From an optimization exercise on the open Yosys and OpenROAD flow, aimed at small area and few clock cycles; shortcuts taken in it are not production practice.
The RTL was checked by simulation tests, not by an equivalence proof against the original design.
The series may have gaps, and a smaller design here may also do less where the tests do not look.

## flow/run.sh

```bash
#!/bin/bash
# synth_recipe.tcl (not shown) runs the flow's synth.tcl, then flattens the netlist and writes it again
# the make line also repeats each setting of config.mk as NAME=value (left out here)
make -C /OpenROAD-flow-scripts/flow DESIGN_CONFIG=/design/flow/config.mk WORK_HOME=/design/flow/orfs CLKGATE_MAP_FILE= SYNTH_SCRIPT=/design/flow/synth_recipe.tcl finish
```

## flow/config.mk

```make
export PLATFORM = sky130hd
export DESIGN_NAME = CHIP
export DESIGN_NICKNAME = CHIP
export VERILOG_FILES = /design/flow/design.v
export SDC_FILE = /design/flow/constraint.sdc
export NUM_CORES = 4
export LEC_CHECK = 0
export CAP_MARGIN = 20
export CORE_MARGIN = 2
export CORE_UTILIZATION = 40
export SLEW_MARGIN = 20
```

## flow/constraint.sdc

```tcl
create_clock -name core_clock -period 11.0 [get_ports {clk}]
set_input_delay 2.2000 -clock core_clock [delete_from_list [all_inputs] [get_ports {clk}]]
set_output_delay 2.2000 -clock core_clock [all_outputs]
set_load 0.01 [all_outputs]
```

## flow/design.v

```verilog
module CHIP (	clk,
				rst_n,
				mem_read_D,
				mem_write_D,
				mem_addr_D,
				mem_wdata_D,
				mem_rdata_D,
				mem_ready_D,
				mem_read_I,
				mem_write_I,
				mem_addr_I,
				mem_wdata_I,
				mem_rdata_I,
				mem_ready_I,
				DCACHE_addr, 
				DCACHE_wdata,
				DCACHE_wen,
				pipe_stall
			);
input			clk, rst_n;
output			mem_read_D;
output			mem_write_D;
output	[31:4]	mem_addr_D;
output	[127:0]	mem_wdata_D;
input	[127:0]	mem_rdata_D;
input			mem_ready_D;
output			mem_read_I;
output			mem_write_I;
output	[31:4]	mem_addr_I;
output	[127:0]	mem_wdata_I;
input	[127:0]	mem_rdata_I;
input			mem_ready_I;
output	[29:0]	DCACHE_addr;
output	[31:0]	DCACHE_wdata;
output			DCACHE_wen;
output			pipe_stall;
wire        ICACHE_ren;
wire        ICACHE_wen;
wire [29:0] ICACHE_addr;
wire [31:0] ICACHE_wdata;
wire        ICACHE_stall;
wire [31:0] ICACHE_rdata;
wire        DCACHE_ren;
wire        DCACHE_wen;
wire [29:0] DCACHE_addr;
wire [31:0] DCACHE_wdata;
wire        DCACHE_stall;
wire [31:0] DCACHE_rdata;
wire [127:0] ICACHE_mem_wdata;
assign pipe_stall = ICACHE_stall | DCACHE_stall;
	MIPS_Pipeline i_MIPS(
		clk, 
		rst_n,
		ICACHE_ren,
		ICACHE_wen,
		ICACHE_addr,
		ICACHE_wdata,
		ICACHE_stall,
		ICACHE_rdata,
		DCACHE_ren,
		DCACHE_wen,
		DCACHE_addr,
		DCACHE_wdata,
		DCACHE_stall,
		DCACHE_rdata
	);
	cache D_cache(
		clk,
		~rst_n,
		DCACHE_ren,
		DCACHE_wen,
		DCACHE_addr,
		DCACHE_wdata,
		DCACHE_stall,
		DCACHE_rdata,
		mem_read_D,
		mem_write_D,
		mem_addr_D,
		mem_rdata_D,
		mem_wdata_D,
		mem_ready_D
	);
	cache I_cache(
		clk,
		~rst_n,
		ICACHE_ren,
		ICACHE_wen,
		ICACHE_addr,
		ICACHE_wdata,
		ICACHE_stall,
		ICACHE_rdata,
		mem_read_I,
		mem_write_I,
		mem_addr_I,
		mem_rdata_I,
		ICACHE_mem_wdata,
		mem_ready_I
	);
	assign mem_wdata_I = 128'd0;
endmodule
module cache(
    clk,
    proc_reset,
    proc_read,
    proc_write,
    proc_addr,
    proc_wdata,
    proc_stall,
    proc_rdata,
    mem_read,
    mem_write,
    mem_addr,
    mem_rdata,
    mem_wdata,
    mem_ready
);
    input          clk;
    input          proc_reset;
    input          proc_read, proc_write;
    input   [29:0] proc_addr;
    input   [31:0] proc_wdata;
    output   reg   proc_stall;
    output  [31:0] proc_rdata;
    input  [127:0] mem_rdata;
    input          mem_ready;
    output   reg   mem_read, mem_write;
    output  reg [27:0] mem_addr;
    output [127:0] mem_wdata;
    parameter IDLE          = 2'b00;
    parameter WRITE_BACK    = 2'b01;
    parameter READ_FROM_MEM = 2'b10;
    reg [1:0] state, state_next;
    reg [153:0] blocks[7:0];
    reg [153:0] blocks_next[7:0];
    wire [24:0] proc_tag;
    wire [2:0]  proc_index;
    wire [1:0]  offset;
    wire [153:0] block_match;
    wire valid,hit;
    wire [24:0] cache_tag;
    integer i;
    assign proc_tag = proc_addr[29:5];
    assign proc_index = proc_addr[4:2];
    assign offset = proc_addr[1:0];
    assign block_match = blocks[proc_index];
    assign proc_rdata = (offset == 2'b00)? block_match[31:0]:
                        (offset == 2'b01)? block_match[63:32]:
                        (offset == 2'b10)? block_match[95:64]: block_match[127:96];
    assign valid  = block_match[153];
    assign hit = (proc_tag == cache_tag) ? 1'b1: 1'b0;
    assign cache_tag = block_match[152:128];
    assign mem_wdata = block_match[127:0];
    always@(*)begin    
        case(state)
            IDLE:
            begin
                mem_read = 1'b0;
                mem_write= 1'b0;
                mem_addr = 28'b0;
            end
            WRITE_BACK:
            begin
                mem_read = 1'b0;
                mem_write= 1'b1;
                mem_addr = {cache_tag,proc_index};
            end
            READ_FROM_MEM:
            begin
                mem_read = 1'b1;
                mem_write= 1'b0;
                mem_addr = {proc_tag,proc_index};
            end
            default:
            begin
                mem_read = 1'b0;
                mem_write= 1'b0;
                mem_addr = 28'b0;
            end
        endcase
    end
    always@(*)begin
        for(i = 0;i<8; i=i+1)begin
            blocks_next[i] = blocks[i];
        end
        proc_stall = 1'b0;
        case(state)
            IDLE:
            begin
                if(proc_read && ~proc_write)begin                
                    if(hit) begin
                        proc_stall = 1'b0;
                        state_next = IDLE;
                    end else begin
                        proc_stall = 1'b1;
                        if(valid) state_next = READ_FROM_MEM;
                        else      state_next = WRITE_BACK;
                    end
                end else if(~proc_read && proc_write)begin       
                    if(hit)begin
                        proc_stall = 1'b0;
                        state_next = IDLE;
                        blocks_next[proc_index][153] = 1'b0;     
                        if     (offset == 2'b00)blocks_next[proc_index][31:0] = proc_wdata;
                        else if(offset == 2'b01)blocks_next[proc_index][63:32] = proc_wdata;
                        else if(offset == 2'b10)blocks_next[proc_index][95:64] = proc_wdata;
                        else                    blocks_next[proc_index][127:96] = proc_wdata;
                    end else begin
                        proc_stall = 1'b1;
                        if(valid) state_next = READ_FROM_MEM;
                        else      state_next = WRITE_BACK;
                    end
                end else state_next = IDLE;
            end
            WRITE_BACK:
            begin
                proc_stall = 1'b1;
                if(~mem_ready) state_next = WRITE_BACK;
                else           state_next = READ_FROM_MEM;
            end
            READ_FROM_MEM:
            begin
                proc_stall = 1'b1;
                if(~mem_ready) state_next = READ_FROM_MEM;
                else begin
                    blocks_next[proc_index] = {1'b1,proc_tag,mem_rdata};
                    state_next = IDLE;
                end
            end
            default:
            begin
                state_next = IDLE;
            end
        endcase
    end
always@( posedge clk or posedge proc_reset ) begin
    if( proc_reset ) begin
        state <= 2'b00;
        for(i = 0;i<8;i=i+1)begin
            blocks[i] <= {1'b1,{153{1'b1}}};
        end 
    end
    else begin
        state <= state_next;
        for (i = 0; i<8; i=i+1)begin
            blocks[i] <= blocks_next[i];
        end
    end
end
endmodule
module MIPS_Pipeline(
		clk, 
		rst_n,
		ICACHE_ren,
		ICACHE_wen,
		ICACHE_addr,
		ICACHE_wdata,
		ICACHE_stall,
		ICACHE_rdata,
		DCACHE_ren,
		DCACHE_wen,
		DCACHE_addr,
		DCACHE_wdata,
		DCACHE_stall,
		DCACHE_rdata
	);
	input clk, rst_n;
	output ICACHE_ren, ICACHE_wen;
	output [29:0] ICACHE_addr;
	output [31:0] ICACHE_wdata;	 
	input  ICACHE_stall;
	input  [31:0] ICACHE_rdata;
	output DCACHE_ren, DCACHE_wen;
	output [29:0] DCACHE_addr;
	output [31:0] DCACHE_wdata;
	input  DCACHE_stall;
	input  [31:0] DCACHE_rdata;
	wire Zero;
	wire mem_stall;
	wire stall;
	wire [31:0] PC4;
	wire [31:0] PC_w;
	reg  [31:0] PC_r;
	wire [31:0] IFID_PC4_w;
	wire [31:0] IFID_instruction_w;
	reg  [31:0] IFID_PC4_r;
	reg  [31:0] IFID_instruction_r;
	wire  [5:0] instruction;
	wire  [4:0] if_id_rs_r,if_id_rt_r,id_ex_rt_r; 
	wire  [5:0] func_ctrl;
	wire	jump_out;			 
	wire	jr_pcaddr_out;		 
	wire	branch_out;			 
	wire	flush_out;			 
	wire    [1:0]aluop_out;		 
	wire	alusrc_out;			 
	wire	regwrite_ex_out;	 
	wire	stall_for_lw_out;	
	wire	jal_addr_ex_out;   
	wire	jal_data_ex_out;
	wire	memread_out;		 
	wire	memwrite_out;		 
	wire	regwrite_mem_out;	 
	wire	jal_addr_mem_out;  
	wire  jal_data_mem_out;
	wire	memtoreg_out;		 
	wire	regwrite_wb_out;	 
	wire	jal_addr_out;		 
	wire	jal_data_out;		 
	wire	regdst_out;  		 
	reg [2:0] id_ex_ex_r,id_ex_ex_w;		 
	reg [1:0]id_ex_m_r,id_ex_m_w;
	reg [4:0]id_ex_wb_r,id_ex_wb_w;
	reg [1:0]ex_mem_m_r,ex_mem_m_w;		 
	reg [4:0]ex_mem_wb_r,ex_mem_wb_w;
	reg [4:0]mem_wb_wb_r,mem_wb_wb_w;	 
	reg	[1:0] ForwardC,ForwardD;
	wire [4:0] wb_addr_alu_true;
	wire [4:0] wb_addr_mem_true;
	wire [4:0] wb_addr_wb_true;
	wire [5:0] IFID_inst_31_26;
	wire [31:0] IFID_Rs_data;
	wire [31:0] IFID_Rt_data;
	wire [15:0] IFID_inst_15_0;
	wire [4:0] IFID_Rs_addr;
	wire [4:0] IFID_Rt_addr;
	wire [4:0] IFID_Rd_addr;
	reg [31:0] register_w[31:0];
	reg [31:0] register_r[31:0];
	wire [31:0] ReadData_Rs, ReadData_Rt;
	integer i ;
	wire [4:0] Reg_Write_addr;
	wire [31:0] Reg_Write_data;
	wire [31:0] inst_sign_extend;
	wire [31:0] beq_addr;
	wire [31:0] jump_addr;
	wire [31:0] jr_addr;
	wire [31:0] IDEX_PC4_w;
	wire [5:0]  IDEX_inst31_26_w;
	wire [31:0] IDEX_Rs_data_w;
	wire [31:0] IDEX_Rt_data_w;
	wire [15:0] IDEX_inst15_0_w;
	wire [4:0]  IDEX_Rt_addr_w;
	wire [4:0]  IDEX_Rd_addr_w;
	reg [31:0] IDEX_PC4_r;
	reg [5:0]  IDEX_inst31_26_r;
	reg [31:0] IDEX_Rs_data_r;
	reg [31:0] IDEX_Rt_data_r;
	reg [15:0] IDEX_inst15_0_r;
	reg [4:0]  IDEX_Rt_addr_r;
	reg [4:0]  IDEX_Rd_addr_r;
	wire  [31:0] ALUin1;
	reg   [31:0] ALUin2;
	wire  [31:0] ALUadd;
	wire  [31:0] ALUsub;
	wire  [31:0] ALUand;
	wire  [31:0] ALUor;
	wire  [31:0] ALUxor;
	wire  [31:0] data2_forward;
	wire [31:0] addr_in_zero;
	wire [31:0] addr_in_sign;
	wire [4:0] shamt;
	wire [5:0] func;
	reg [31:0] ALUout;
	wire [4:0] IDEX_R;
	wire [31:0] EXMEM_data_w;	 
	wire [31:0] EXMEM_Rt_data_w;
	wire [4:0] EXMEM_R_w;
	reg  [31:0] EXMEM_data_r;
	reg  [31:0] EXMEM_Rt_data_r;
	reg  [4:0] EXMEM_R_r;
	wire [31:0] MEMWB_data_w;
	wire [4:0]  MEMWB_R_w;
	reg  [31:0] MEMWB_data_r;
	reg  [4:0]  MEMWB_R_r;
		wire [31:0] EXMEM_memout;
	assign ICACHE_ren=1'b1;
	assign ICACHE_wen=1'b0;
	assign ICACHE_wdata=32'd0;
	assign mem_stall = ICACHE_stall | DCACHE_stall;
	assign PC4 = PC_r+32'd4;
	assign ICACHE_addr = PC_r[31:2];
	assign jump_addr = {IFID_PC4_w[31:28], IFID_instruction_w[25:0],2'b0 };
	assign jump_out = (IFID_instruction_w[31:26]==6'b000010 || IFID_instruction_w[31:26]==6'b000011);
	assign PC_w = (stall) ? PC_r :
		   (jump_out==1'b1 && jr_pcaddr_out==1'b0 && branch_out==1'b0) ? jump_addr : 
		   (jump_out==1'b0 && jr_pcaddr_out==1'b1 && branch_out==1'b0) ? jr_addr :
		   (jump_out==1'b0 && jr_pcaddr_out==1'b0 && branch_out==1'b1) ? beq_addr : PC4;
	assign IFID_instruction_w = (stall) ? IFID_instruction_r : 
								(flush_out) ? 32'd0 : ICACHE_rdata;
	assign IFID_PC4_w = (stall) ? IFID_PC4_r :
						(flush_out) ? 32'd0 : PC4;
	assign  instruction = IFID_instruction_r[31:26];
	assign  if_id_rs_r = IFID_instruction_r[25:21];
	assign  if_id_rt_r = IFID_instruction_r[20:16];
	assign  id_ex_rt_r = IDEX_Rt_addr_r;
	assign  func_ctrl = IFID_instruction_r[5:0];
	assign	jr_pcaddr_out=(instruction==6'b000000)&&(func_ctrl==6'b001000 || func_ctrl==6'b001001);		 
	assign	branch_out=(instruction==6'b000100)&&(Zero);									 
	assign	flush_out=   ((instruction==6'b000000)&&(func_ctrl==6'b001000 || func_ctrl==6'b001001))||
						 ((instruction==6'b000100)&&(Zero));									 
	assign aluop_out=id_ex_ex_r[2:1];																								 
	assign alusrc_out=id_ex_ex_r[0];																									 
	assign regwrite_ex_out=id_ex_wb_r[3];																							 
	assign stall_for_lw_out=id_ex_m_r[1] &&(if_id_rs_r==id_ex_rt_r || if_id_rt_r==id_ex_rt_r)&& (id_ex_rt_r!=5'b00000); 
	assign jal_addr_ex_out=id_ex_wb_r[2];																							 
	assign jal_data_ex_out=id_ex_wb_r[1];
	assign memread_out=ex_mem_m_r[1];			 
	assign memwrite_out=	ex_mem_m_r[0];			 
	assign regwrite_mem_out=ex_mem_wb_r[3]; 	 
	assign jal_addr_mem_out=ex_mem_wb_r[2];	 
	assign jal_data_mem_out=ex_mem_wb_r[1];
	assign memtoreg_out=ex_mem_wb_r[4];		 
	assign regwrite_wb_out=mem_wb_wb_r[3];		 
	assign jal_addr_out=mem_wb_wb_r[2];			 
	assign jal_data_out=mem_wb_wb_r[1];			 
	assign regdst_out=id_ex_wb_r[0];  			 
	always@(*)begin
		if (mem_stall)begin																				 
			id_ex_ex_w=id_ex_ex_r;
			id_ex_m_w=id_ex_m_r;
			id_ex_wb_w=id_ex_wb_r;
			ex_mem_m_w=ex_mem_m_r;
			ex_mem_wb_w=ex_mem_wb_r;
			mem_wb_wb_w=mem_wb_wb_r;
		end
		else if (id_ex_m_r[1] &&(if_id_rs_r==id_ex_rt_r || if_id_rt_r==id_ex_rt_r)&& (id_ex_rt_r!=5'b00000))begin 		 
			id_ex_ex_w=3'b110;
			id_ex_m_w=2'b00;
			id_ex_wb_w=5'b00000;
			ex_mem_m_w=id_ex_m_r;
			ex_mem_wb_w=id_ex_wb_r;
			mem_wb_wb_w=ex_mem_wb_r;
		end
		else begin
			if(instruction==6'b000000)begin						 
				id_ex_ex_w=3'b100;
				id_ex_m_w=2'b00;
				id_ex_wb_w=(func_ctrl==6'b001001)?5'b01011:5'b01001;		 
			end
			else if(instruction==6'b001000 || 					 
					instruction==6'b001100 || 					 
					instruction==6'b001101 || 					 
					instruction==6'b001110 ||					 
					instruction==6'b001010)begin				 
				id_ex_ex_w=3'b001;
				id_ex_m_w=2'b00;
				id_ex_wb_w=5'b01000;
			end
			else if(instruction==6'b100011)begin				 
				id_ex_ex_w=3'b001;
				id_ex_m_w=2'b10;
				id_ex_wb_w=5'b11000;
			end
			else if(instruction==6'b101011)begin				 
				id_ex_ex_w=3'b001;
				id_ex_m_w=2'b01;
				id_ex_wb_w=5'b00000;
			end
			else if(instruction==6'b000100)begin				 
				id_ex_ex_w=3'b010;
				id_ex_m_w=2'b00;
				id_ex_wb_w=5'b00000;
			end
			else if(instruction==6'b000010)begin				 
				id_ex_ex_w=3'b110;
				id_ex_m_w=2'b00;
				id_ex_wb_w=5'b00000;
			end
			else if(instruction==6'b000011)begin				 
				id_ex_ex_w=3'b110;
				id_ex_m_w=2'b00;
				id_ex_wb_w=5'b01110;
			end
			else begin			 
				id_ex_ex_w=3'b110;
				id_ex_m_w=2'b00;
				id_ex_wb_w=5'b00000;
			end
			ex_mem_m_w=id_ex_m_r;
			ex_mem_wb_w=id_ex_wb_r;
			mem_wb_wb_w=ex_mem_wb_r;
		end
	end
	assign DCACHE_ren=memread_out;
	assign DCACHE_wen=memwrite_out;
	assign DCACHE_addr=EXMEM_data_r[31:2];
	assign DCACHE_wdata=EXMEM_Rt_data_r;
	assign stall = mem_stall | stall_for_lw_out;
	assign wb_addr_alu_true=jal_addr_ex_out?5'b11111:IDEX_R;
	assign wb_addr_mem_true=jal_addr_mem_out?5'b11111:EXMEM_R_r;
	assign wb_addr_wb_true=jal_addr_out?5'b11111:MEMWB_R_r;
	always@(*)begin
		if(wb_addr_alu_true==IFID_Rs_addr && regwrite_ex_out && wb_addr_alu_true!=5'b00000)begin
			ForwardC=2'b01;
		end
		else if(wb_addr_mem_true==IFID_Rs_addr && regwrite_mem_out && wb_addr_mem_true!=5'b00000)begin
			ForwardC=2'b10;
		end
		else if(wb_addr_wb_true==IFID_Rs_addr && regwrite_wb_out && wb_addr_wb_true!=5'b00000)begin
			ForwardC=2'b11;
		end
		else begin
			ForwardC=2'b00;
		end
	end
	always@(*)begin
		if(wb_addr_alu_true==IFID_Rt_addr && regwrite_ex_out && wb_addr_alu_true!=5'b00000)begin
			ForwardD=2'b01;
		end
		else if(wb_addr_mem_true==IFID_Rt_addr && regwrite_mem_out && wb_addr_mem_true!=5'b00000)begin
			ForwardD=2'b10;
		end
		else if(wb_addr_wb_true==IFID_Rt_addr && regwrite_wb_out && wb_addr_wb_true!=5'b00000)begin
			ForwardD=2'b11;
		end
		else begin
			ForwardD=2'b00;
		end
	end
	assign IFID_inst_31_26 = IFID_instruction_r[31:26];
	assign IFID_inst_15_0 = IFID_instruction_r[15:0];
	assign Reg_Write_addr = (jal_addr_out) ? 5'd31 : MEMWB_R_r;
	assign Reg_Write_data = MEMWB_data_r;
	assign ReadData_Rs = register_r[IFID_instruction_r[25:21]];
	assign ReadData_Rt = register_r[IFID_instruction_r[20:16]];
	assign IFID_Rs_data = (ForwardC==2'b01) ? EXMEM_data_w : 
						  (ForwardC==2'b10) ? MEMWB_data_w :
						  (ForwardC==2'b11) ? MEMWB_data_r : ReadData_Rs;
	assign IFID_Rt_data = (ForwardD==2'b01) ? EXMEM_data_w :
						  (ForwardD==2'b10) ? MEMWB_data_w :
						  (ForwardD==2'b11) ? MEMWB_data_r : ReadData_Rt;			  
	assign Zero = (IFID_Rs_data==IFID_Rt_data) ? 1'b1 : 1'b0;
	assign IFID_Rs_addr = IFID_instruction_r[25:21];
	assign IFID_Rt_addr = IFID_instruction_r[20:16];
	assign IFID_Rd_addr = IFID_instruction_r[15:11];
	assign inst_sign_extend = {{16{IFID_instruction_r[15]}}, IFID_inst_15_0};
	assign beq_addr = (inst_sign_extend << 2) + IFID_PC4_r;
	always @(*) begin
		register_w[0]=32'd0;
		for (i=1; i<32; i=i+1) begin
			register_w[i] = register_r[i];
		end
		if(regwrite_wb_out && Reg_Write_addr!=5'b00000) begin
			register_w[Reg_Write_addr] = Reg_Write_data;
		end
		else ;
	end
	assign jr_addr = IFID_Rs_data;
	assign IDEX_PC4_w = (mem_stall) ? IDEX_PC4_r : IFID_PC4_r;
	assign IDEX_inst31_26_w = (mem_stall) ? IDEX_inst31_26_r : IFID_inst_31_26;
	assign IDEX_Rs_data_w = (mem_stall) ? IDEX_Rs_data_r : IFID_Rs_data;
	assign IDEX_Rt_data_w = (mem_stall) ? IDEX_Rt_data_r : IFID_Rt_data;
	assign IDEX_inst15_0_w = (mem_stall) ? IDEX_inst15_0_r : IFID_inst_15_0;
	assign IDEX_Rt_addr_w = (mem_stall) ? IDEX_Rt_addr_r : IFID_Rt_addr;
	assign IDEX_Rd_addr_w = (mem_stall) ? IDEX_Rd_addr_r : IFID_Rd_addr;
	assign addr_in_zero = {16'b0, IDEX_inst15_0_r};
	assign addr_in_sign = {{16{IDEX_inst15_0_r[15]}}, IDEX_inst15_0_r};
	assign shamt = IDEX_inst15_0_r[10:6];
	assign func = IDEX_inst15_0_r[5:0];
	assign IDEX_R = (regdst_out) ? IDEX_Rd_addr_r : IDEX_Rt_addr_r ;
	assign ALUin1=IDEX_Rs_data_r;
	assign data2_forward=IDEX_Rt_data_r;
	always@(*)begin
		case(aluop_out)
		2'b00: begin	 
			if((IDEX_inst31_26_r==6'b001100)||(IDEX_inst31_26_r==6'b001101)||(IDEX_inst31_26_r==6'b001110)) begin	 
				ALUin2 = addr_in_zero;
			end
			else begin	 
				ALUin2 = addr_in_sign;
			end
		end
		2'b10: begin	 
			if((func==6'b100000)||(func==6'b100010)||(func==6'b100100)||(func==6'b100101)||(func==6'b100110)||(func==6'b101010))	begin	 
				ALUin2 = data2_forward;
			end
			else begin	 
				ALUin2 = data2_forward;
			end
		end
		default : begin 
				ALUin2 = 32'd0;	
		end
		endcase	
	end
	assign	ALUadd = ALUin1 + ALUin2;
	assign	ALUsub = ALUin1 - ALUin2;
	assign	ALUand = ALUin1 & ALUin2;
	assign	ALUor  = ALUin1 | ALUin2;
	assign	ALUxor = ALUin1 ^ ALUin2;
	always@(*) begin
		case(aluop_out)
		2'b00: begin	 
			if(IDEX_inst31_26_r==6'b001000) begin	 
				ALUout = ALUadd;
				end
			else if(IDEX_inst31_26_r==6'b001100) begin	 
				ALUout = ALUand;
				end
			else if(IDEX_inst31_26_r==6'b001101) begin	 
				ALUout = ALUor;
				end
			else if(IDEX_inst31_26_r==6'b001110) begin	 
				ALUout = ALUxor;
				end
			else if(IDEX_inst31_26_r==6'b001010) begin	 
				ALUout = ALUsub[31] ? 32'd1 : 32'd0;
				end
			else if(IDEX_inst31_26_r==6'b100011) begin	 
				ALUout = ALUadd;
				end
			else if(IDEX_inst31_26_r==6'b101011) begin	 
				ALUout = ALUadd;
				end
			else begin
				ALUout = 32'd0;	 
				end
			end
		2'b10: begin	 
			if(func==6'b100000)	begin	 
				ALUout = ALUadd;
				end
			else if(func==6'b100010) begin	 
				ALUout = ALUsub;
				end
			else if(func==6'b100100) begin	 
				ALUout = ALUand;
				end
			else if(func==6'b100101) begin	 
				ALUout = ALUor;
				end
			else if(func==6'b100110) begin	 
				ALUout = ALUxor;
				end
			else if(func==6'b100111) begin	 
				ALUout = ~ALUor;
				end
			else if(func==6'b000000) begin	 
				ALUout = ALUin1 << shamt;		 
				end
			else if(func==6'b000011) begin	 
				ALUout = ALUin1 >>> shamt;
				end
			else if(func==6'b00010)	begin	 
				ALUout = ALUin1 >> shamt;
				end
			else if(func==6'b101010) begin	 
				ALUout = ALUsub[31] ? 32'd1 : 32'd0;
				end
			else if(func==6'b001000) begin	 
				ALUout = 32'd0;
				end
			else if(func==6'b001001) begin	 
				ALUout = 32'd0;
				end
			else begin
				ALUout = 32'd0;
				end
			end
		default : begin 
				ALUout = 32'd0; 	
			end
		endcase	
	end
	assign EXMEM_data_w = (mem_stall) ? EXMEM_data_r : 
						  (jal_data_ex_out) ? IDEX_PC4_r : ALUout;
	assign EXMEM_Rt_data_w = (mem_stall) ? EXMEM_Rt_data_r : IDEX_Rt_data_r;
	assign EXMEM_R_w = (mem_stall) ? EXMEM_R_r : IDEX_R;
	assign EXMEM_memout=DCACHE_rdata;
	assign MEMWB_data_w = (mem_stall) ? MEMWB_data_r : 
						  (memtoreg_out) ? EXMEM_memout : EXMEM_data_r;
	assign MEMWB_R_w = (mem_stall) ? MEMWB_R_r : EXMEM_R_r;
	always @(posedge clk or negedge rst_n) begin
		if(~rst_n) begin
			PC_r <=32'd0;
			id_ex_ex_r<=3'b110;
			id_ex_m_r<=2'b00;
			id_ex_wb_r<=5'b00000;
			ex_mem_m_r<=2'b00;
			ex_mem_wb_r<=5'b00000;
			mem_wb_wb_r<=5'b00000;
			for (i=0; i<32; i=i+1) begin   
			register_r[i]<=32'd0;
			end
			IFID_PC4_r <= 32'd0;
			IFID_instruction_r <= 32'd0;
			IDEX_PC4_r <= 32'd0;
			IDEX_inst31_26_r <= 6'd0;
			IDEX_Rs_data_r <= 32'd0;
			IDEX_Rt_data_r <= 32'd0;
			IDEX_inst15_0_r <= 16'd0;
			IDEX_Rt_addr_r <= 5'd0;
			IDEX_Rd_addr_r <= 5'd0;
			EXMEM_data_r <= 32'd0;
			EXMEM_Rt_data_r <= 32'd0;
			EXMEM_R_r <= 5'd0;
			MEMWB_data_r <= 32'd0;
			MEMWB_R_r <= 5'd0;
		end
		else begin
			PC_r <= PC_w;
			id_ex_ex_r<=id_ex_ex_w;
			id_ex_m_r<=id_ex_m_w;
			id_ex_wb_r<=id_ex_wb_w;
			ex_mem_m_r<=ex_mem_m_w;
			ex_mem_wb_r<=ex_mem_wb_w;
			mem_wb_wb_r<=mem_wb_wb_w;
			for (i=0; i<32; i=i+1) begin   
				register_r[i]<=register_w[i];
			end
			IFID_PC4_r <= IFID_PC4_w;
			IFID_instruction_r <= IFID_instruction_w;
			IDEX_PC4_r <= IDEX_PC4_w;
			IDEX_inst31_26_r <= IDEX_inst31_26_w;
			IDEX_Rs_data_r <= IDEX_Rs_data_w;
			IDEX_Rt_data_r <= IDEX_Rt_data_w;
			IDEX_inst15_0_r <= IDEX_inst15_0_w;
			IDEX_Rt_addr_r <= IDEX_Rt_addr_w;
			IDEX_Rd_addr_r <= IDEX_Rd_addr_w;
			EXMEM_data_r <= EXMEM_data_w;
			EXMEM_Rt_data_r <= EXMEM_Rt_data_w;
			EXMEM_R_r <= EXMEM_R_w;
			MEMWB_data_r <= MEMWB_data_w;
			MEMWB_R_r <= MEMWB_R_w;
		end
	end
endmodule
```

==> impl_metrics.toml, run 1 <==
[global_routing]
grt_overflow = 0
grt_pass1_vias = 157000
grt_first_pass_wirelength_mm = 1250
grt_use_total_pct = 34.8

[timing]
setup-tns-final_ns = 0
timing.final.max_slew_violations = 0
timing.final.ws_setup_ns = 0.936
layout_worst_path_cycle_share_pct = 91.5
report.final.setup_viol = 0
maxClockFrequency_ghz = 0.0994
hold_viol_final = 0

[floorplan]
num_rows = 257
total_i_o_pin_count = 640
die_y_um = 705

[synthesis]
synth_top_family_by_area = "multiplexers"
synth.yosys.seq_area_share_pct = 50.3
synth_commonest_cells = "sky130_fd_sc_hd__mux2_2 (2463), sky130_fd_sc_hd__dfstp_2 (2458), sky130_fd_sc_hd__nand2_1 (2253)"
synth_compound_area_share_pct = 16.8
ys.warnings.count = 6
yosys_register_bits = 3823
syn_area_per_cell_um2 = 10.6
synth.cell_area_um2 = 196000

[placement]
placed_cells = 24500
post_dp_cell_area_um2 = 209000

[setup_path]
critPathTopFamily = "simple AND/OR/NAND/NOR gates"
critical_path_cell_count = 27
crit_top_cell = "sky130_fd_sc_hd__buf_4"
cp_slowest_stage_delay_ns = 0.83
r2r-start = "i_MIPS.id_ex_ex_r[2]"
cp_num_buf_inv = 5
cp-start-kind = "flop"
worst_path_max_delay_cell = "sky130_fd_sc_hd__nor2_1"
timing.reg2reg.worst_path_depth = 27

[worst_hold_path]
holdCritPathClass = "flop to flop"
hp-start = "D_cache.blocks[2][37]"
min_to = "D_cache.blocks[2][37]"

[outcome]
status = "no timing/DRC/antenna violations"

[detailed_routing]
routed-via-count = 163000
drtIter0Drc = 22100
postRouteWirelength_mm = 894
highest_layer = "met5"
m1_wl_mm = 350
wl_met3_mm = 102
avgRoutedWirePerCell_um = 35.3

[clock_network]
cts.htree.levels = 5
tritoncts_num_sinks = 3823
postCtsResizedCells = 0

[layout]
final_net_count = 18800
finish.cell_count_without_fillers = 25300
multi_input_area_um2 = 91300
portion_of_the_layout_cell_area_used_by_clock_cells_pct = 6.38
top_area_cell_class = "registers"
antenna-diode-count = 50

[power]
Testbench counts for the RTL of run 1, summed over its fixed seeds: cycles 52,195.
**Run 1: routed clock nets over the placement**

Scale: 1 px per um.
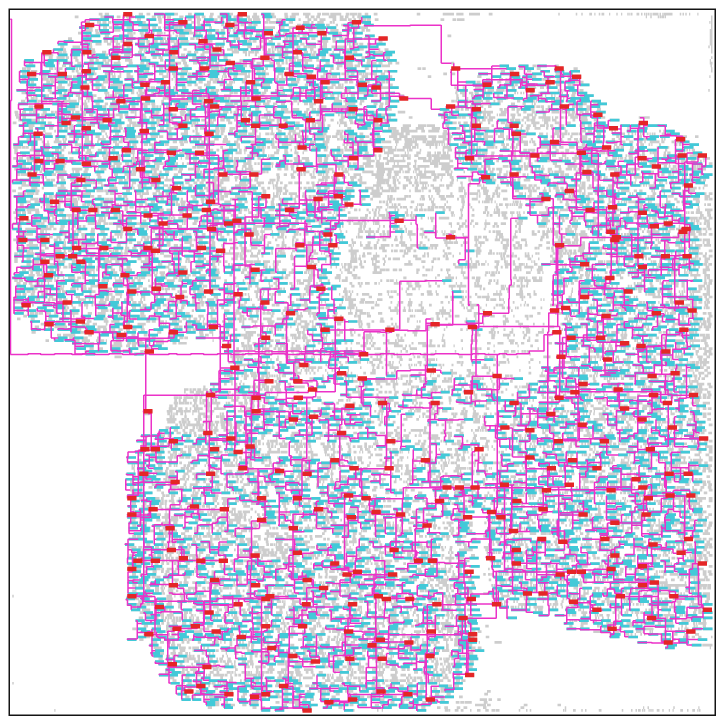
[magenta] clock wires | length: 52.4 mm
[red] clock-net drivers | count: 423
[cyan] flip-flops | count: 3823
flops lie	spread over the die
routed clock nets	424

**Run 1: cell area per tile**

Scale: 0.5 px per um. 35 x 35 tiles, from black (low) to pale yellow (high), 0 to 100% covered.
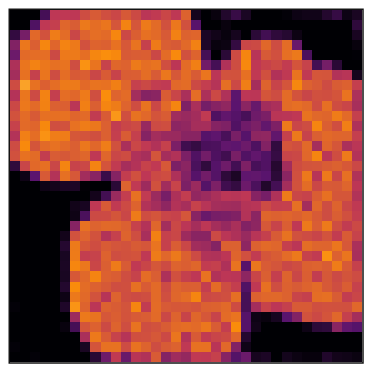
fullest tile	80%
tiles over 75% full	0.70%
emptiest ninth of the die	lower left
nearly empty tiles	14%
Final Core Density: 45.7%
area of the core: 489000 um^2

**Run 1: metal layers overlaid**

Scale: 1 px per um.
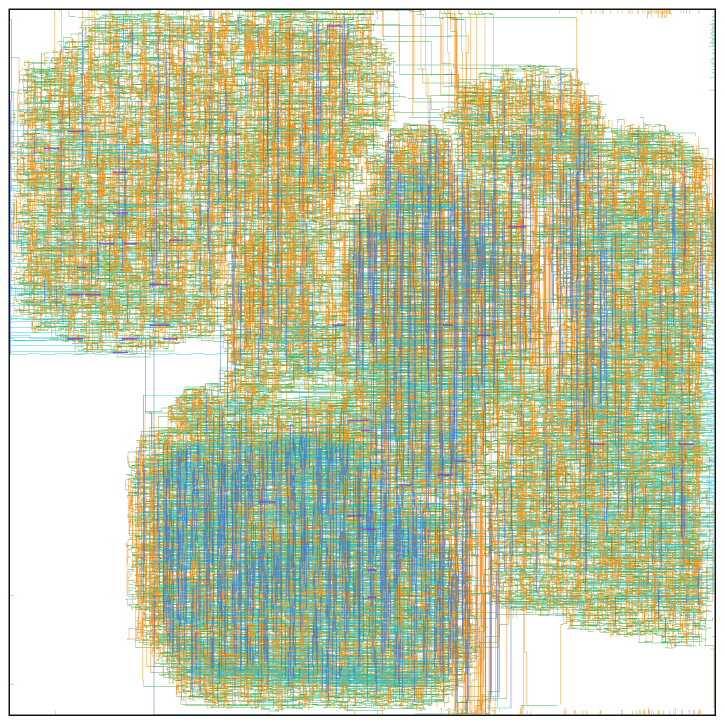
color	layer	wire length
blue	M4	65.6 mm
purple	M5	445 um
green	M1	350 mm
orange	M2	376 mm
cyan	M3	102 mm

## Run 2: files that changed since run 1, shown whole
==> flow/design.v <==
module CHIP (
    clk, rst_n,
    mem_read_D, mem_write_D, mem_addr_D, mem_wdata_D, mem_rdata_D, mem_ready_D,
    mem_read_I, mem_write_I, mem_addr_I, mem_wdata_I, mem_rdata_I, mem_ready_I,
    DCACHE_addr, DCACHE_wdata, DCACHE_wen, pipe_stall
);
input          clk, rst_n;
output         mem_read_D;
output         mem_write_D;
output [31:4]  mem_addr_D;
output [127:0] mem_wdata_D;
input  [127:0] mem_rdata_D;
input          mem_ready_D;
output         mem_read_I;
output         mem_write_I;
output [31:4]  mem_addr_I;
output [127:0] mem_wdata_I;
input  [127:0] mem_rdata_I;
input          mem_ready_I;
output [29:0]  DCACHE_addr;
output [31:0]  DCACHE_wdata;
output         DCACHE_wen;
output         pipe_stall;
localparam LNI = 2;               
localparam NI  = 1 << LNI;
localparam PF  = 2;               
localparam LND = 1;               
localparam ND  = 1 << LND;
localparam ITW = 8 - LNI;
integer k;
genvar g, w;
reg  [29:0] pc;                   
wire [27:0] pcblk = pc[29:2];
wire [LNI-1:0] pidx = pcblk[LNI-1:0];
reg  [NI*128-1:0] idata;
reg  [NI*ITW-1:0] itag;           
reg  [19:0]       ireg;           
reg  [NI-1:0]     ival;
reg               imr;
reg  [27:0]       ima;
wire         iregok = ireg == pcblk[27:8];
wire [127:0] iline = idata[pidx*128 +: 128];
wire         ihit  = iregok && ival[pidx] && itag[pidx*ITW +: ITW] == pcblk[7:LNI];
wire [31:0]  inst  = iline[pc[1:0]*32 +: 32];
wire [5:0]  op  = inst[31:26];
wire [5:0]  fn  = inst[5:0];
wire [4:0]  rs  = inst[25:21];
wire [4:0]  rt  = inst[20:16];
wire [4:0]  rd  = inst[15:11];
wire [4:0]  sh  = inst[10:6];
wire [15:0] imm = inst[15:0];
wire isR    = op == 6'h00;
wire isJR   = isR && (fn == 6'h08 || fn == 6'h09);
wire isJALR = isR && fn == 6'h09;
wire isJ    = op == 6'h02;
wire isJAL  = op == 6'h03;
wire isBEQ  = op == 6'h04;
wire isLW   = op == 6'h23;
wire isSW   = op == 6'h2b;
wire isADDI = op == 6'h08;
wire isANDI = op == 6'h0c;
wire isORI  = op == 6'h0d;
wire isXORI = op == 6'h0e;
wire isSLTI = op == 6'h0a;
wire isImm  = isADDI | isANDI | isORI | isXORI | isSLTI;
reg  [32*32-1:32] rfr;            
wire [32*32-1:0]  rf = {rfr, 32'd0};
reg  [31:0]      rv;              
wire [31:0] rsv = rv[rs] ? rf[rs*32 +: 32] : 32'd0;
wire [31:0] rtv = rv[rt] ? rf[rt*32 +: 32] : 32'd0;
wire [31:0] simm = {{16{imm[15]}}, imm};
wire [31:0] zimm = {16'd0, imm};
wire        dosub = isSLTI | (isR & (fn == 6'h22 || fn == 6'h2a));
wire [31:0] opb  = isR ? rtv : (isANDI | isORI | isXORI) ? zimm : simm;
wire [31:0] sum  = rsv + (dosub ? ~opb : opb) + {31'd0, dosub};
wire [31:0] land = rsv & opb;
wire [31:0] lor  = rsv | opb;
wire [31:0] lxor = rsv ^ opb;
function [31:0] rev32(input [31:0] x);
    integer j;
    for (j = 0; j < 32; j = j + 1) rev32[j] = x[31 - j];
endfunction
wire [31:0] shr = (fn[1] ? rsv : rev32(rsv)) >> sh;
wire [31:0] shl = rev32(shr);
reg [31:0] alu;
always @(*) begin
    alu = 32'd0;
    if (isR) begin
        case (fn)
            6'h20, 6'h22: alu = sum;
            6'h24: alu = land;
            6'h25: alu = lor;
            6'h26: alu = lxor;
            6'h27: alu = ~lor;
            6'h2a: alu = {31'd0, sum[31]};
            6'h00: alu = shl;
            6'h02, 6'h03: alu = shr;
            default: alu = 32'd0;
        endcase
    end else if (isADDI) alu = sum;
    else if (isANDI) alu = land;
    else if (isORI)  alu = lor;
    else if (isXORI) alu = lxor;
    else if (isSLTI) alu = {31'd0, sum[31]};
end
wire [29:0] pc1  = pc + 30'd1;
wire [29:0] btgt = pc1 + simm[29:0];
wire        eq   = rsv == rtv;
reg  [ND*128-1:0] ddata;
reg  [ND*28-1:0]  dtag;           
reg  [ND-1:0]     dlv;            
reg  [ND*4-1:0]   dmask;          
reg  [ND-1:0]     ddirty;
reg               dmr, dmw;       
reg               dkw;            
reg               wbv;            
reg  [27:0]       wba;
reg  [3:0]        wbm;            
reg  [127:0]      wbd;
reg               pend;           
reg  [4:0]        preg;
reg  [1:0]        pwo;
wire [27:0]    ablk  = sum[31:4];
wire [1:0]     wo    = sum[3:2];
wire [3:0]     wbit  = 4'b0001 << wo;
wire [4:0] lowsum = {1'b0, rsv[3:0]} + {1'b0, simm[3:0]};
function blkeq(input [27:0] a, input [27:0] b, input [27:0] t, input c4);
    reg [27:0] x, kk;
    begin
        x     = a ^ b ^ t;
        kk    = (a & b) | ((a | b) & ~t);
        blkeq = x == {kk[26:0], c4};
    end
endfunction
reg            dlru;              
reg            dfl;               
wire           lrdone = mem_ready_D & dmr & ~dkw;       
wire           wrdone = mem_ready_D & dmr &  dkw;       
wire           wwdone = mem_ready_D & dmw;              
wire [LND-1:0] fidx   = dfl;
wire           mfree  = ~(dmr | dmw) | mem_ready_D;
wire           wbv_e  = wbv & ~wwdone;
wire [3:0]     wbm_e  = wrdone ? 4'hf : wbm;
wire           pend_e = pend & ~lrdone;
wire           lfill0 = dmr & ~dkw & ~dfl;
wire           lfill1 = dmr & ~dkw &  dfl;
wire [3:0]     m0     = dmask[3:0];
wire [3:0]     m1     = dmask[7:4];
wire [3:0]     m0e    = (lfill0 & lrdone) ? 4'hf : m0;
wire [3:0]     m1e    = (lfill1 & lrdone) ? 4'hf : m1;
wire           hit0   = dlv[0] && blkeq(rsv[31:4], simm[31:4], dtag[27:0],  lowsum[4]);
wire           hit1   = dlv[1] && blkeq(rsv[31:4], simm[31:4], dtag[55:28], lowsum[4]);
wire           taghit = hit0 | hit1;
wire           wbhit  = wbv_e && blkeq(rsv[31:4], simm[31:4], wba, lowsum[4]);
wire           vfill0 = dlru ? lfill1 : lfill0;
wire           ofill  = dlru ? lfill0 : lfill1;
wire           alt    = vfill0 | (ddirty[dlru] & wbv & ~ddirty[~dlru] & ~ofill);
wire           v      = dlru ^ alt;
wire           vfill  = v ? lfill1 : lfill0;
wire           vdirty = ddirty[v];
wire [3:0]     vmask  = v ? m1 : m0;
wire           vevok  = ~vdirty | ~wbv_e;
wire [27:0]    vtag   = v ? dtag[55:28] : dtag[27:0];
wire [LND-1:0] s      = hit1 ? 1'b1 : hit0 ? 1'b0 : v;
wire [3:0]     smask  = hit1 ? m1e : m0e;               
wire [31:0]    lw0    = ddata[wo*32 +: 32];
wire [31:0]    lw1    = ddata[128 + wo*32 +: 32];
wire           fr0    = lfill0 & lrdone & ~m0[wo];
wire           fr1    = lfill1 & lrdone & ~m1[wo];
wire [31:0]    lword  = (hit1 ? fr1 : fr0) ? mem_rdata_D[wo*32 +: 32] : hit1 ? lw1 : lw0;
wire           hitnf  = (hit0 & ~(lfill0 & ~lrdone)) | (hit1 & ~(lfill1 & ~lrdone));
wire [4:0]  wa_c;
wire        wr_c;
wire        rdrs  = ~(isJ | isJAL);
wire        rdrt  = isR | isBEQ | isSW;
wire        haz   = pend && ((rdrs && rs == preg) || (rdrt && rt == preg) || (wr_c && wa_c == preg));
wire        fillw = lrdone & pend;                       
wire        block = haz | (fillw & wr_c);
wire ld_hit  = (hit0 & m0e[wo]) | (hit1 & m1e[wo]);
wire ld_go   = ~ld_hit & mfree & ~pend_e & ~wbhit & (hitnf | (~taghit & ~vfill & vevok));    
wire st_go   = ~lrdone & (taghit | (~vfill & vevok));
wire dready  = isLW ? (ld_hit | ld_go) : isSW ? st_go : 1'b1;
wire retire  = ihit & ~block & dready;
wire d_ld    = retire & isLW & ~ld_hit;                  
wire d_evict = retire & ~taghit & vdirty & (isLW | isSW);
wire d_st    = retire & isSW;
wire d_retag = retire & ~taghit & (isLW | isSW);
wire need_wb = ihit & ~block & (isLW | isSW) & ~dready & mfree & wbv_e &
               (isLW ? (wbhit | (~taghit & vdirty)) : (~taghit & vdirty & ~vfill));
wire wb_go   = mfree & wbv_e & ~d_ld & ((isLW | isSW) ? (need_wb | dready) : 1'b1);
wire        wen = retire & ~d_ld & wr_c;
assign wr_c = (isR & ~(fn == 6'h08)) | isImm | isLW | isJAL;
assign wa_c = isJAL ? 5'd31 : isR ? rd : rt;
wire [4:0]  wa  = fillw ? preg : wa_c;
wire [31:0] wd  = fillw ? mem_rdata_D[pwo*32 +: 32] :
                  isLW ? lword : (isJAL | isJALR) ? {pc1, 2'b00} : alu;
wire        we  = fillw | wen;
generate for (g = 1; g < 32; g = g + 1) begin : RFW
    always @(posedge clk)
        if (we && wa == g) rfr[g*32 +: 32] <= wd;
end endgenerate
always @(posedge clk or negedge rst_n)
    if (!rst_n) rv <= 32'd0;
    else if (we && wa != 5'd0) rv[wa] <= 1'b1;
wire [29:0] npc = (isJ | isJAL) ? {pc1[29:26], inst[25:0]} :
                  isJR          ? rsv[31:2] :
                  (isBEQ & eq)  ? btgt : pc1;
always @(posedge clk or negedge rst_n)
    if (!rst_n) pc <= 30'd0;
    else if (retire) pc <= npc;
reg srep;                         
always @(posedge clk or negedge rst_n)
    if (!rst_n) srep <= 1'b0;
    else if (retire) srep <= 1'b0;
    else if (ihit & isSW & ~haz) srep <= 1'b1;
assign DCACHE_wen   = isSW;
assign DCACHE_addr  = sum[31:2];
assign DCACHE_wdata = rtv;
assign pipe_stall   = ~(ihit & ~haz & ~srep);
always @(posedge clk or negedge rst_n) begin
    if (!rst_n) begin
        dmr <= 1'b0; dmw <= 1'b0; dkw <= 1'b0;
        dlv <= {ND{1'b0}}; dmask <= {ND*4{1'b0}}; ddirty <= {ND{1'b0}};
        wbv <= 1'b0; wbm <= 4'd0; pend <= 1'b0; preg <= 5'd0; pwo <= 2'd0;
        dlru <= 1'b0; dfl <= 1'b0;
    end else begin
        if (mem_ready_D) begin
            dmr <= 1'b0; dmw <= 1'b0;
        end
        if (lrdone) begin
            dmask[fidx*4 +: 4] <= 4'hf;
            pend <= 1'b0;
        end
        if (wrdone) wbm <= 4'hf;
        if (wwdone) wbv <= 1'b0;
        if (retire && (isLW || isSW)) dlru <= ~s;
        if (d_ld) begin
            dmr <= 1'b1; dkw <= 1'b0; dfl <= s;
            pend <= wr_c & (rt != 5'd0); preg <= rt; pwo <= wo;
        end else if (wb_go) begin
            dkw <= 1'b1;
            if (wbm_e == 4'hf) dmw <= 1'b1; else dmr <= 1'b1;
        end
        if (d_evict) begin
            wbv <= 1'b1; wbm <= vmask;
        end
        if (d_retag) begin
            dlv[s] <= 1'b1;
            ddirty[s] <= isSW;
            dmask[s*4 +: 4] <= isSW ? wbit : 4'h0;
        end else if (d_st) begin
            ddirty[s] <= 1'b1;
            dmask[s*4 +: 4] <= smask | wbit;
        end
    end
end
generate for (g = 0; g < ND; g = g + 1) begin : DL
    always @(posedge clk)
        if (d_retag && s == g) dtag[g*28 +: 28] <= ablk;
    for (w = 0; w < 4; w = w + 1) begin : W
        always @(posedge clk)
            if ((d_st && s == g && wo == w) || (lrdone && fidx == g && !dmask[g*4 + w]))
                ddata[g*128 + w*32 +: 32] <= lrdone ? mem_rdata_D[w*32 +: 32] : rtv;
    end
end endgenerate
always @(posedge clk)
    if (d_evict) wba <= vtag;
generate for (w = 0; w < 4; w = w + 1) begin : WB
    always @(posedge clk)
        if (d_evict)
            wbd[w*32 +: 32] <= v ? ddata[128 + w*32 +: 32] : ddata[w*32 +: 32];
        else if (wrdone && !wbm[w])
            wbd[w*32 +: 32] <= mem_rdata_D[w*32 +: 32];
end endgenerate
assign mem_read_D  = dmr;
assign mem_write_D = dmw;
assign mem_addr_D  = dkw ? wba : dfl ? dtag[55:28] : dtag[27:0];
assign mem_wdata_D = wbd;
wire [LNI-1:0] iidx = ima[LNI-1:0];
reg  [7:0]     loopb;             
reg            ireq;
reg  [27:0]    inext;
reg  [8:0]     cb;
reg  [LNI-1:0] ci;
wire           inloop = pcblk[7:0] == loopb;
always @(*) begin
    ireq  = 1'b0;
    inext = pcblk;
    for (k = PF; k >= 1; k = k - 1) begin
        cb = {1'b0, pcblk[7:0]} + k;
        ci = cb[LNI-1:0];
        if (iregok && !cb[8] && !(k > 1 && inloop) &&
            !(ival[ci] && itag[ci*ITW +: ITW] == cb[7:LNI]) && !(mem_ready_I && iidx == ci)) begin
            ireq  = 1'b1;
            inext = {pcblk[27:8], cb[7:0]};
        end
    end
    if (!ihit && !(mem_ready_I && iidx == pidx)) begin
        ireq  = 1'b1;
        inext = pcblk;
    end
end
always @(posedge clk or negedge rst_n) begin
    if (!rst_n) begin
        imr <= 1'b0; ima <= 28'd0; ival <= {NI{1'b0}}; loopb <= 8'd0;
    end else begin
        if (mem_ready_I) begin
            imr <= 1'b0;
            if (ima[27:8] == ireg) ival[iidx] <= 1'b1;
            else ival <= {{NI-1{1'b0}}, 1'b1} << iidx;
        end
        if ((!imr || mem_ready_I) && ireq) begin
            imr <= 1'b1;
            ima <= inext;
        end
        if (retire && isJ && inst[25:0] < pc[25:0]) loopb <= pcblk[7:0];
    end
end
always @(posedge clk)
    if (mem_ready_I) ireg <= ima[27:8];
generate for (g = 0; g < NI; g = g + 1) begin : IL
    always @(posedge clk)
        if (mem_ready_I && iidx == g) begin
            idata[g*128 +: 128] <= mem_rdata_I;
            itag[g*ITW +: ITW]  <= ima[7:LNI];
        end
end endgenerate
assign mem_read_I  = imr | (ireq & rst_n);
assign mem_addr_I  = imr ? ima : inext;
assign mem_write_I = 1'b0;
assign mem_wdata_I = 128'd0;
endmodule
**Run 2: cell placement**

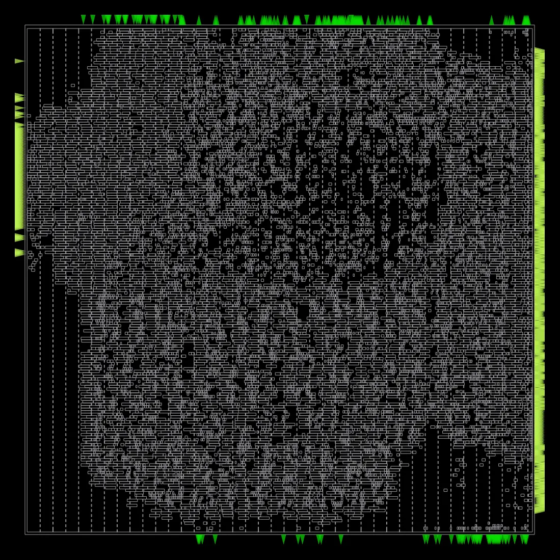
Tapcells: 3919
area of the core: 294000 um^2

**Run 2: routed clock nets over the placement**

Scale: 1 px per um.
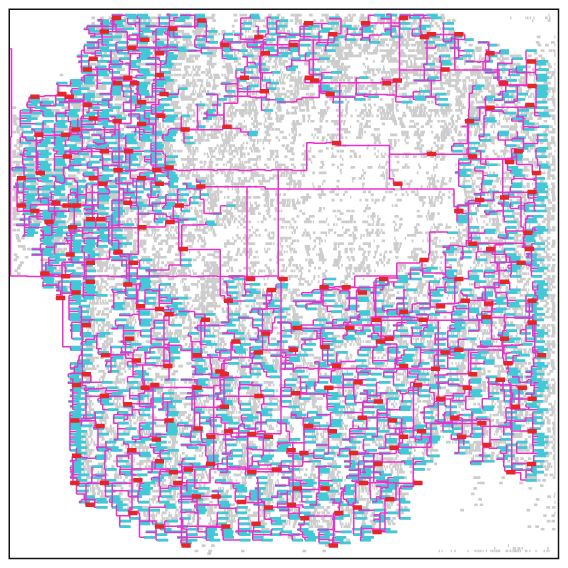
[red] clock-net drivers | count: 237
[magenta] clock wires | length: 28.7 mm
[cyan] flip-flops | count: 2150
routed clock nets	238
flops lie	spread over the die

==> run 2 against run 1 <==
Wire length shrank 41%; register-to-register slack got worse by 0.60 ns; sequential share of layout area rose by 1.6 points; global-route usage shrank 0.62 points; final cell count down 39%; non-clock buffer count increased by 25; clock-buffer cell count fell by 338; die area shrank 40%; first-iteration DRC count decreased by 33%; critical path depth increased by 2; largest cell class unchanged.
==> impl_metrics.toml, run 2 <==
[timing]
maxClockFrequency_ghz = 0.0933
report.final.setup_viol = 0
hold_viol_final = 0
timing.final.ws_setup_ns = 0.280
setup-tns-final_ns = 0
worst_clock_skew_ns = 0.0777
maxSlewHeadroom_pct = 11.5
layout_worst_path_cycle_share_pct = 97.5
timing.final.max_slew_violations = 0

[detailed_routing]
highest_layer = "met5"
drt-pass1-iter-count = 11
m1_wl_mm = 205
wl_met3_mm = 62.5
dr_wl_met2_mm = 228
drtIter0Drc = 14800

[setup_path]
critPathKind = "flop to output port"
critical_path.endpoint = "DCACHE_addr[21]"
worst_setup_path_end_kind = "output port"
critPathRequiredTime_ns = 8.80
cp_num_buf_inv = 7
cp-start-kind = "flop"
worst_path_max_delay_cell = "sky130_fd_sc_hd__clkdlybuf4s50_1"
worst_r2r_endpoint = "rfr[945]"
critical_path_cell_count = 29
cp_slowest_stage_delay_ns = 0.72
timing.reg2reg.worst_path_depth = 31
cp_data_arrival_time_ns = 8.52
critPathTopFamily = "buffers and inverters"
critical_path.startpoint = "pc[0]"
r2r-start = "pc[2]"

[layout]
post-route-cell-area_um2 = 140000
multi_input_gates = 7526
top_area_cell_class = "registers"
seq_share_pct = 45.7
postLayoutCoreUtil_pct = 47.6
signal_buffer_area_fraction_pct = 8.07
antenna-diode-count = 32
n_sequential_cell = 2150
register_cell_area_after_layout_um2 = 63900
layout.clock_buffers = 293
final_net_count = 11800
finish.cell_count_without_fillers = 15500
final_cell_mix = "sky130_fd_sc_hd__nand2_1 (2156), sky130_fd_sc_hd__edfxtp_1 (2016), sky130_fd_sc_hd__nand3_1 (691)"
portion_of_the_layout_cell_area_used_by_clock_cells_pct = 5.54
multi_input_area_um2 = 50900

[clock_network]
cts_buf_count = 237
cts.htree.levels = 4
postCtsResizedCells = 63
tritoncts_num_sinks = 2150
clkLatencyLatePin_ns = 0.95
tritoncts_clock_tree = "yes"

[global_routing]
grt_pass1_vias = 92200
grtUsageMet1_pct = 45.6
antenna_found_initial = 56
grt_first_pass_wirelength_mm = 729
grt_overflow = 0
use_met3_pct = 8.99

[synthesis]
synth.cell_area_um2 = 118000
synth_top_family_by_area = "simple AND/OR/NAND/NOR gates"
ys.warnings.count = 1
post_synth_num_cell_types = 103
synth_top_flop_cell = "sky130_fd_sc_hd__edfxtp_1"
synthAdderAreaFrac_pct = 3.11
synth_top_cells_by_area = "sky130_fd_sc_hd__edfxtp_1 (51%), sky130_fd_sc_hd__nand2_1 (6.9%), sky130_fd_sc_hd__mux2i_1 (5.2%)"
yosys_register_bits = 2150
synthesis.instances = 10700
yosys.cell_count.top_type = "sky130_fd_sc_hd__nand2_1"
synth-simple-area-share_pct = 14.2
syn_area_per_cell_um2 = 11.1
synth_commonest_cells = "sky130_fd_sc_hd__nand2_1 (2160), sky130_fd_sc_hd__edfxtp_1 (2016), sky130_fd_sc_hd__nand3_1 (693)"
portion_of_netlist_area_occupied_by_mux_cells_pct = 10.4
synth.yosys.seq_area_share_pct = 54.0
cell_type_with_the_highest_aggregate_area_in_the_netlist = "sky130_fd_sc_hd__edfxtp_1"
synth_compound_area_share_pct = 11.2
post_synthesis_async_set_or_reset_flop_share_pct = 6.23
post_synth_edffs = 2016

[placement]
port_buffers = 510
dp_worst_setup_slack_ns = -0.280
placed_cells = 15000
post_dp_cell_area_um2 = 131000

[floorplan]
start_util_pct = 40.2
num_rows = 199
die_y_um = 548
total_i_o_pin_count = 640

[worst_hold_path]
holdCritPathClass = "flop to flop"
hp-start = "rv[11]"
min_to = "rv[11]"

[outcome]
status = "no timing/DRC/antenna violations"
Testbench counts for the RTL of run 2, summed over its fixed seeds: cycles 33,638.
**Run 2: metal layers overlaid**

Scale: 1 px per um.
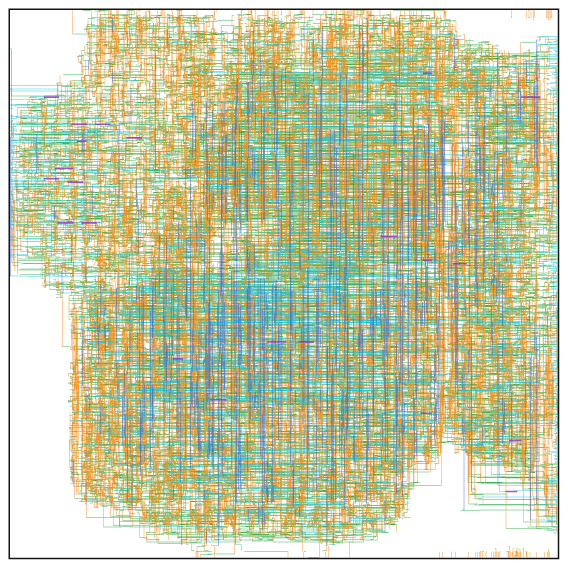
color	layer	wire length
cyan	M3	62.5 mm
purple	M5	281 um
orange	M2	228 mm
green	M1	205 mm
blue	M4	33.2 mm
Total Wirelength: 530 mm
vias after detailed routing: 98000
total track usage: 34.2%
routed len/inst: 34.2 um

**Run 2: close-up of the layout**

Region (122, 396) to (152, 426) um. Cells in gray, sequential cells in the stronger gray; small squares are vias.
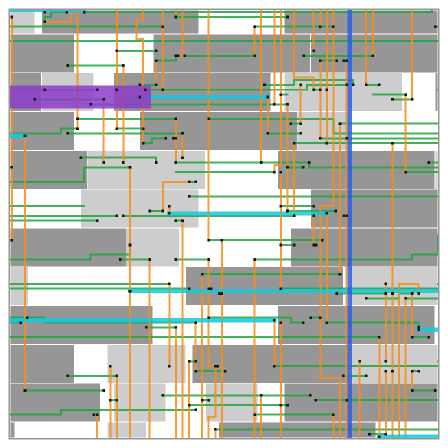
color	layer
orange	M2
cyan	M3
purple	M5
blue	M4
green	M1
sequential cells in the window	16
netlist names of flops here include	`idata` (16)
cells with their middle in the window	28
most frequent	edfxtp_1 (16), mux4_2 (5), clkdlybuf4s50_1 (5)

## Run 3: what changed since run 2
--- a/flow/design.v
+++ b/flow/design.v
@@ -41,5 +41,11 @@
 wire         iregok = ireg == pcblk[27:8];
-wire [127:0] iline = idata[pidx*128 +: 128];
 wire         ihit  = iregok && ival[pidx] && itag[pidx*ITW +: ITW] == pcblk[7:LNI];
-wire [31:0]  inst  = iline[pc[1:0]*32 +: 32];
+wire [4*NI-1:0] isel = {{4*NI-1{1'b0}}, 1'b1} << {pidx, pc[1:0]};
+reg  [31:0]  inst;
+integer q;
+always @(*) begin
+    inst = 32'd0;
+    for (q = 0; q < 4*NI; q = q + 1)
+        inst = inst | (idata[q*32 +: 32] & {32{isel[q]}});
+end
 wire [5:0]  op  = inst[31:26];
@@ -68,4 +74,14 @@
 reg  [31:0]      rv;              
-wire [31:0] rsv = rv[rs] ? rf[rs*32 +: 32] : 32'd0;
-wire [31:0] rtv = rv[rt] ? rf[rt*32 +: 32] : 32'd0;
+wire [31:0] rssel = (32'd1 << rs) & rv;
+wire [31:0] rtsel = (32'd1 << rt) & rv;
+reg  [31:0] rsv, rtv;
+integer r;
+always @(*) begin
+    rsv = 32'd0;
+    rtv = 32'd0;
+    for (r = 1; r < 32; r = r + 1) begin
+        rsv = rsv | (rf[r*32 +: 32] & {32{rssel[r]}});
+        rtv = rtv | (rf[r*32 +: 32] & {32{rtsel[r]}});
+    end
+end
 wire [31:0] simm = {{16{imm[15]}}, imm};
@@ -122,4 +138,5 @@
 reg  [1:0]        pwo;
-wire [27:0]    ablk  = sum[31:4];
-wire [1:0]     wo    = sum[3:2];
+wire [31:0]    maddr = rsv + simm;
+wire [27:0]    ablk  = maddr[31:4];
+wire [1:0]     wo    = maddr[3:2];
 wire [3:0]     wbit  = 4'b0001 << wo;
@@ -216,3 +233,3 @@
 assign DCACHE_wen   = isSW;
-assign DCACHE_addr  = sum[31:2];
+assign DCACHE_addr  = maddr[31:2];
 assign DCACHE_wdata = rtv;
--- a/flow/config.mk
+++ b/flow/config.mk
@@ -10,2 +10,4 @@
 export CORE_UTILIZATION = 40
+export CTS_CLUSTER_DIAMETER = 100
+export CTS_CLUSTER_SIZE = 22
 export SLEW_MARGIN = 20
**Run 3: cell placement**

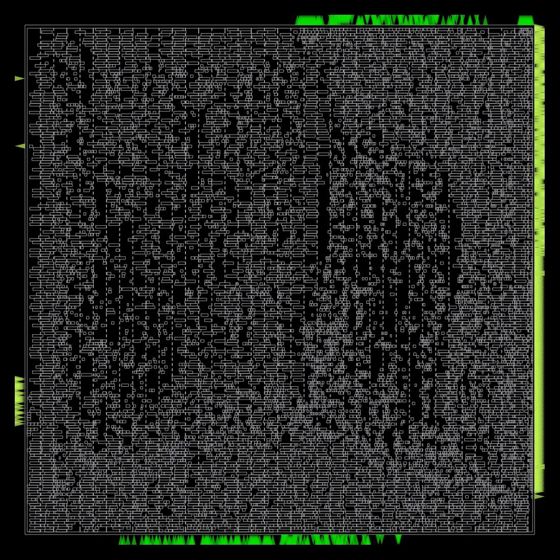
Tapcells: 3724
placement row count: 194
filler cell count: 24900

**Run 3: metal layers overlaid**

Scale: 1 px per um.
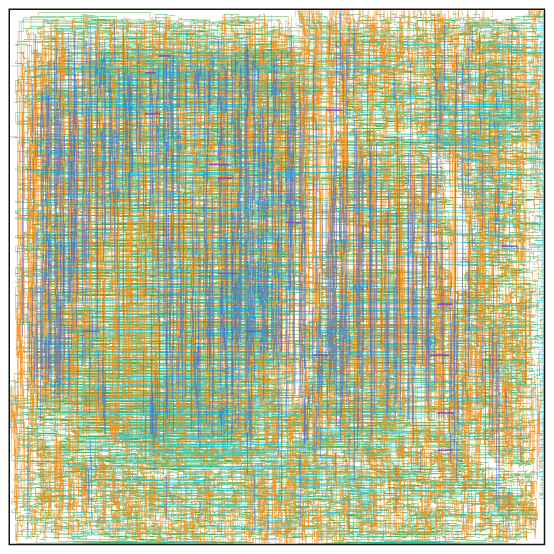
color	layer	wire length
purple	M5	227 um
orange	M2	285 mm
cyan	M3	76.7 mm
green	M1	242 mm
blue	M4	54.1 mm

==> run 3 against run 2 <==
Sequential share of layout area is 3.2 points higher; clock-buffer cell count is 124 lower; first-iteration DRC count is 20% higher; flip-flop and latch count is 1 lower; die area is 5.1% lower; clock skew is 0.00077 ns higher; still clean on timing, DRC and antenna; setup slack worse by 0.050 ns; global-route usage is 11 points higher.
==> impl_metrics.toml, run 3 <==
[synthesis]
synthesis.instances = 9028
yosys_register_bits = 2149
syn_area_per_cell_um2 = 12.4
ys.warnings.count = 1
synth.cell_area_um2 = 112000
synth_compound_area_share_pct = 16.7
synth-simple-area-share_pct = 9.21
synth.yosys.seq_area_share_pct = 56.9
cell_type_with_the_highest_aggregate_area_in_the_netlist = "sky130_fd_sc_hd__edfxtp_1"
yosys.area.top_type_share_pct = 53.9
synth_commonest_cells = "sky130_fd_sc_hd__edfxtp_1 (2016), sky130_fd_sc_hd__nand2_1 (606), sky130_fd_sc_hd__nor2_1 (486)"
synth_top_cells_by_area = "sky130_fd_sc_hd__edfxtp_1 (54%), sky130_fd_sc_hd__dfrtp_1 (3.0%), sky130_fd_sc_hd__a22oi_1 (2.9%)"
post_synth_edffs = 2016
synth_top_family_by_area = "compound AO/OA/AOI/OAI gates"
synthAdderAreaFrac_pct = 3.63
portion_of_netlist_area_occupied_by_mux_cells_pct = 6.65
post_synthesis_async_set_or_reset_flop_share_pct = 6.19
yosys.cell_count.top_type = "sky130_fd_sc_hd__edfxtp_1"
post_synth_xor_area_fraction_pct = 2.70
post_synth_num_cell_types = 119
synth_top_flop_cell = "sky130_fd_sc_hd__edfxtp_1"

[layout]
antenna-diode-count = 40
top_area_cell_class = "registers"
syn_to_final_growth_pct = 16.4
registers.top_by_ff_count = "rfr"
seq_share_pct = 48.9
layout.clock_buffers = 169
final_cell_mix = "sky130_fd_sc_hd__edfxtp_1 (2016), sky130_fd_sc_hd__nand2_1 (604), sky130_fd_sc_hd__buf_4 (586)"
n_sequential_cell = 2149
portion_of_the_layout_cell_area_used_by_clock_cells_pct = 3.19
finish.cell_count_without_fillers = 13600
post-route-cell-area_um2 = 131000
drive_gt1_share_pct = 14.8
largest_registers = "rfr (992), idata (512), ddata (256)"
final_net_count = 10300
multi_input_area_um2 = 45200
largest_register_ffs = 992
multi_input_gates = 5976
signal_buffer_area_fraction_pct = 8.92
register_cell_area_after_layout_um2 = 63900
nonClockBufferCount = 1208
multi_input_area_share_pct = 34.6

[setup_path]
worst_path_max_delay_cell = "sky130_fd_sc_hd__or4_4"
timing.reg2reg.worst_path_depth = 38
cp-start-kind = "flop"
timing.critical_path.fanout_max = 16
r2r_slack_ns = 0.33
cp_num_buf_inv = 10
cp_data_arrival_time_ns = 8.57
critPathRequiredTime_ns = 8.80
worst_setup_path_end_kind = "output port"
worst_r2r_endpoint = "rfr[542]"
crit_top_cell = "sky130_fd_sc_hd__buf_4"
critPathKind = "flop to output port"
r2r-start = "pc[0]"
cp_slowest_stage_delay_ns = 0.57
critical_path.endpoint = "DCACHE_addr[23]"
critPathTopFamily = "buffers and inverters"
critical_path_cell_count = 29
critical_path.startpoint = "pc[1]"

[detailed_routing]
m1_wl_mm = 242
highest_layer = "met5"
routed-via-count = 96200
remaining_antenna_violation_count_after_routing = 0
drt-pass1-iter-count = 10
avgRoutedWirePerCell_um = 48.4
wl_met3_mm = 76.7
drtIter0Drc = 17800
postRouteWirelength_mm = 658
via_per_inst = 7.08
dr_wl_met2_mm = 285

[clock_network]
clkTransAtPathRegs_ns = 0.10
cts.htree.levels = 4
cts_root_buf = "sky130_fd_sc_hd__clkbuf_16"
postCtsResizedCells = 30
tritoncts_num_sinks = 2149
cts_hold_buf = 0
clkLatencyLatePin_ns = 0.92
cts.repair_timing.setup_buffer_count = 3
tritoncts_clock_tree = "yes"
max-clock-path-buffers = 4
cts_buf_count = 134

[timing]
timing.final.max_slew_violations = 0
hold_viol_final = 0
report.final.setup_viol = 0
maxSlewHeadroom_pct = 9.52
finalCriticalPeriod_ns = 10.77
maxClockFrequency_ghz = 0.0929
timing.final.ws_setup_ns = 0.230
setup-tns-final_ns = 0
rsz0062_at_grt = "no"
layout_worst_path_cycle_share_pct = 97.9
worst_clock_skew_ns = 0.0785

[worst_hold_path]
holdCritPathClass = "flop to flop"
min_to = "ireg[16]"
hold_critical_path_depth = 0
hp-start = "ima[24]"

[placement]
post_dp_cell_area_um2 = 126000
placed_cells = 13300
dp_worst_setup_slack_ns = 0.0371
place_congestion = 1.03
port_buffers = 510

[outcome]
status = "no timing/DRC/antenna violations"

[floorplan]
die-area_um2 = 285000
die_w_um = 534
total_i_o_pin_count = 640
die_y_um = 534

[global_routing]
grt_first_pass_wirelength_mm = 855
use_met3_pct = 12.1
grt_pass1_vias = 90000
grtUsageMet1_pct = 56.6
antenna_found_initial = 61
grt_overflow = 0
grtUsageMet2_pct = 67.4
grt_use_total_pct = 44.8

[job]
drv_cap = 0
Testbench counts for the RTL of run 3, summed over its fixed seeds: cycles 33,638.
**Run 3: routed clock nets over the placement**

Scale: 1 px per um.
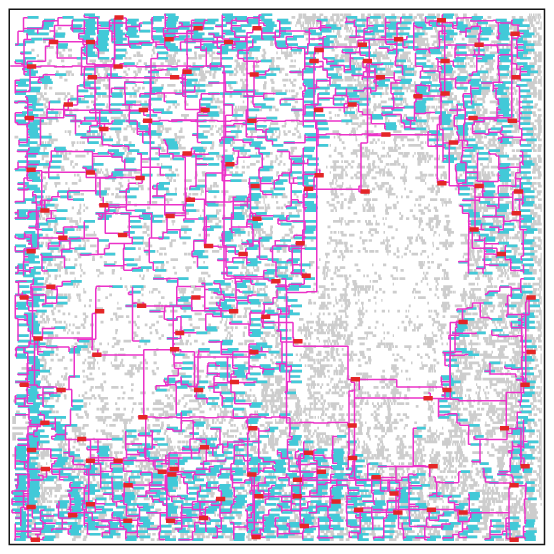
[red] clock-net drivers | count: 134
[magenta] clock wires | length: 26.6 mm
[cyan] flip-flops | count: 2149
flops lie	spread over the die

**Run 3: cell area per tile**

27 x 27 tiles, from black (low) to pale yellow (high), 0 to 100% covered.
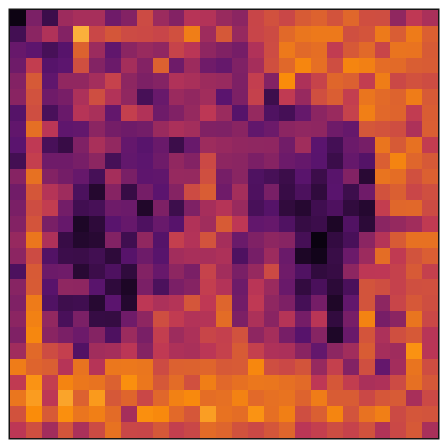
tiles over 75% full	1.5%
fullest tile	83%
mean over tiles	44%
emptiest ninth of the die	middle left
Initial Utilization: 40.2%
area of the core: 279000 um^2
Final Core Density: 46.8%

## Run 4: what changed since run 3
==> flow/flow/run.sh (new file) <==
#!/bin/bash
# The standard layout (standard.sh, unchanged synthesis and steps), except that
# the buffer placed on every input and output port is a buf_1 cell instead of
# the delay cell the resizer picks by default. Make's full output goes to
# standard.log in this folder; the ORFS step logs stay under orfs/logs.
set -euo pipefail
export BUFFER_PORTS_ARGS="-buffer_cell sky130_fd_sc_hd__buf_1"
bash standard.sh > standard.log 2>&1
==> flow/standard.sh (new file) <==
#!/bin/bash
# synth_recipe.tcl (not shown) runs the flow's synth.tcl, then flattens the netlist and writes it again
# the make line also repeats each setting of config.mk as NAME=value (left out here)
make -C /OpenROAD-flow-scripts/flow DESIGN_CONFIG=/design/flow/config.mk WORK_HOME=/design/flow/orfs CLKGATE_MAP_FILE= SYNTH_SCRIPT=/design/flow/synth_recipe.tcl "${@:-finish}"
removed: flow/run.sh
**Run 4: cell placement**

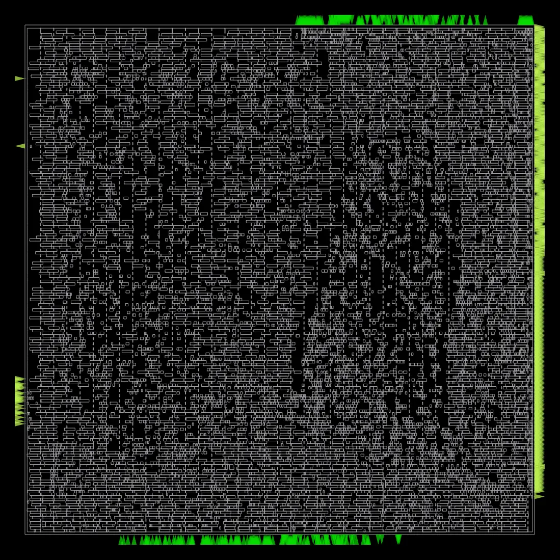
final instance count without filler cells: 13600
number of sequential cells in the layout: 2149
Final Core Density: 45.9%
filler cell count: 25300

**Run 4: routed clock nets over the placement**

Scale: 1 px per um.
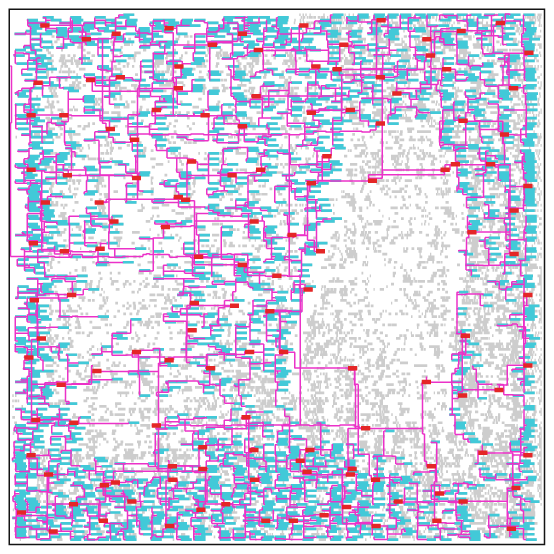
[red] clock-net drivers | count: 136
[cyan] flip-flops | count: 2149
[magenta] clock wires | length: 27.0 mm
routed clock nets	137
flops lie	spread over the die
insertion delay to the later sink of the worst-skew pair: 0.93 ns
Clock Skew: 0.0795 ns

==> run 4 against run 3 <==
Now fails the layout checks on setup timing; first-iteration DRC count rose by 1.8%; synthesized cell count unchanged; synthesized area unchanged; clock skew is 0.00095 ns higher; core utilization decreased by 0.87 points; flip-flop and latch count unchanged; hold slack improved by 0.0035 ns; clock-buffer cell count down 7; final cell count is 0.28% higher; register-to-register slack better by 0.45 ns; design area down 1.9%; critical path type unchanged.
==> impl_metrics.toml, run 4 <==
[detailed_routing]
routed-via-count = 97000
wl_met3_mm = 77.5
m1_wl_mm = 245
postRouteWirelength_mm = 661
drt-pass1-iter-count = 12
remaining_antenna_violation_count_after_routing = 0
drtIter0Drc = 18100
highest_layer = "met5"
avgRoutedWirePerCell_um = 48.5
via_per_inst = 7.12
dr_wl_met2_mm = 284
post-route-drc-count = 0

[clock_network]
cts.repair_timing.setup_buffer_count = 6
cts_hold_buf = 0
cts.htree.levels = 4
cts_buf_count = 136
postCtsResizedCells = 36
clkTransAtPathRegs_ns = 0.09
tritoncts_num_sinks = 2149
tritoncts_clock_tree = "yes"
max-clock-path-buffers = 4
cts_root_buf = "sky130_fd_sc_hd__clkbuf_16"

[synthesis]
post_synth_edffs = 2016
synth_top_cells_by_area = "sky130_fd_sc_hd__edfxtp_1 (54%), sky130_fd_sc_hd__dfrtp_1 (3.0%), sky130_fd_sc_hd__a22oi_1 (2.9%)"
portion_of_netlist_area_occupied_by_mux_cells_pct = 6.65
synth_compound_area_share_pct = 16.7
synth.yosys.seq_area_share_pct = 56.9
synth-simple-area-share_pct = 9.21
synth_top_family_by_area = "compound AO/OA/AOI/OAI gates"
post_synth_num_cell_types = 119
synth_commonest_cells = "sky130_fd_sc_hd__edfxtp_1 (2016), sky130_fd_sc_hd__nand2_1 (606), sky130_fd_sc_hd__nor2_1 (486)"
synthesis.instances = 9028
post_synthesis_async_set_or_reset_flop_share_pct = 6.19
ys.warnings.count = 1
cell_type_with_the_highest_aggregate_area_in_the_netlist = "sky130_fd_sc_hd__edfxtp_1"
syn_area_per_cell_um2 = 12.4
synthAdderAreaFrac_pct = 3.63
synth.cell_area_um2 = 112000
yosys_register_bits = 2149
yosys.cell_count.top_type = "sky130_fd_sc_hd__edfxtp_1"
synth_top_flop_cell = "sky130_fd_sc_hd__edfxtp_1"
yosys.area.top_type_share_pct = 53.9
post_synth_xor_area_fraction_pct = 2.70

[layout]
final_cell_mix = "sky130_fd_sc_hd__edfxtp_1 (2016), sky130_fd_sc_hd__nand2_1 (604), sky130_fd_sc_hd__buf_4 (584)"
signal_buffer_area_fraction_pct = 7.13
inverters = 275
layout.clock_buffers = 162
largest_register_ffs = 992
registers.top_by_ff_count = "rfr"
antenna-diode-count = 53
register_cell_area_after_layout_um2 = 63900
layout_commonest_cell = "sky130_fd_sc_hd__edfxtp_1"
nonClockBufferCount = 1241
largest_registers = "rfr (992), idata (512), ddata (256)"
multi_input_gates = 5976
post-route-cell-area_um2 = 128000
multi_input_area_share_pct = 35.3
multi_input_area_um2 = 45200
syn_to_final_growth_pct = 14.2
top_area_cell_class = "registers"
final_net_count = 10300
seq_share_pct = 49.8
drive_gt1_share_pct = 15.3
portion_of_the_layout_cell_area_used_by_clock_cells_pct = 3.23

[floorplan]
core_um2 = 279000
die_w_um = 534
die-area_um2 = 285000
num_rows = 194
start_util_pct = 40.2
taps = 3724
total_i_o_pin_count = 640
die_y_um = 534

[timing]
setup-tns-final_ns = -0.0167
hold_viol_final = 0
maxSlewHeadroom_pct = 14.4
maxClockFrequency_ghz = 0.0908
timing.final.max_slew_violations = 0
max_slew.worst_pin.slew_ns = 1.28
report.final.setup_viol = 1
whs_ns = 0.511
layout_worst_path_cycle_share_pct = 100
timing.final.ws_setup_ns = -0.0167
finalCriticalPeriod_ns = 11.02

[worst_hold_path]
min_to = "srep"
hold_critical_path_depth = 2
hp-start = "srep"
holdCritPathClass = "flop to flop"

[setup_path]
critical_path.startpoint = "pc[1]"
r2r_slack_ns = 0.78
cp_num_buf_inv = 9
timing.reg2reg.worst_path_depth = 30
cp_data_arrival_time_ns = 8.82
cp_slowest_stage_delay_ns = 0.58
critPathRequiredTime_ns = 8.80
r2r-start = "pc[1]"
timing.critical_path.fanout_max = 15
critical_path_cell_count = 30
cp-start-kind = "flop"
crit_top_cell = "sky130_fd_sc_hd__buf_4"
critPathKind = "flop to output port"
critical_path.endpoint = "DCACHE_addr[29]"
worst_path_max_delay_cell = "sky130_fd_sc_hd__a2111o_2"
critPathTopFamily = "compound AO/OA/AOI/OAI gates"
worst_setup_path_end_kind = "output port"
worst_r2r_endpoint = "rfr[838]"

[placement]
placed_cells = 13300
dp_worst_setup_slack_ns = 0.202
place_congestion = 1.07
port_buffers = 510
post_dp_cell_area_um2 = 123000
dp_hpwl_mm = 471

[global_routing]
grtUsageMet1_pct = 57.0
grt_first_pass_wirelength_mm = 861
grt_use_total_pct = 45.0
use_met3_pct = 12.6
grt_pass1_vias = 90300
grtUsageMet2_pct = 67.0
antenna_found_initial = 73
busiest_layer = "met2"
grt_overflow = 0
maximum_number_of_pins_on_one_net_before_global_route_repair = 128

[outcome]
status = "finished with violations"
checkFailReasons = "setup timing"

[job]
drv_cap = 0
**Run 4: metal layers overlaid**

Scale: 1 px per um.
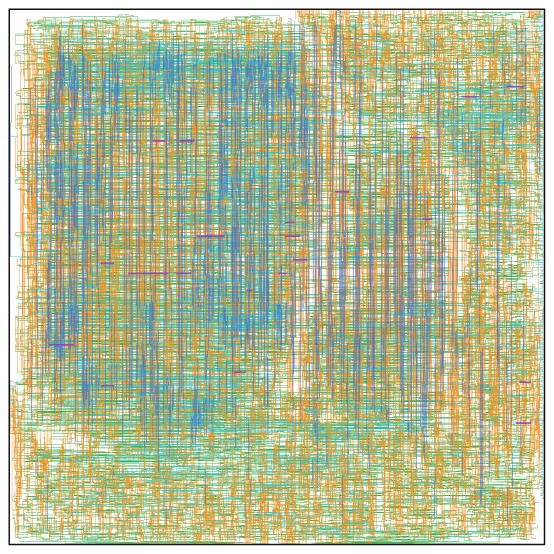
color	layer	wire length
blue	M4	55.1 mm
purple	M5	293 um
cyan	M3	77.5 mm
green	M1	245 mm
orange	M2	284 mm

**Run 4: close-up of the layout**

Region (118, 385) to (148, 415) um. Cells in gray, sequential cells in the stronger gray; small squares are vias.
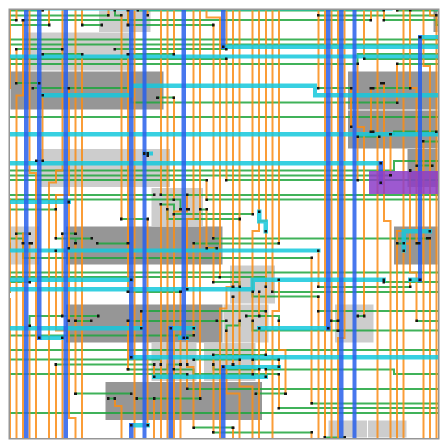
color	layer
orange	M2
purple	M5
cyan	M3
blue	M4
green	M1
netlist names of flops here include	`rfr` (6)
most frequent	edfxtp_1 (6), a221oi_1 (2), a32o_1 (2)
sequential cells in the window	6
cells with their middle in the window	16

## Run 5: what changed since run 4
==> flow/flow/run.sh (replaced) <==
#!/bin/bash
# The standard layout (standard.sh: unchanged synthesis and steps), except that
# the buffer placed on every input and output port is a buf_2 cell instead of
# the delay cell the resizer picks by default. Make's full output goes to
# standard.log in this folder; the ORFS step logs stay under orfs/logs.
set -euo pipefail
export BUFFER_PORTS_ARGS="-buffer_cell sky130_fd_sc_hd__buf_2"
bash standard.sh > standard.log 2>&1
--- a/flow/config.mk
+++ b/flow/config.mk
@@ -9,3 +9,3 @@
 export CORE_MARGIN = 2
-export CORE_UTILIZATION = 40
+export CORE_UTILIZATION = 55
 export CTS_CLUSTER_DIAMETER = 100
**Run 5: close-up of the layout**

Region (99, 327) to (129, 357) um. Cells in gray, sequential cells in the stronger gray; small squares are vias.
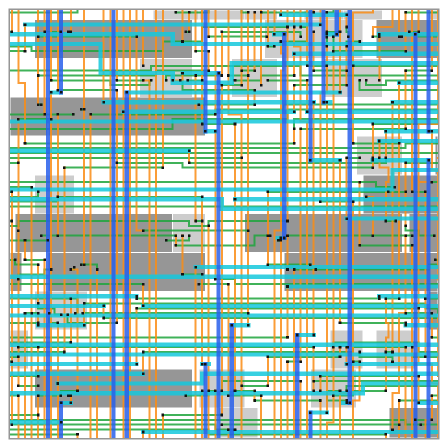
color	layer
cyan	M3
blue	M4
orange	M2
green	M1
cells with their middle in the window	21
most frequent	edfxtp_1 (7)
netlist names of flops here include	`rfr` (7)
sequential cells in the window	7

**Run 5: cell area per tile**

23 x 23 tiles, from black (low) to pale yellow (high), 0 to 100% covered.
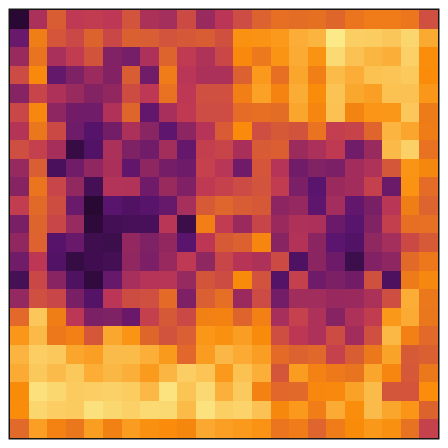
mean over tiles	58%
tiles over 75% full	25%
fullest tile	95%
emptiest ninth of the die	middle left
Initial Utilization: 55.4%
Final Core Density: 61.5%
area of the core: 203000 um^2

==> run 5 against run 4 <==
Still fails the layout checks on setup timing; sequential share of layout area grew 1.5 points; via count increased by 3.2%; maximum frequency decreased by 0.14%; hold slack better by 0.015 ns; first-iteration DRC count increased by 23%; design area decreased by 2.9%; largest cell class unchanged; flip-flop and latch count unchanged.
==> impl_metrics.toml, run 5 <==
[placement]
dp_hpwl_mm = 398
placed_cells = 12100
post_dp_cell_area_um2 = 121000
port_buffers = 510
place_congestion = 1.11
dp_worst_setup_slack_ns = -0.0385

[synthesis]
synth.yosys.seq_area_share_pct = 56.9
post_synth_num_cell_types = 119
synth_top_cells_by_area = "sky130_fd_sc_hd__edfxtp_1 (54%), sky130_fd_sc_hd__dfrtp_1 (3.0%), sky130_fd_sc_hd__a22oi_1 (2.9%)"
cell_type_with_the_highest_aggregate_area_in_the_netlist = "sky130_fd_sc_hd__edfxtp_1"
yosys.cell_count.top_type = "sky130_fd_sc_hd__edfxtp_1"
synth-simple-area-share_pct = 9.21
post_synth_xor_area_fraction_pct = 2.70
synth.cell_area_um2 = 112000
syn_area_per_cell_um2 = 12.4
post_synthesis_async_set_or_reset_flop_share_pct = 6.19
yosys_register_bits = 2149
synth_top_flop_cell = "sky130_fd_sc_hd__edfxtp_1"
post_synth_edffs = 2016
synth_compound_area_share_pct = 16.7
synthAdderAreaFrac_pct = 3.63
yosys.area.top_type_share_pct = 53.9
synth_top_family_by_area = "compound AO/OA/AOI/OAI gates"
ys.warnings.count = 1
portion_of_netlist_area_occupied_by_mux_cells_pct = 6.65
synthesis.instances = 9028
synth_commonest_cells = "sky130_fd_sc_hd__edfxtp_1 (2016), sky130_fd_sc_hd__nand2_1 (606), sky130_fd_sc_hd__nor2_1 (486)"

[setup_path]
r2r_slack_ns = 0.33
worst_r2r_endpoint = "rfr[862]"
critPathKind = "flop to output port"
worst_path_max_delay_cell = "sky130_fd_sc_hd__nand4_1"
critical_path_cell_count = 31
cp_data_arrival_time_ns = 8.83
critPathRequiredTime_ns = 8.80
critPathTopFamily = "compound AO/OA/AOI/OAI gates"
cp_slowest_stage_delay_ns = 0.53
critical_path.endpoint = "DCACHE_addr[29]"
timing.critical_path.fanout_max = 19
timing.reg2reg.worst_path_depth = 32
critical_path.startpoint = "pc[1]"
worst_setup_path_end_kind = "output port"
cp-start-kind = "flop"
cp_num_buf_inv = 9

[global_routing]
use_met3_pct = 25.5
antenna_found_initial = 82
grtUsageMet1_pct = 65.0
grt_first_pass_wirelength_mm = 781
maximum_number_of_pins_on_one_net_before_global_route_repair = 131
grtUsageMet2_pct = 76.0

[layout]
layout.clock_buffers = 152
syn_to_final_growth_pct = 10.9
nonClockBufferCount = 1066
layout_commonest_cell = "sky130_fd_sc_hd__edfxtp_1"
n_sequential_cell = 2149
largest_registers = "rfr (992), idata (512), ddata (256)"
drive_gt1_share_pct = 18.3
top_area_cell_class = "registers"
multi_input_area_um2 = 45100
multi_input_area_share_pct = 36.3
antenna-diode-count = 100
multi_input_gates = 5976
post-route-cell-area_um2 = 124000
register_cell_area_after_layout_um2 = 63900
portion_of_the_layout_cell_area_used_by_clock_cells_pct = 2.64
final_cell_mix = "sky130_fd_sc_hd__edfxtp_1 (2016), sky130_fd_sc_hd__nand2_1 (604), sky130_fd_sc_hd__buf_2 (509)"
registers.top_by_ff_count = "rfr"
signal_buffer_area_fraction_pct = 6.06

[clock_network]
clkLatencyLatePin_ns = 0.90
cts_hold_buf = 0
cts_buf_count = 112
cts.repair_timing.setup_buffer_count = 5
tritoncts_clock_tree = "yes"
cts_root_buf = "sky130_fd_sc_hd__clkbuf_16"
clkTransAtPathRegs_ns = 0.10
postCtsResizedCells = 28
cts.htree.levels = 3
tritoncts_num_sinks = 2149
max-clock-path-buffers = 3

[worst_hold_path]
min_to = "ireg[9]"
hold_critical_path_depth = 0
holdCritPathClass = "flop to flop"

[job]
drv_cap = 0

[detailed_routing]
remaining_antenna_violation_count_after_routing = 0
highest_layer = "met5"
dr_wl_met2_mm = 237
via_per_inst = 8.07
post-route-drc-count = 0
m1_wl_mm = 189
avgRoutedWirePerCell_um = 47.5
drt-pass1-iter-count = 17

[timing]
report.final.setup_viol = 1
layout_worst_path_cycle_share_pct = 100
setup-tns-final_ns = -0.0323
maxClockFrequency_ghz = 0.0906
timing.final.ws_setup_ns = -0.0323
whs_ns = 0.526
worst_clock_skew_ns = 0.0794
finalCriticalPeriod_ns = 11.03
hold_viol_final = 0
timing.final.max_slew_violations = 0
max_slew.worst_pin.slew_ns = 1.29

[floorplan]
die_y_um = 456
die_w_um = 456
total_i_o_pin_count = 640
die-area_um2 = 208000

[outcome]
checkFailReasons = "setup timing"
status = "finished with violations"
**Run 5: cell placement**

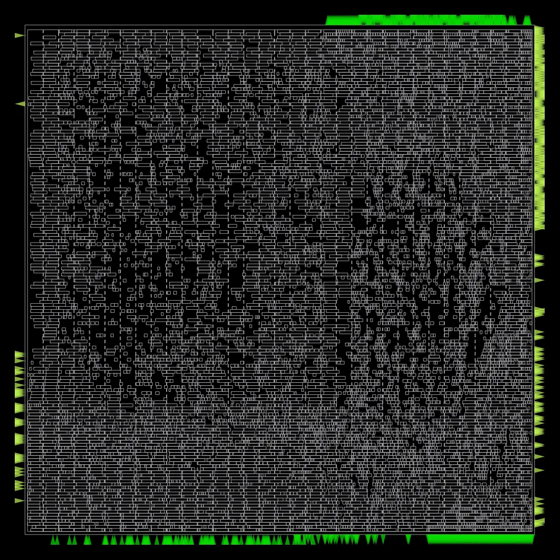
Tapcells: 2672
final instance count without filler cells: 12400
placement row count: 165
sequential cell area share: 51.3%

**Run 5: routed clock nets over the placement**

Scale: 1 px per um.
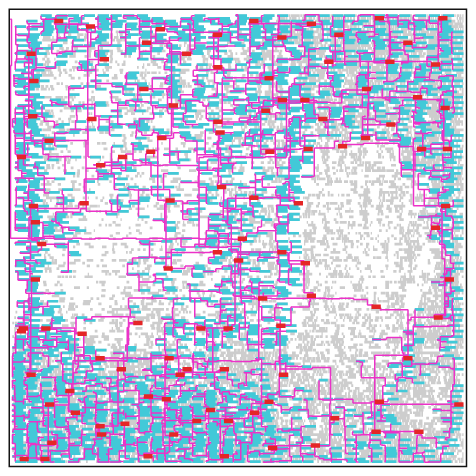
[red] clock-net drivers | count: 112
[magenta] clock wires | length: 23.9 mm
[cyan] flip-flops | count: 2149
flops lie	spread over the die
routed clock nets	113

[afterwards: timing with drivers on the ports]
In the flow no input, the clock included, has a driving cell. The finished layouts below were timed again as built, in two steps. Step 1, drivers: a clkbuf_16 drives clk and a buf_2 each remaining input, both assumed. Step 2 adds t to the input delays and takes it off the output delays; t is the mean of the earliest and latest rising clock arrival at the registers after step 1. Input paths then give back, and output paths get back, about the clock's delay inside the block. Slacks: ideal / step 1 / step 2; pairs: ideal / step 1.
run | shift t [ns] | setup WS [ns] | clock arrival spread, ns | worst slew at a driven data input, ns
run 1 | 1.135 | 0.936 / 0.936 / 0.936 | 0.095 / 0.094 | 0.20
run 2 | 1.012 | 0.280 / 0.180 / 0.339 | 0.078 / 0.078 | 0.17
run 3 | 0.999 | 0.230 / 0.115 / 0.331 | 0.079 / 0.078 | 0.16
run 4 | 0.986 | -0.017 / -0.116 / 0.780 | 0.079 / 0.079 | 0.18
run 5 | 0.951 | -0.032 / -0.125 / 0.328 | 0.079 / 0.079 | 0.23
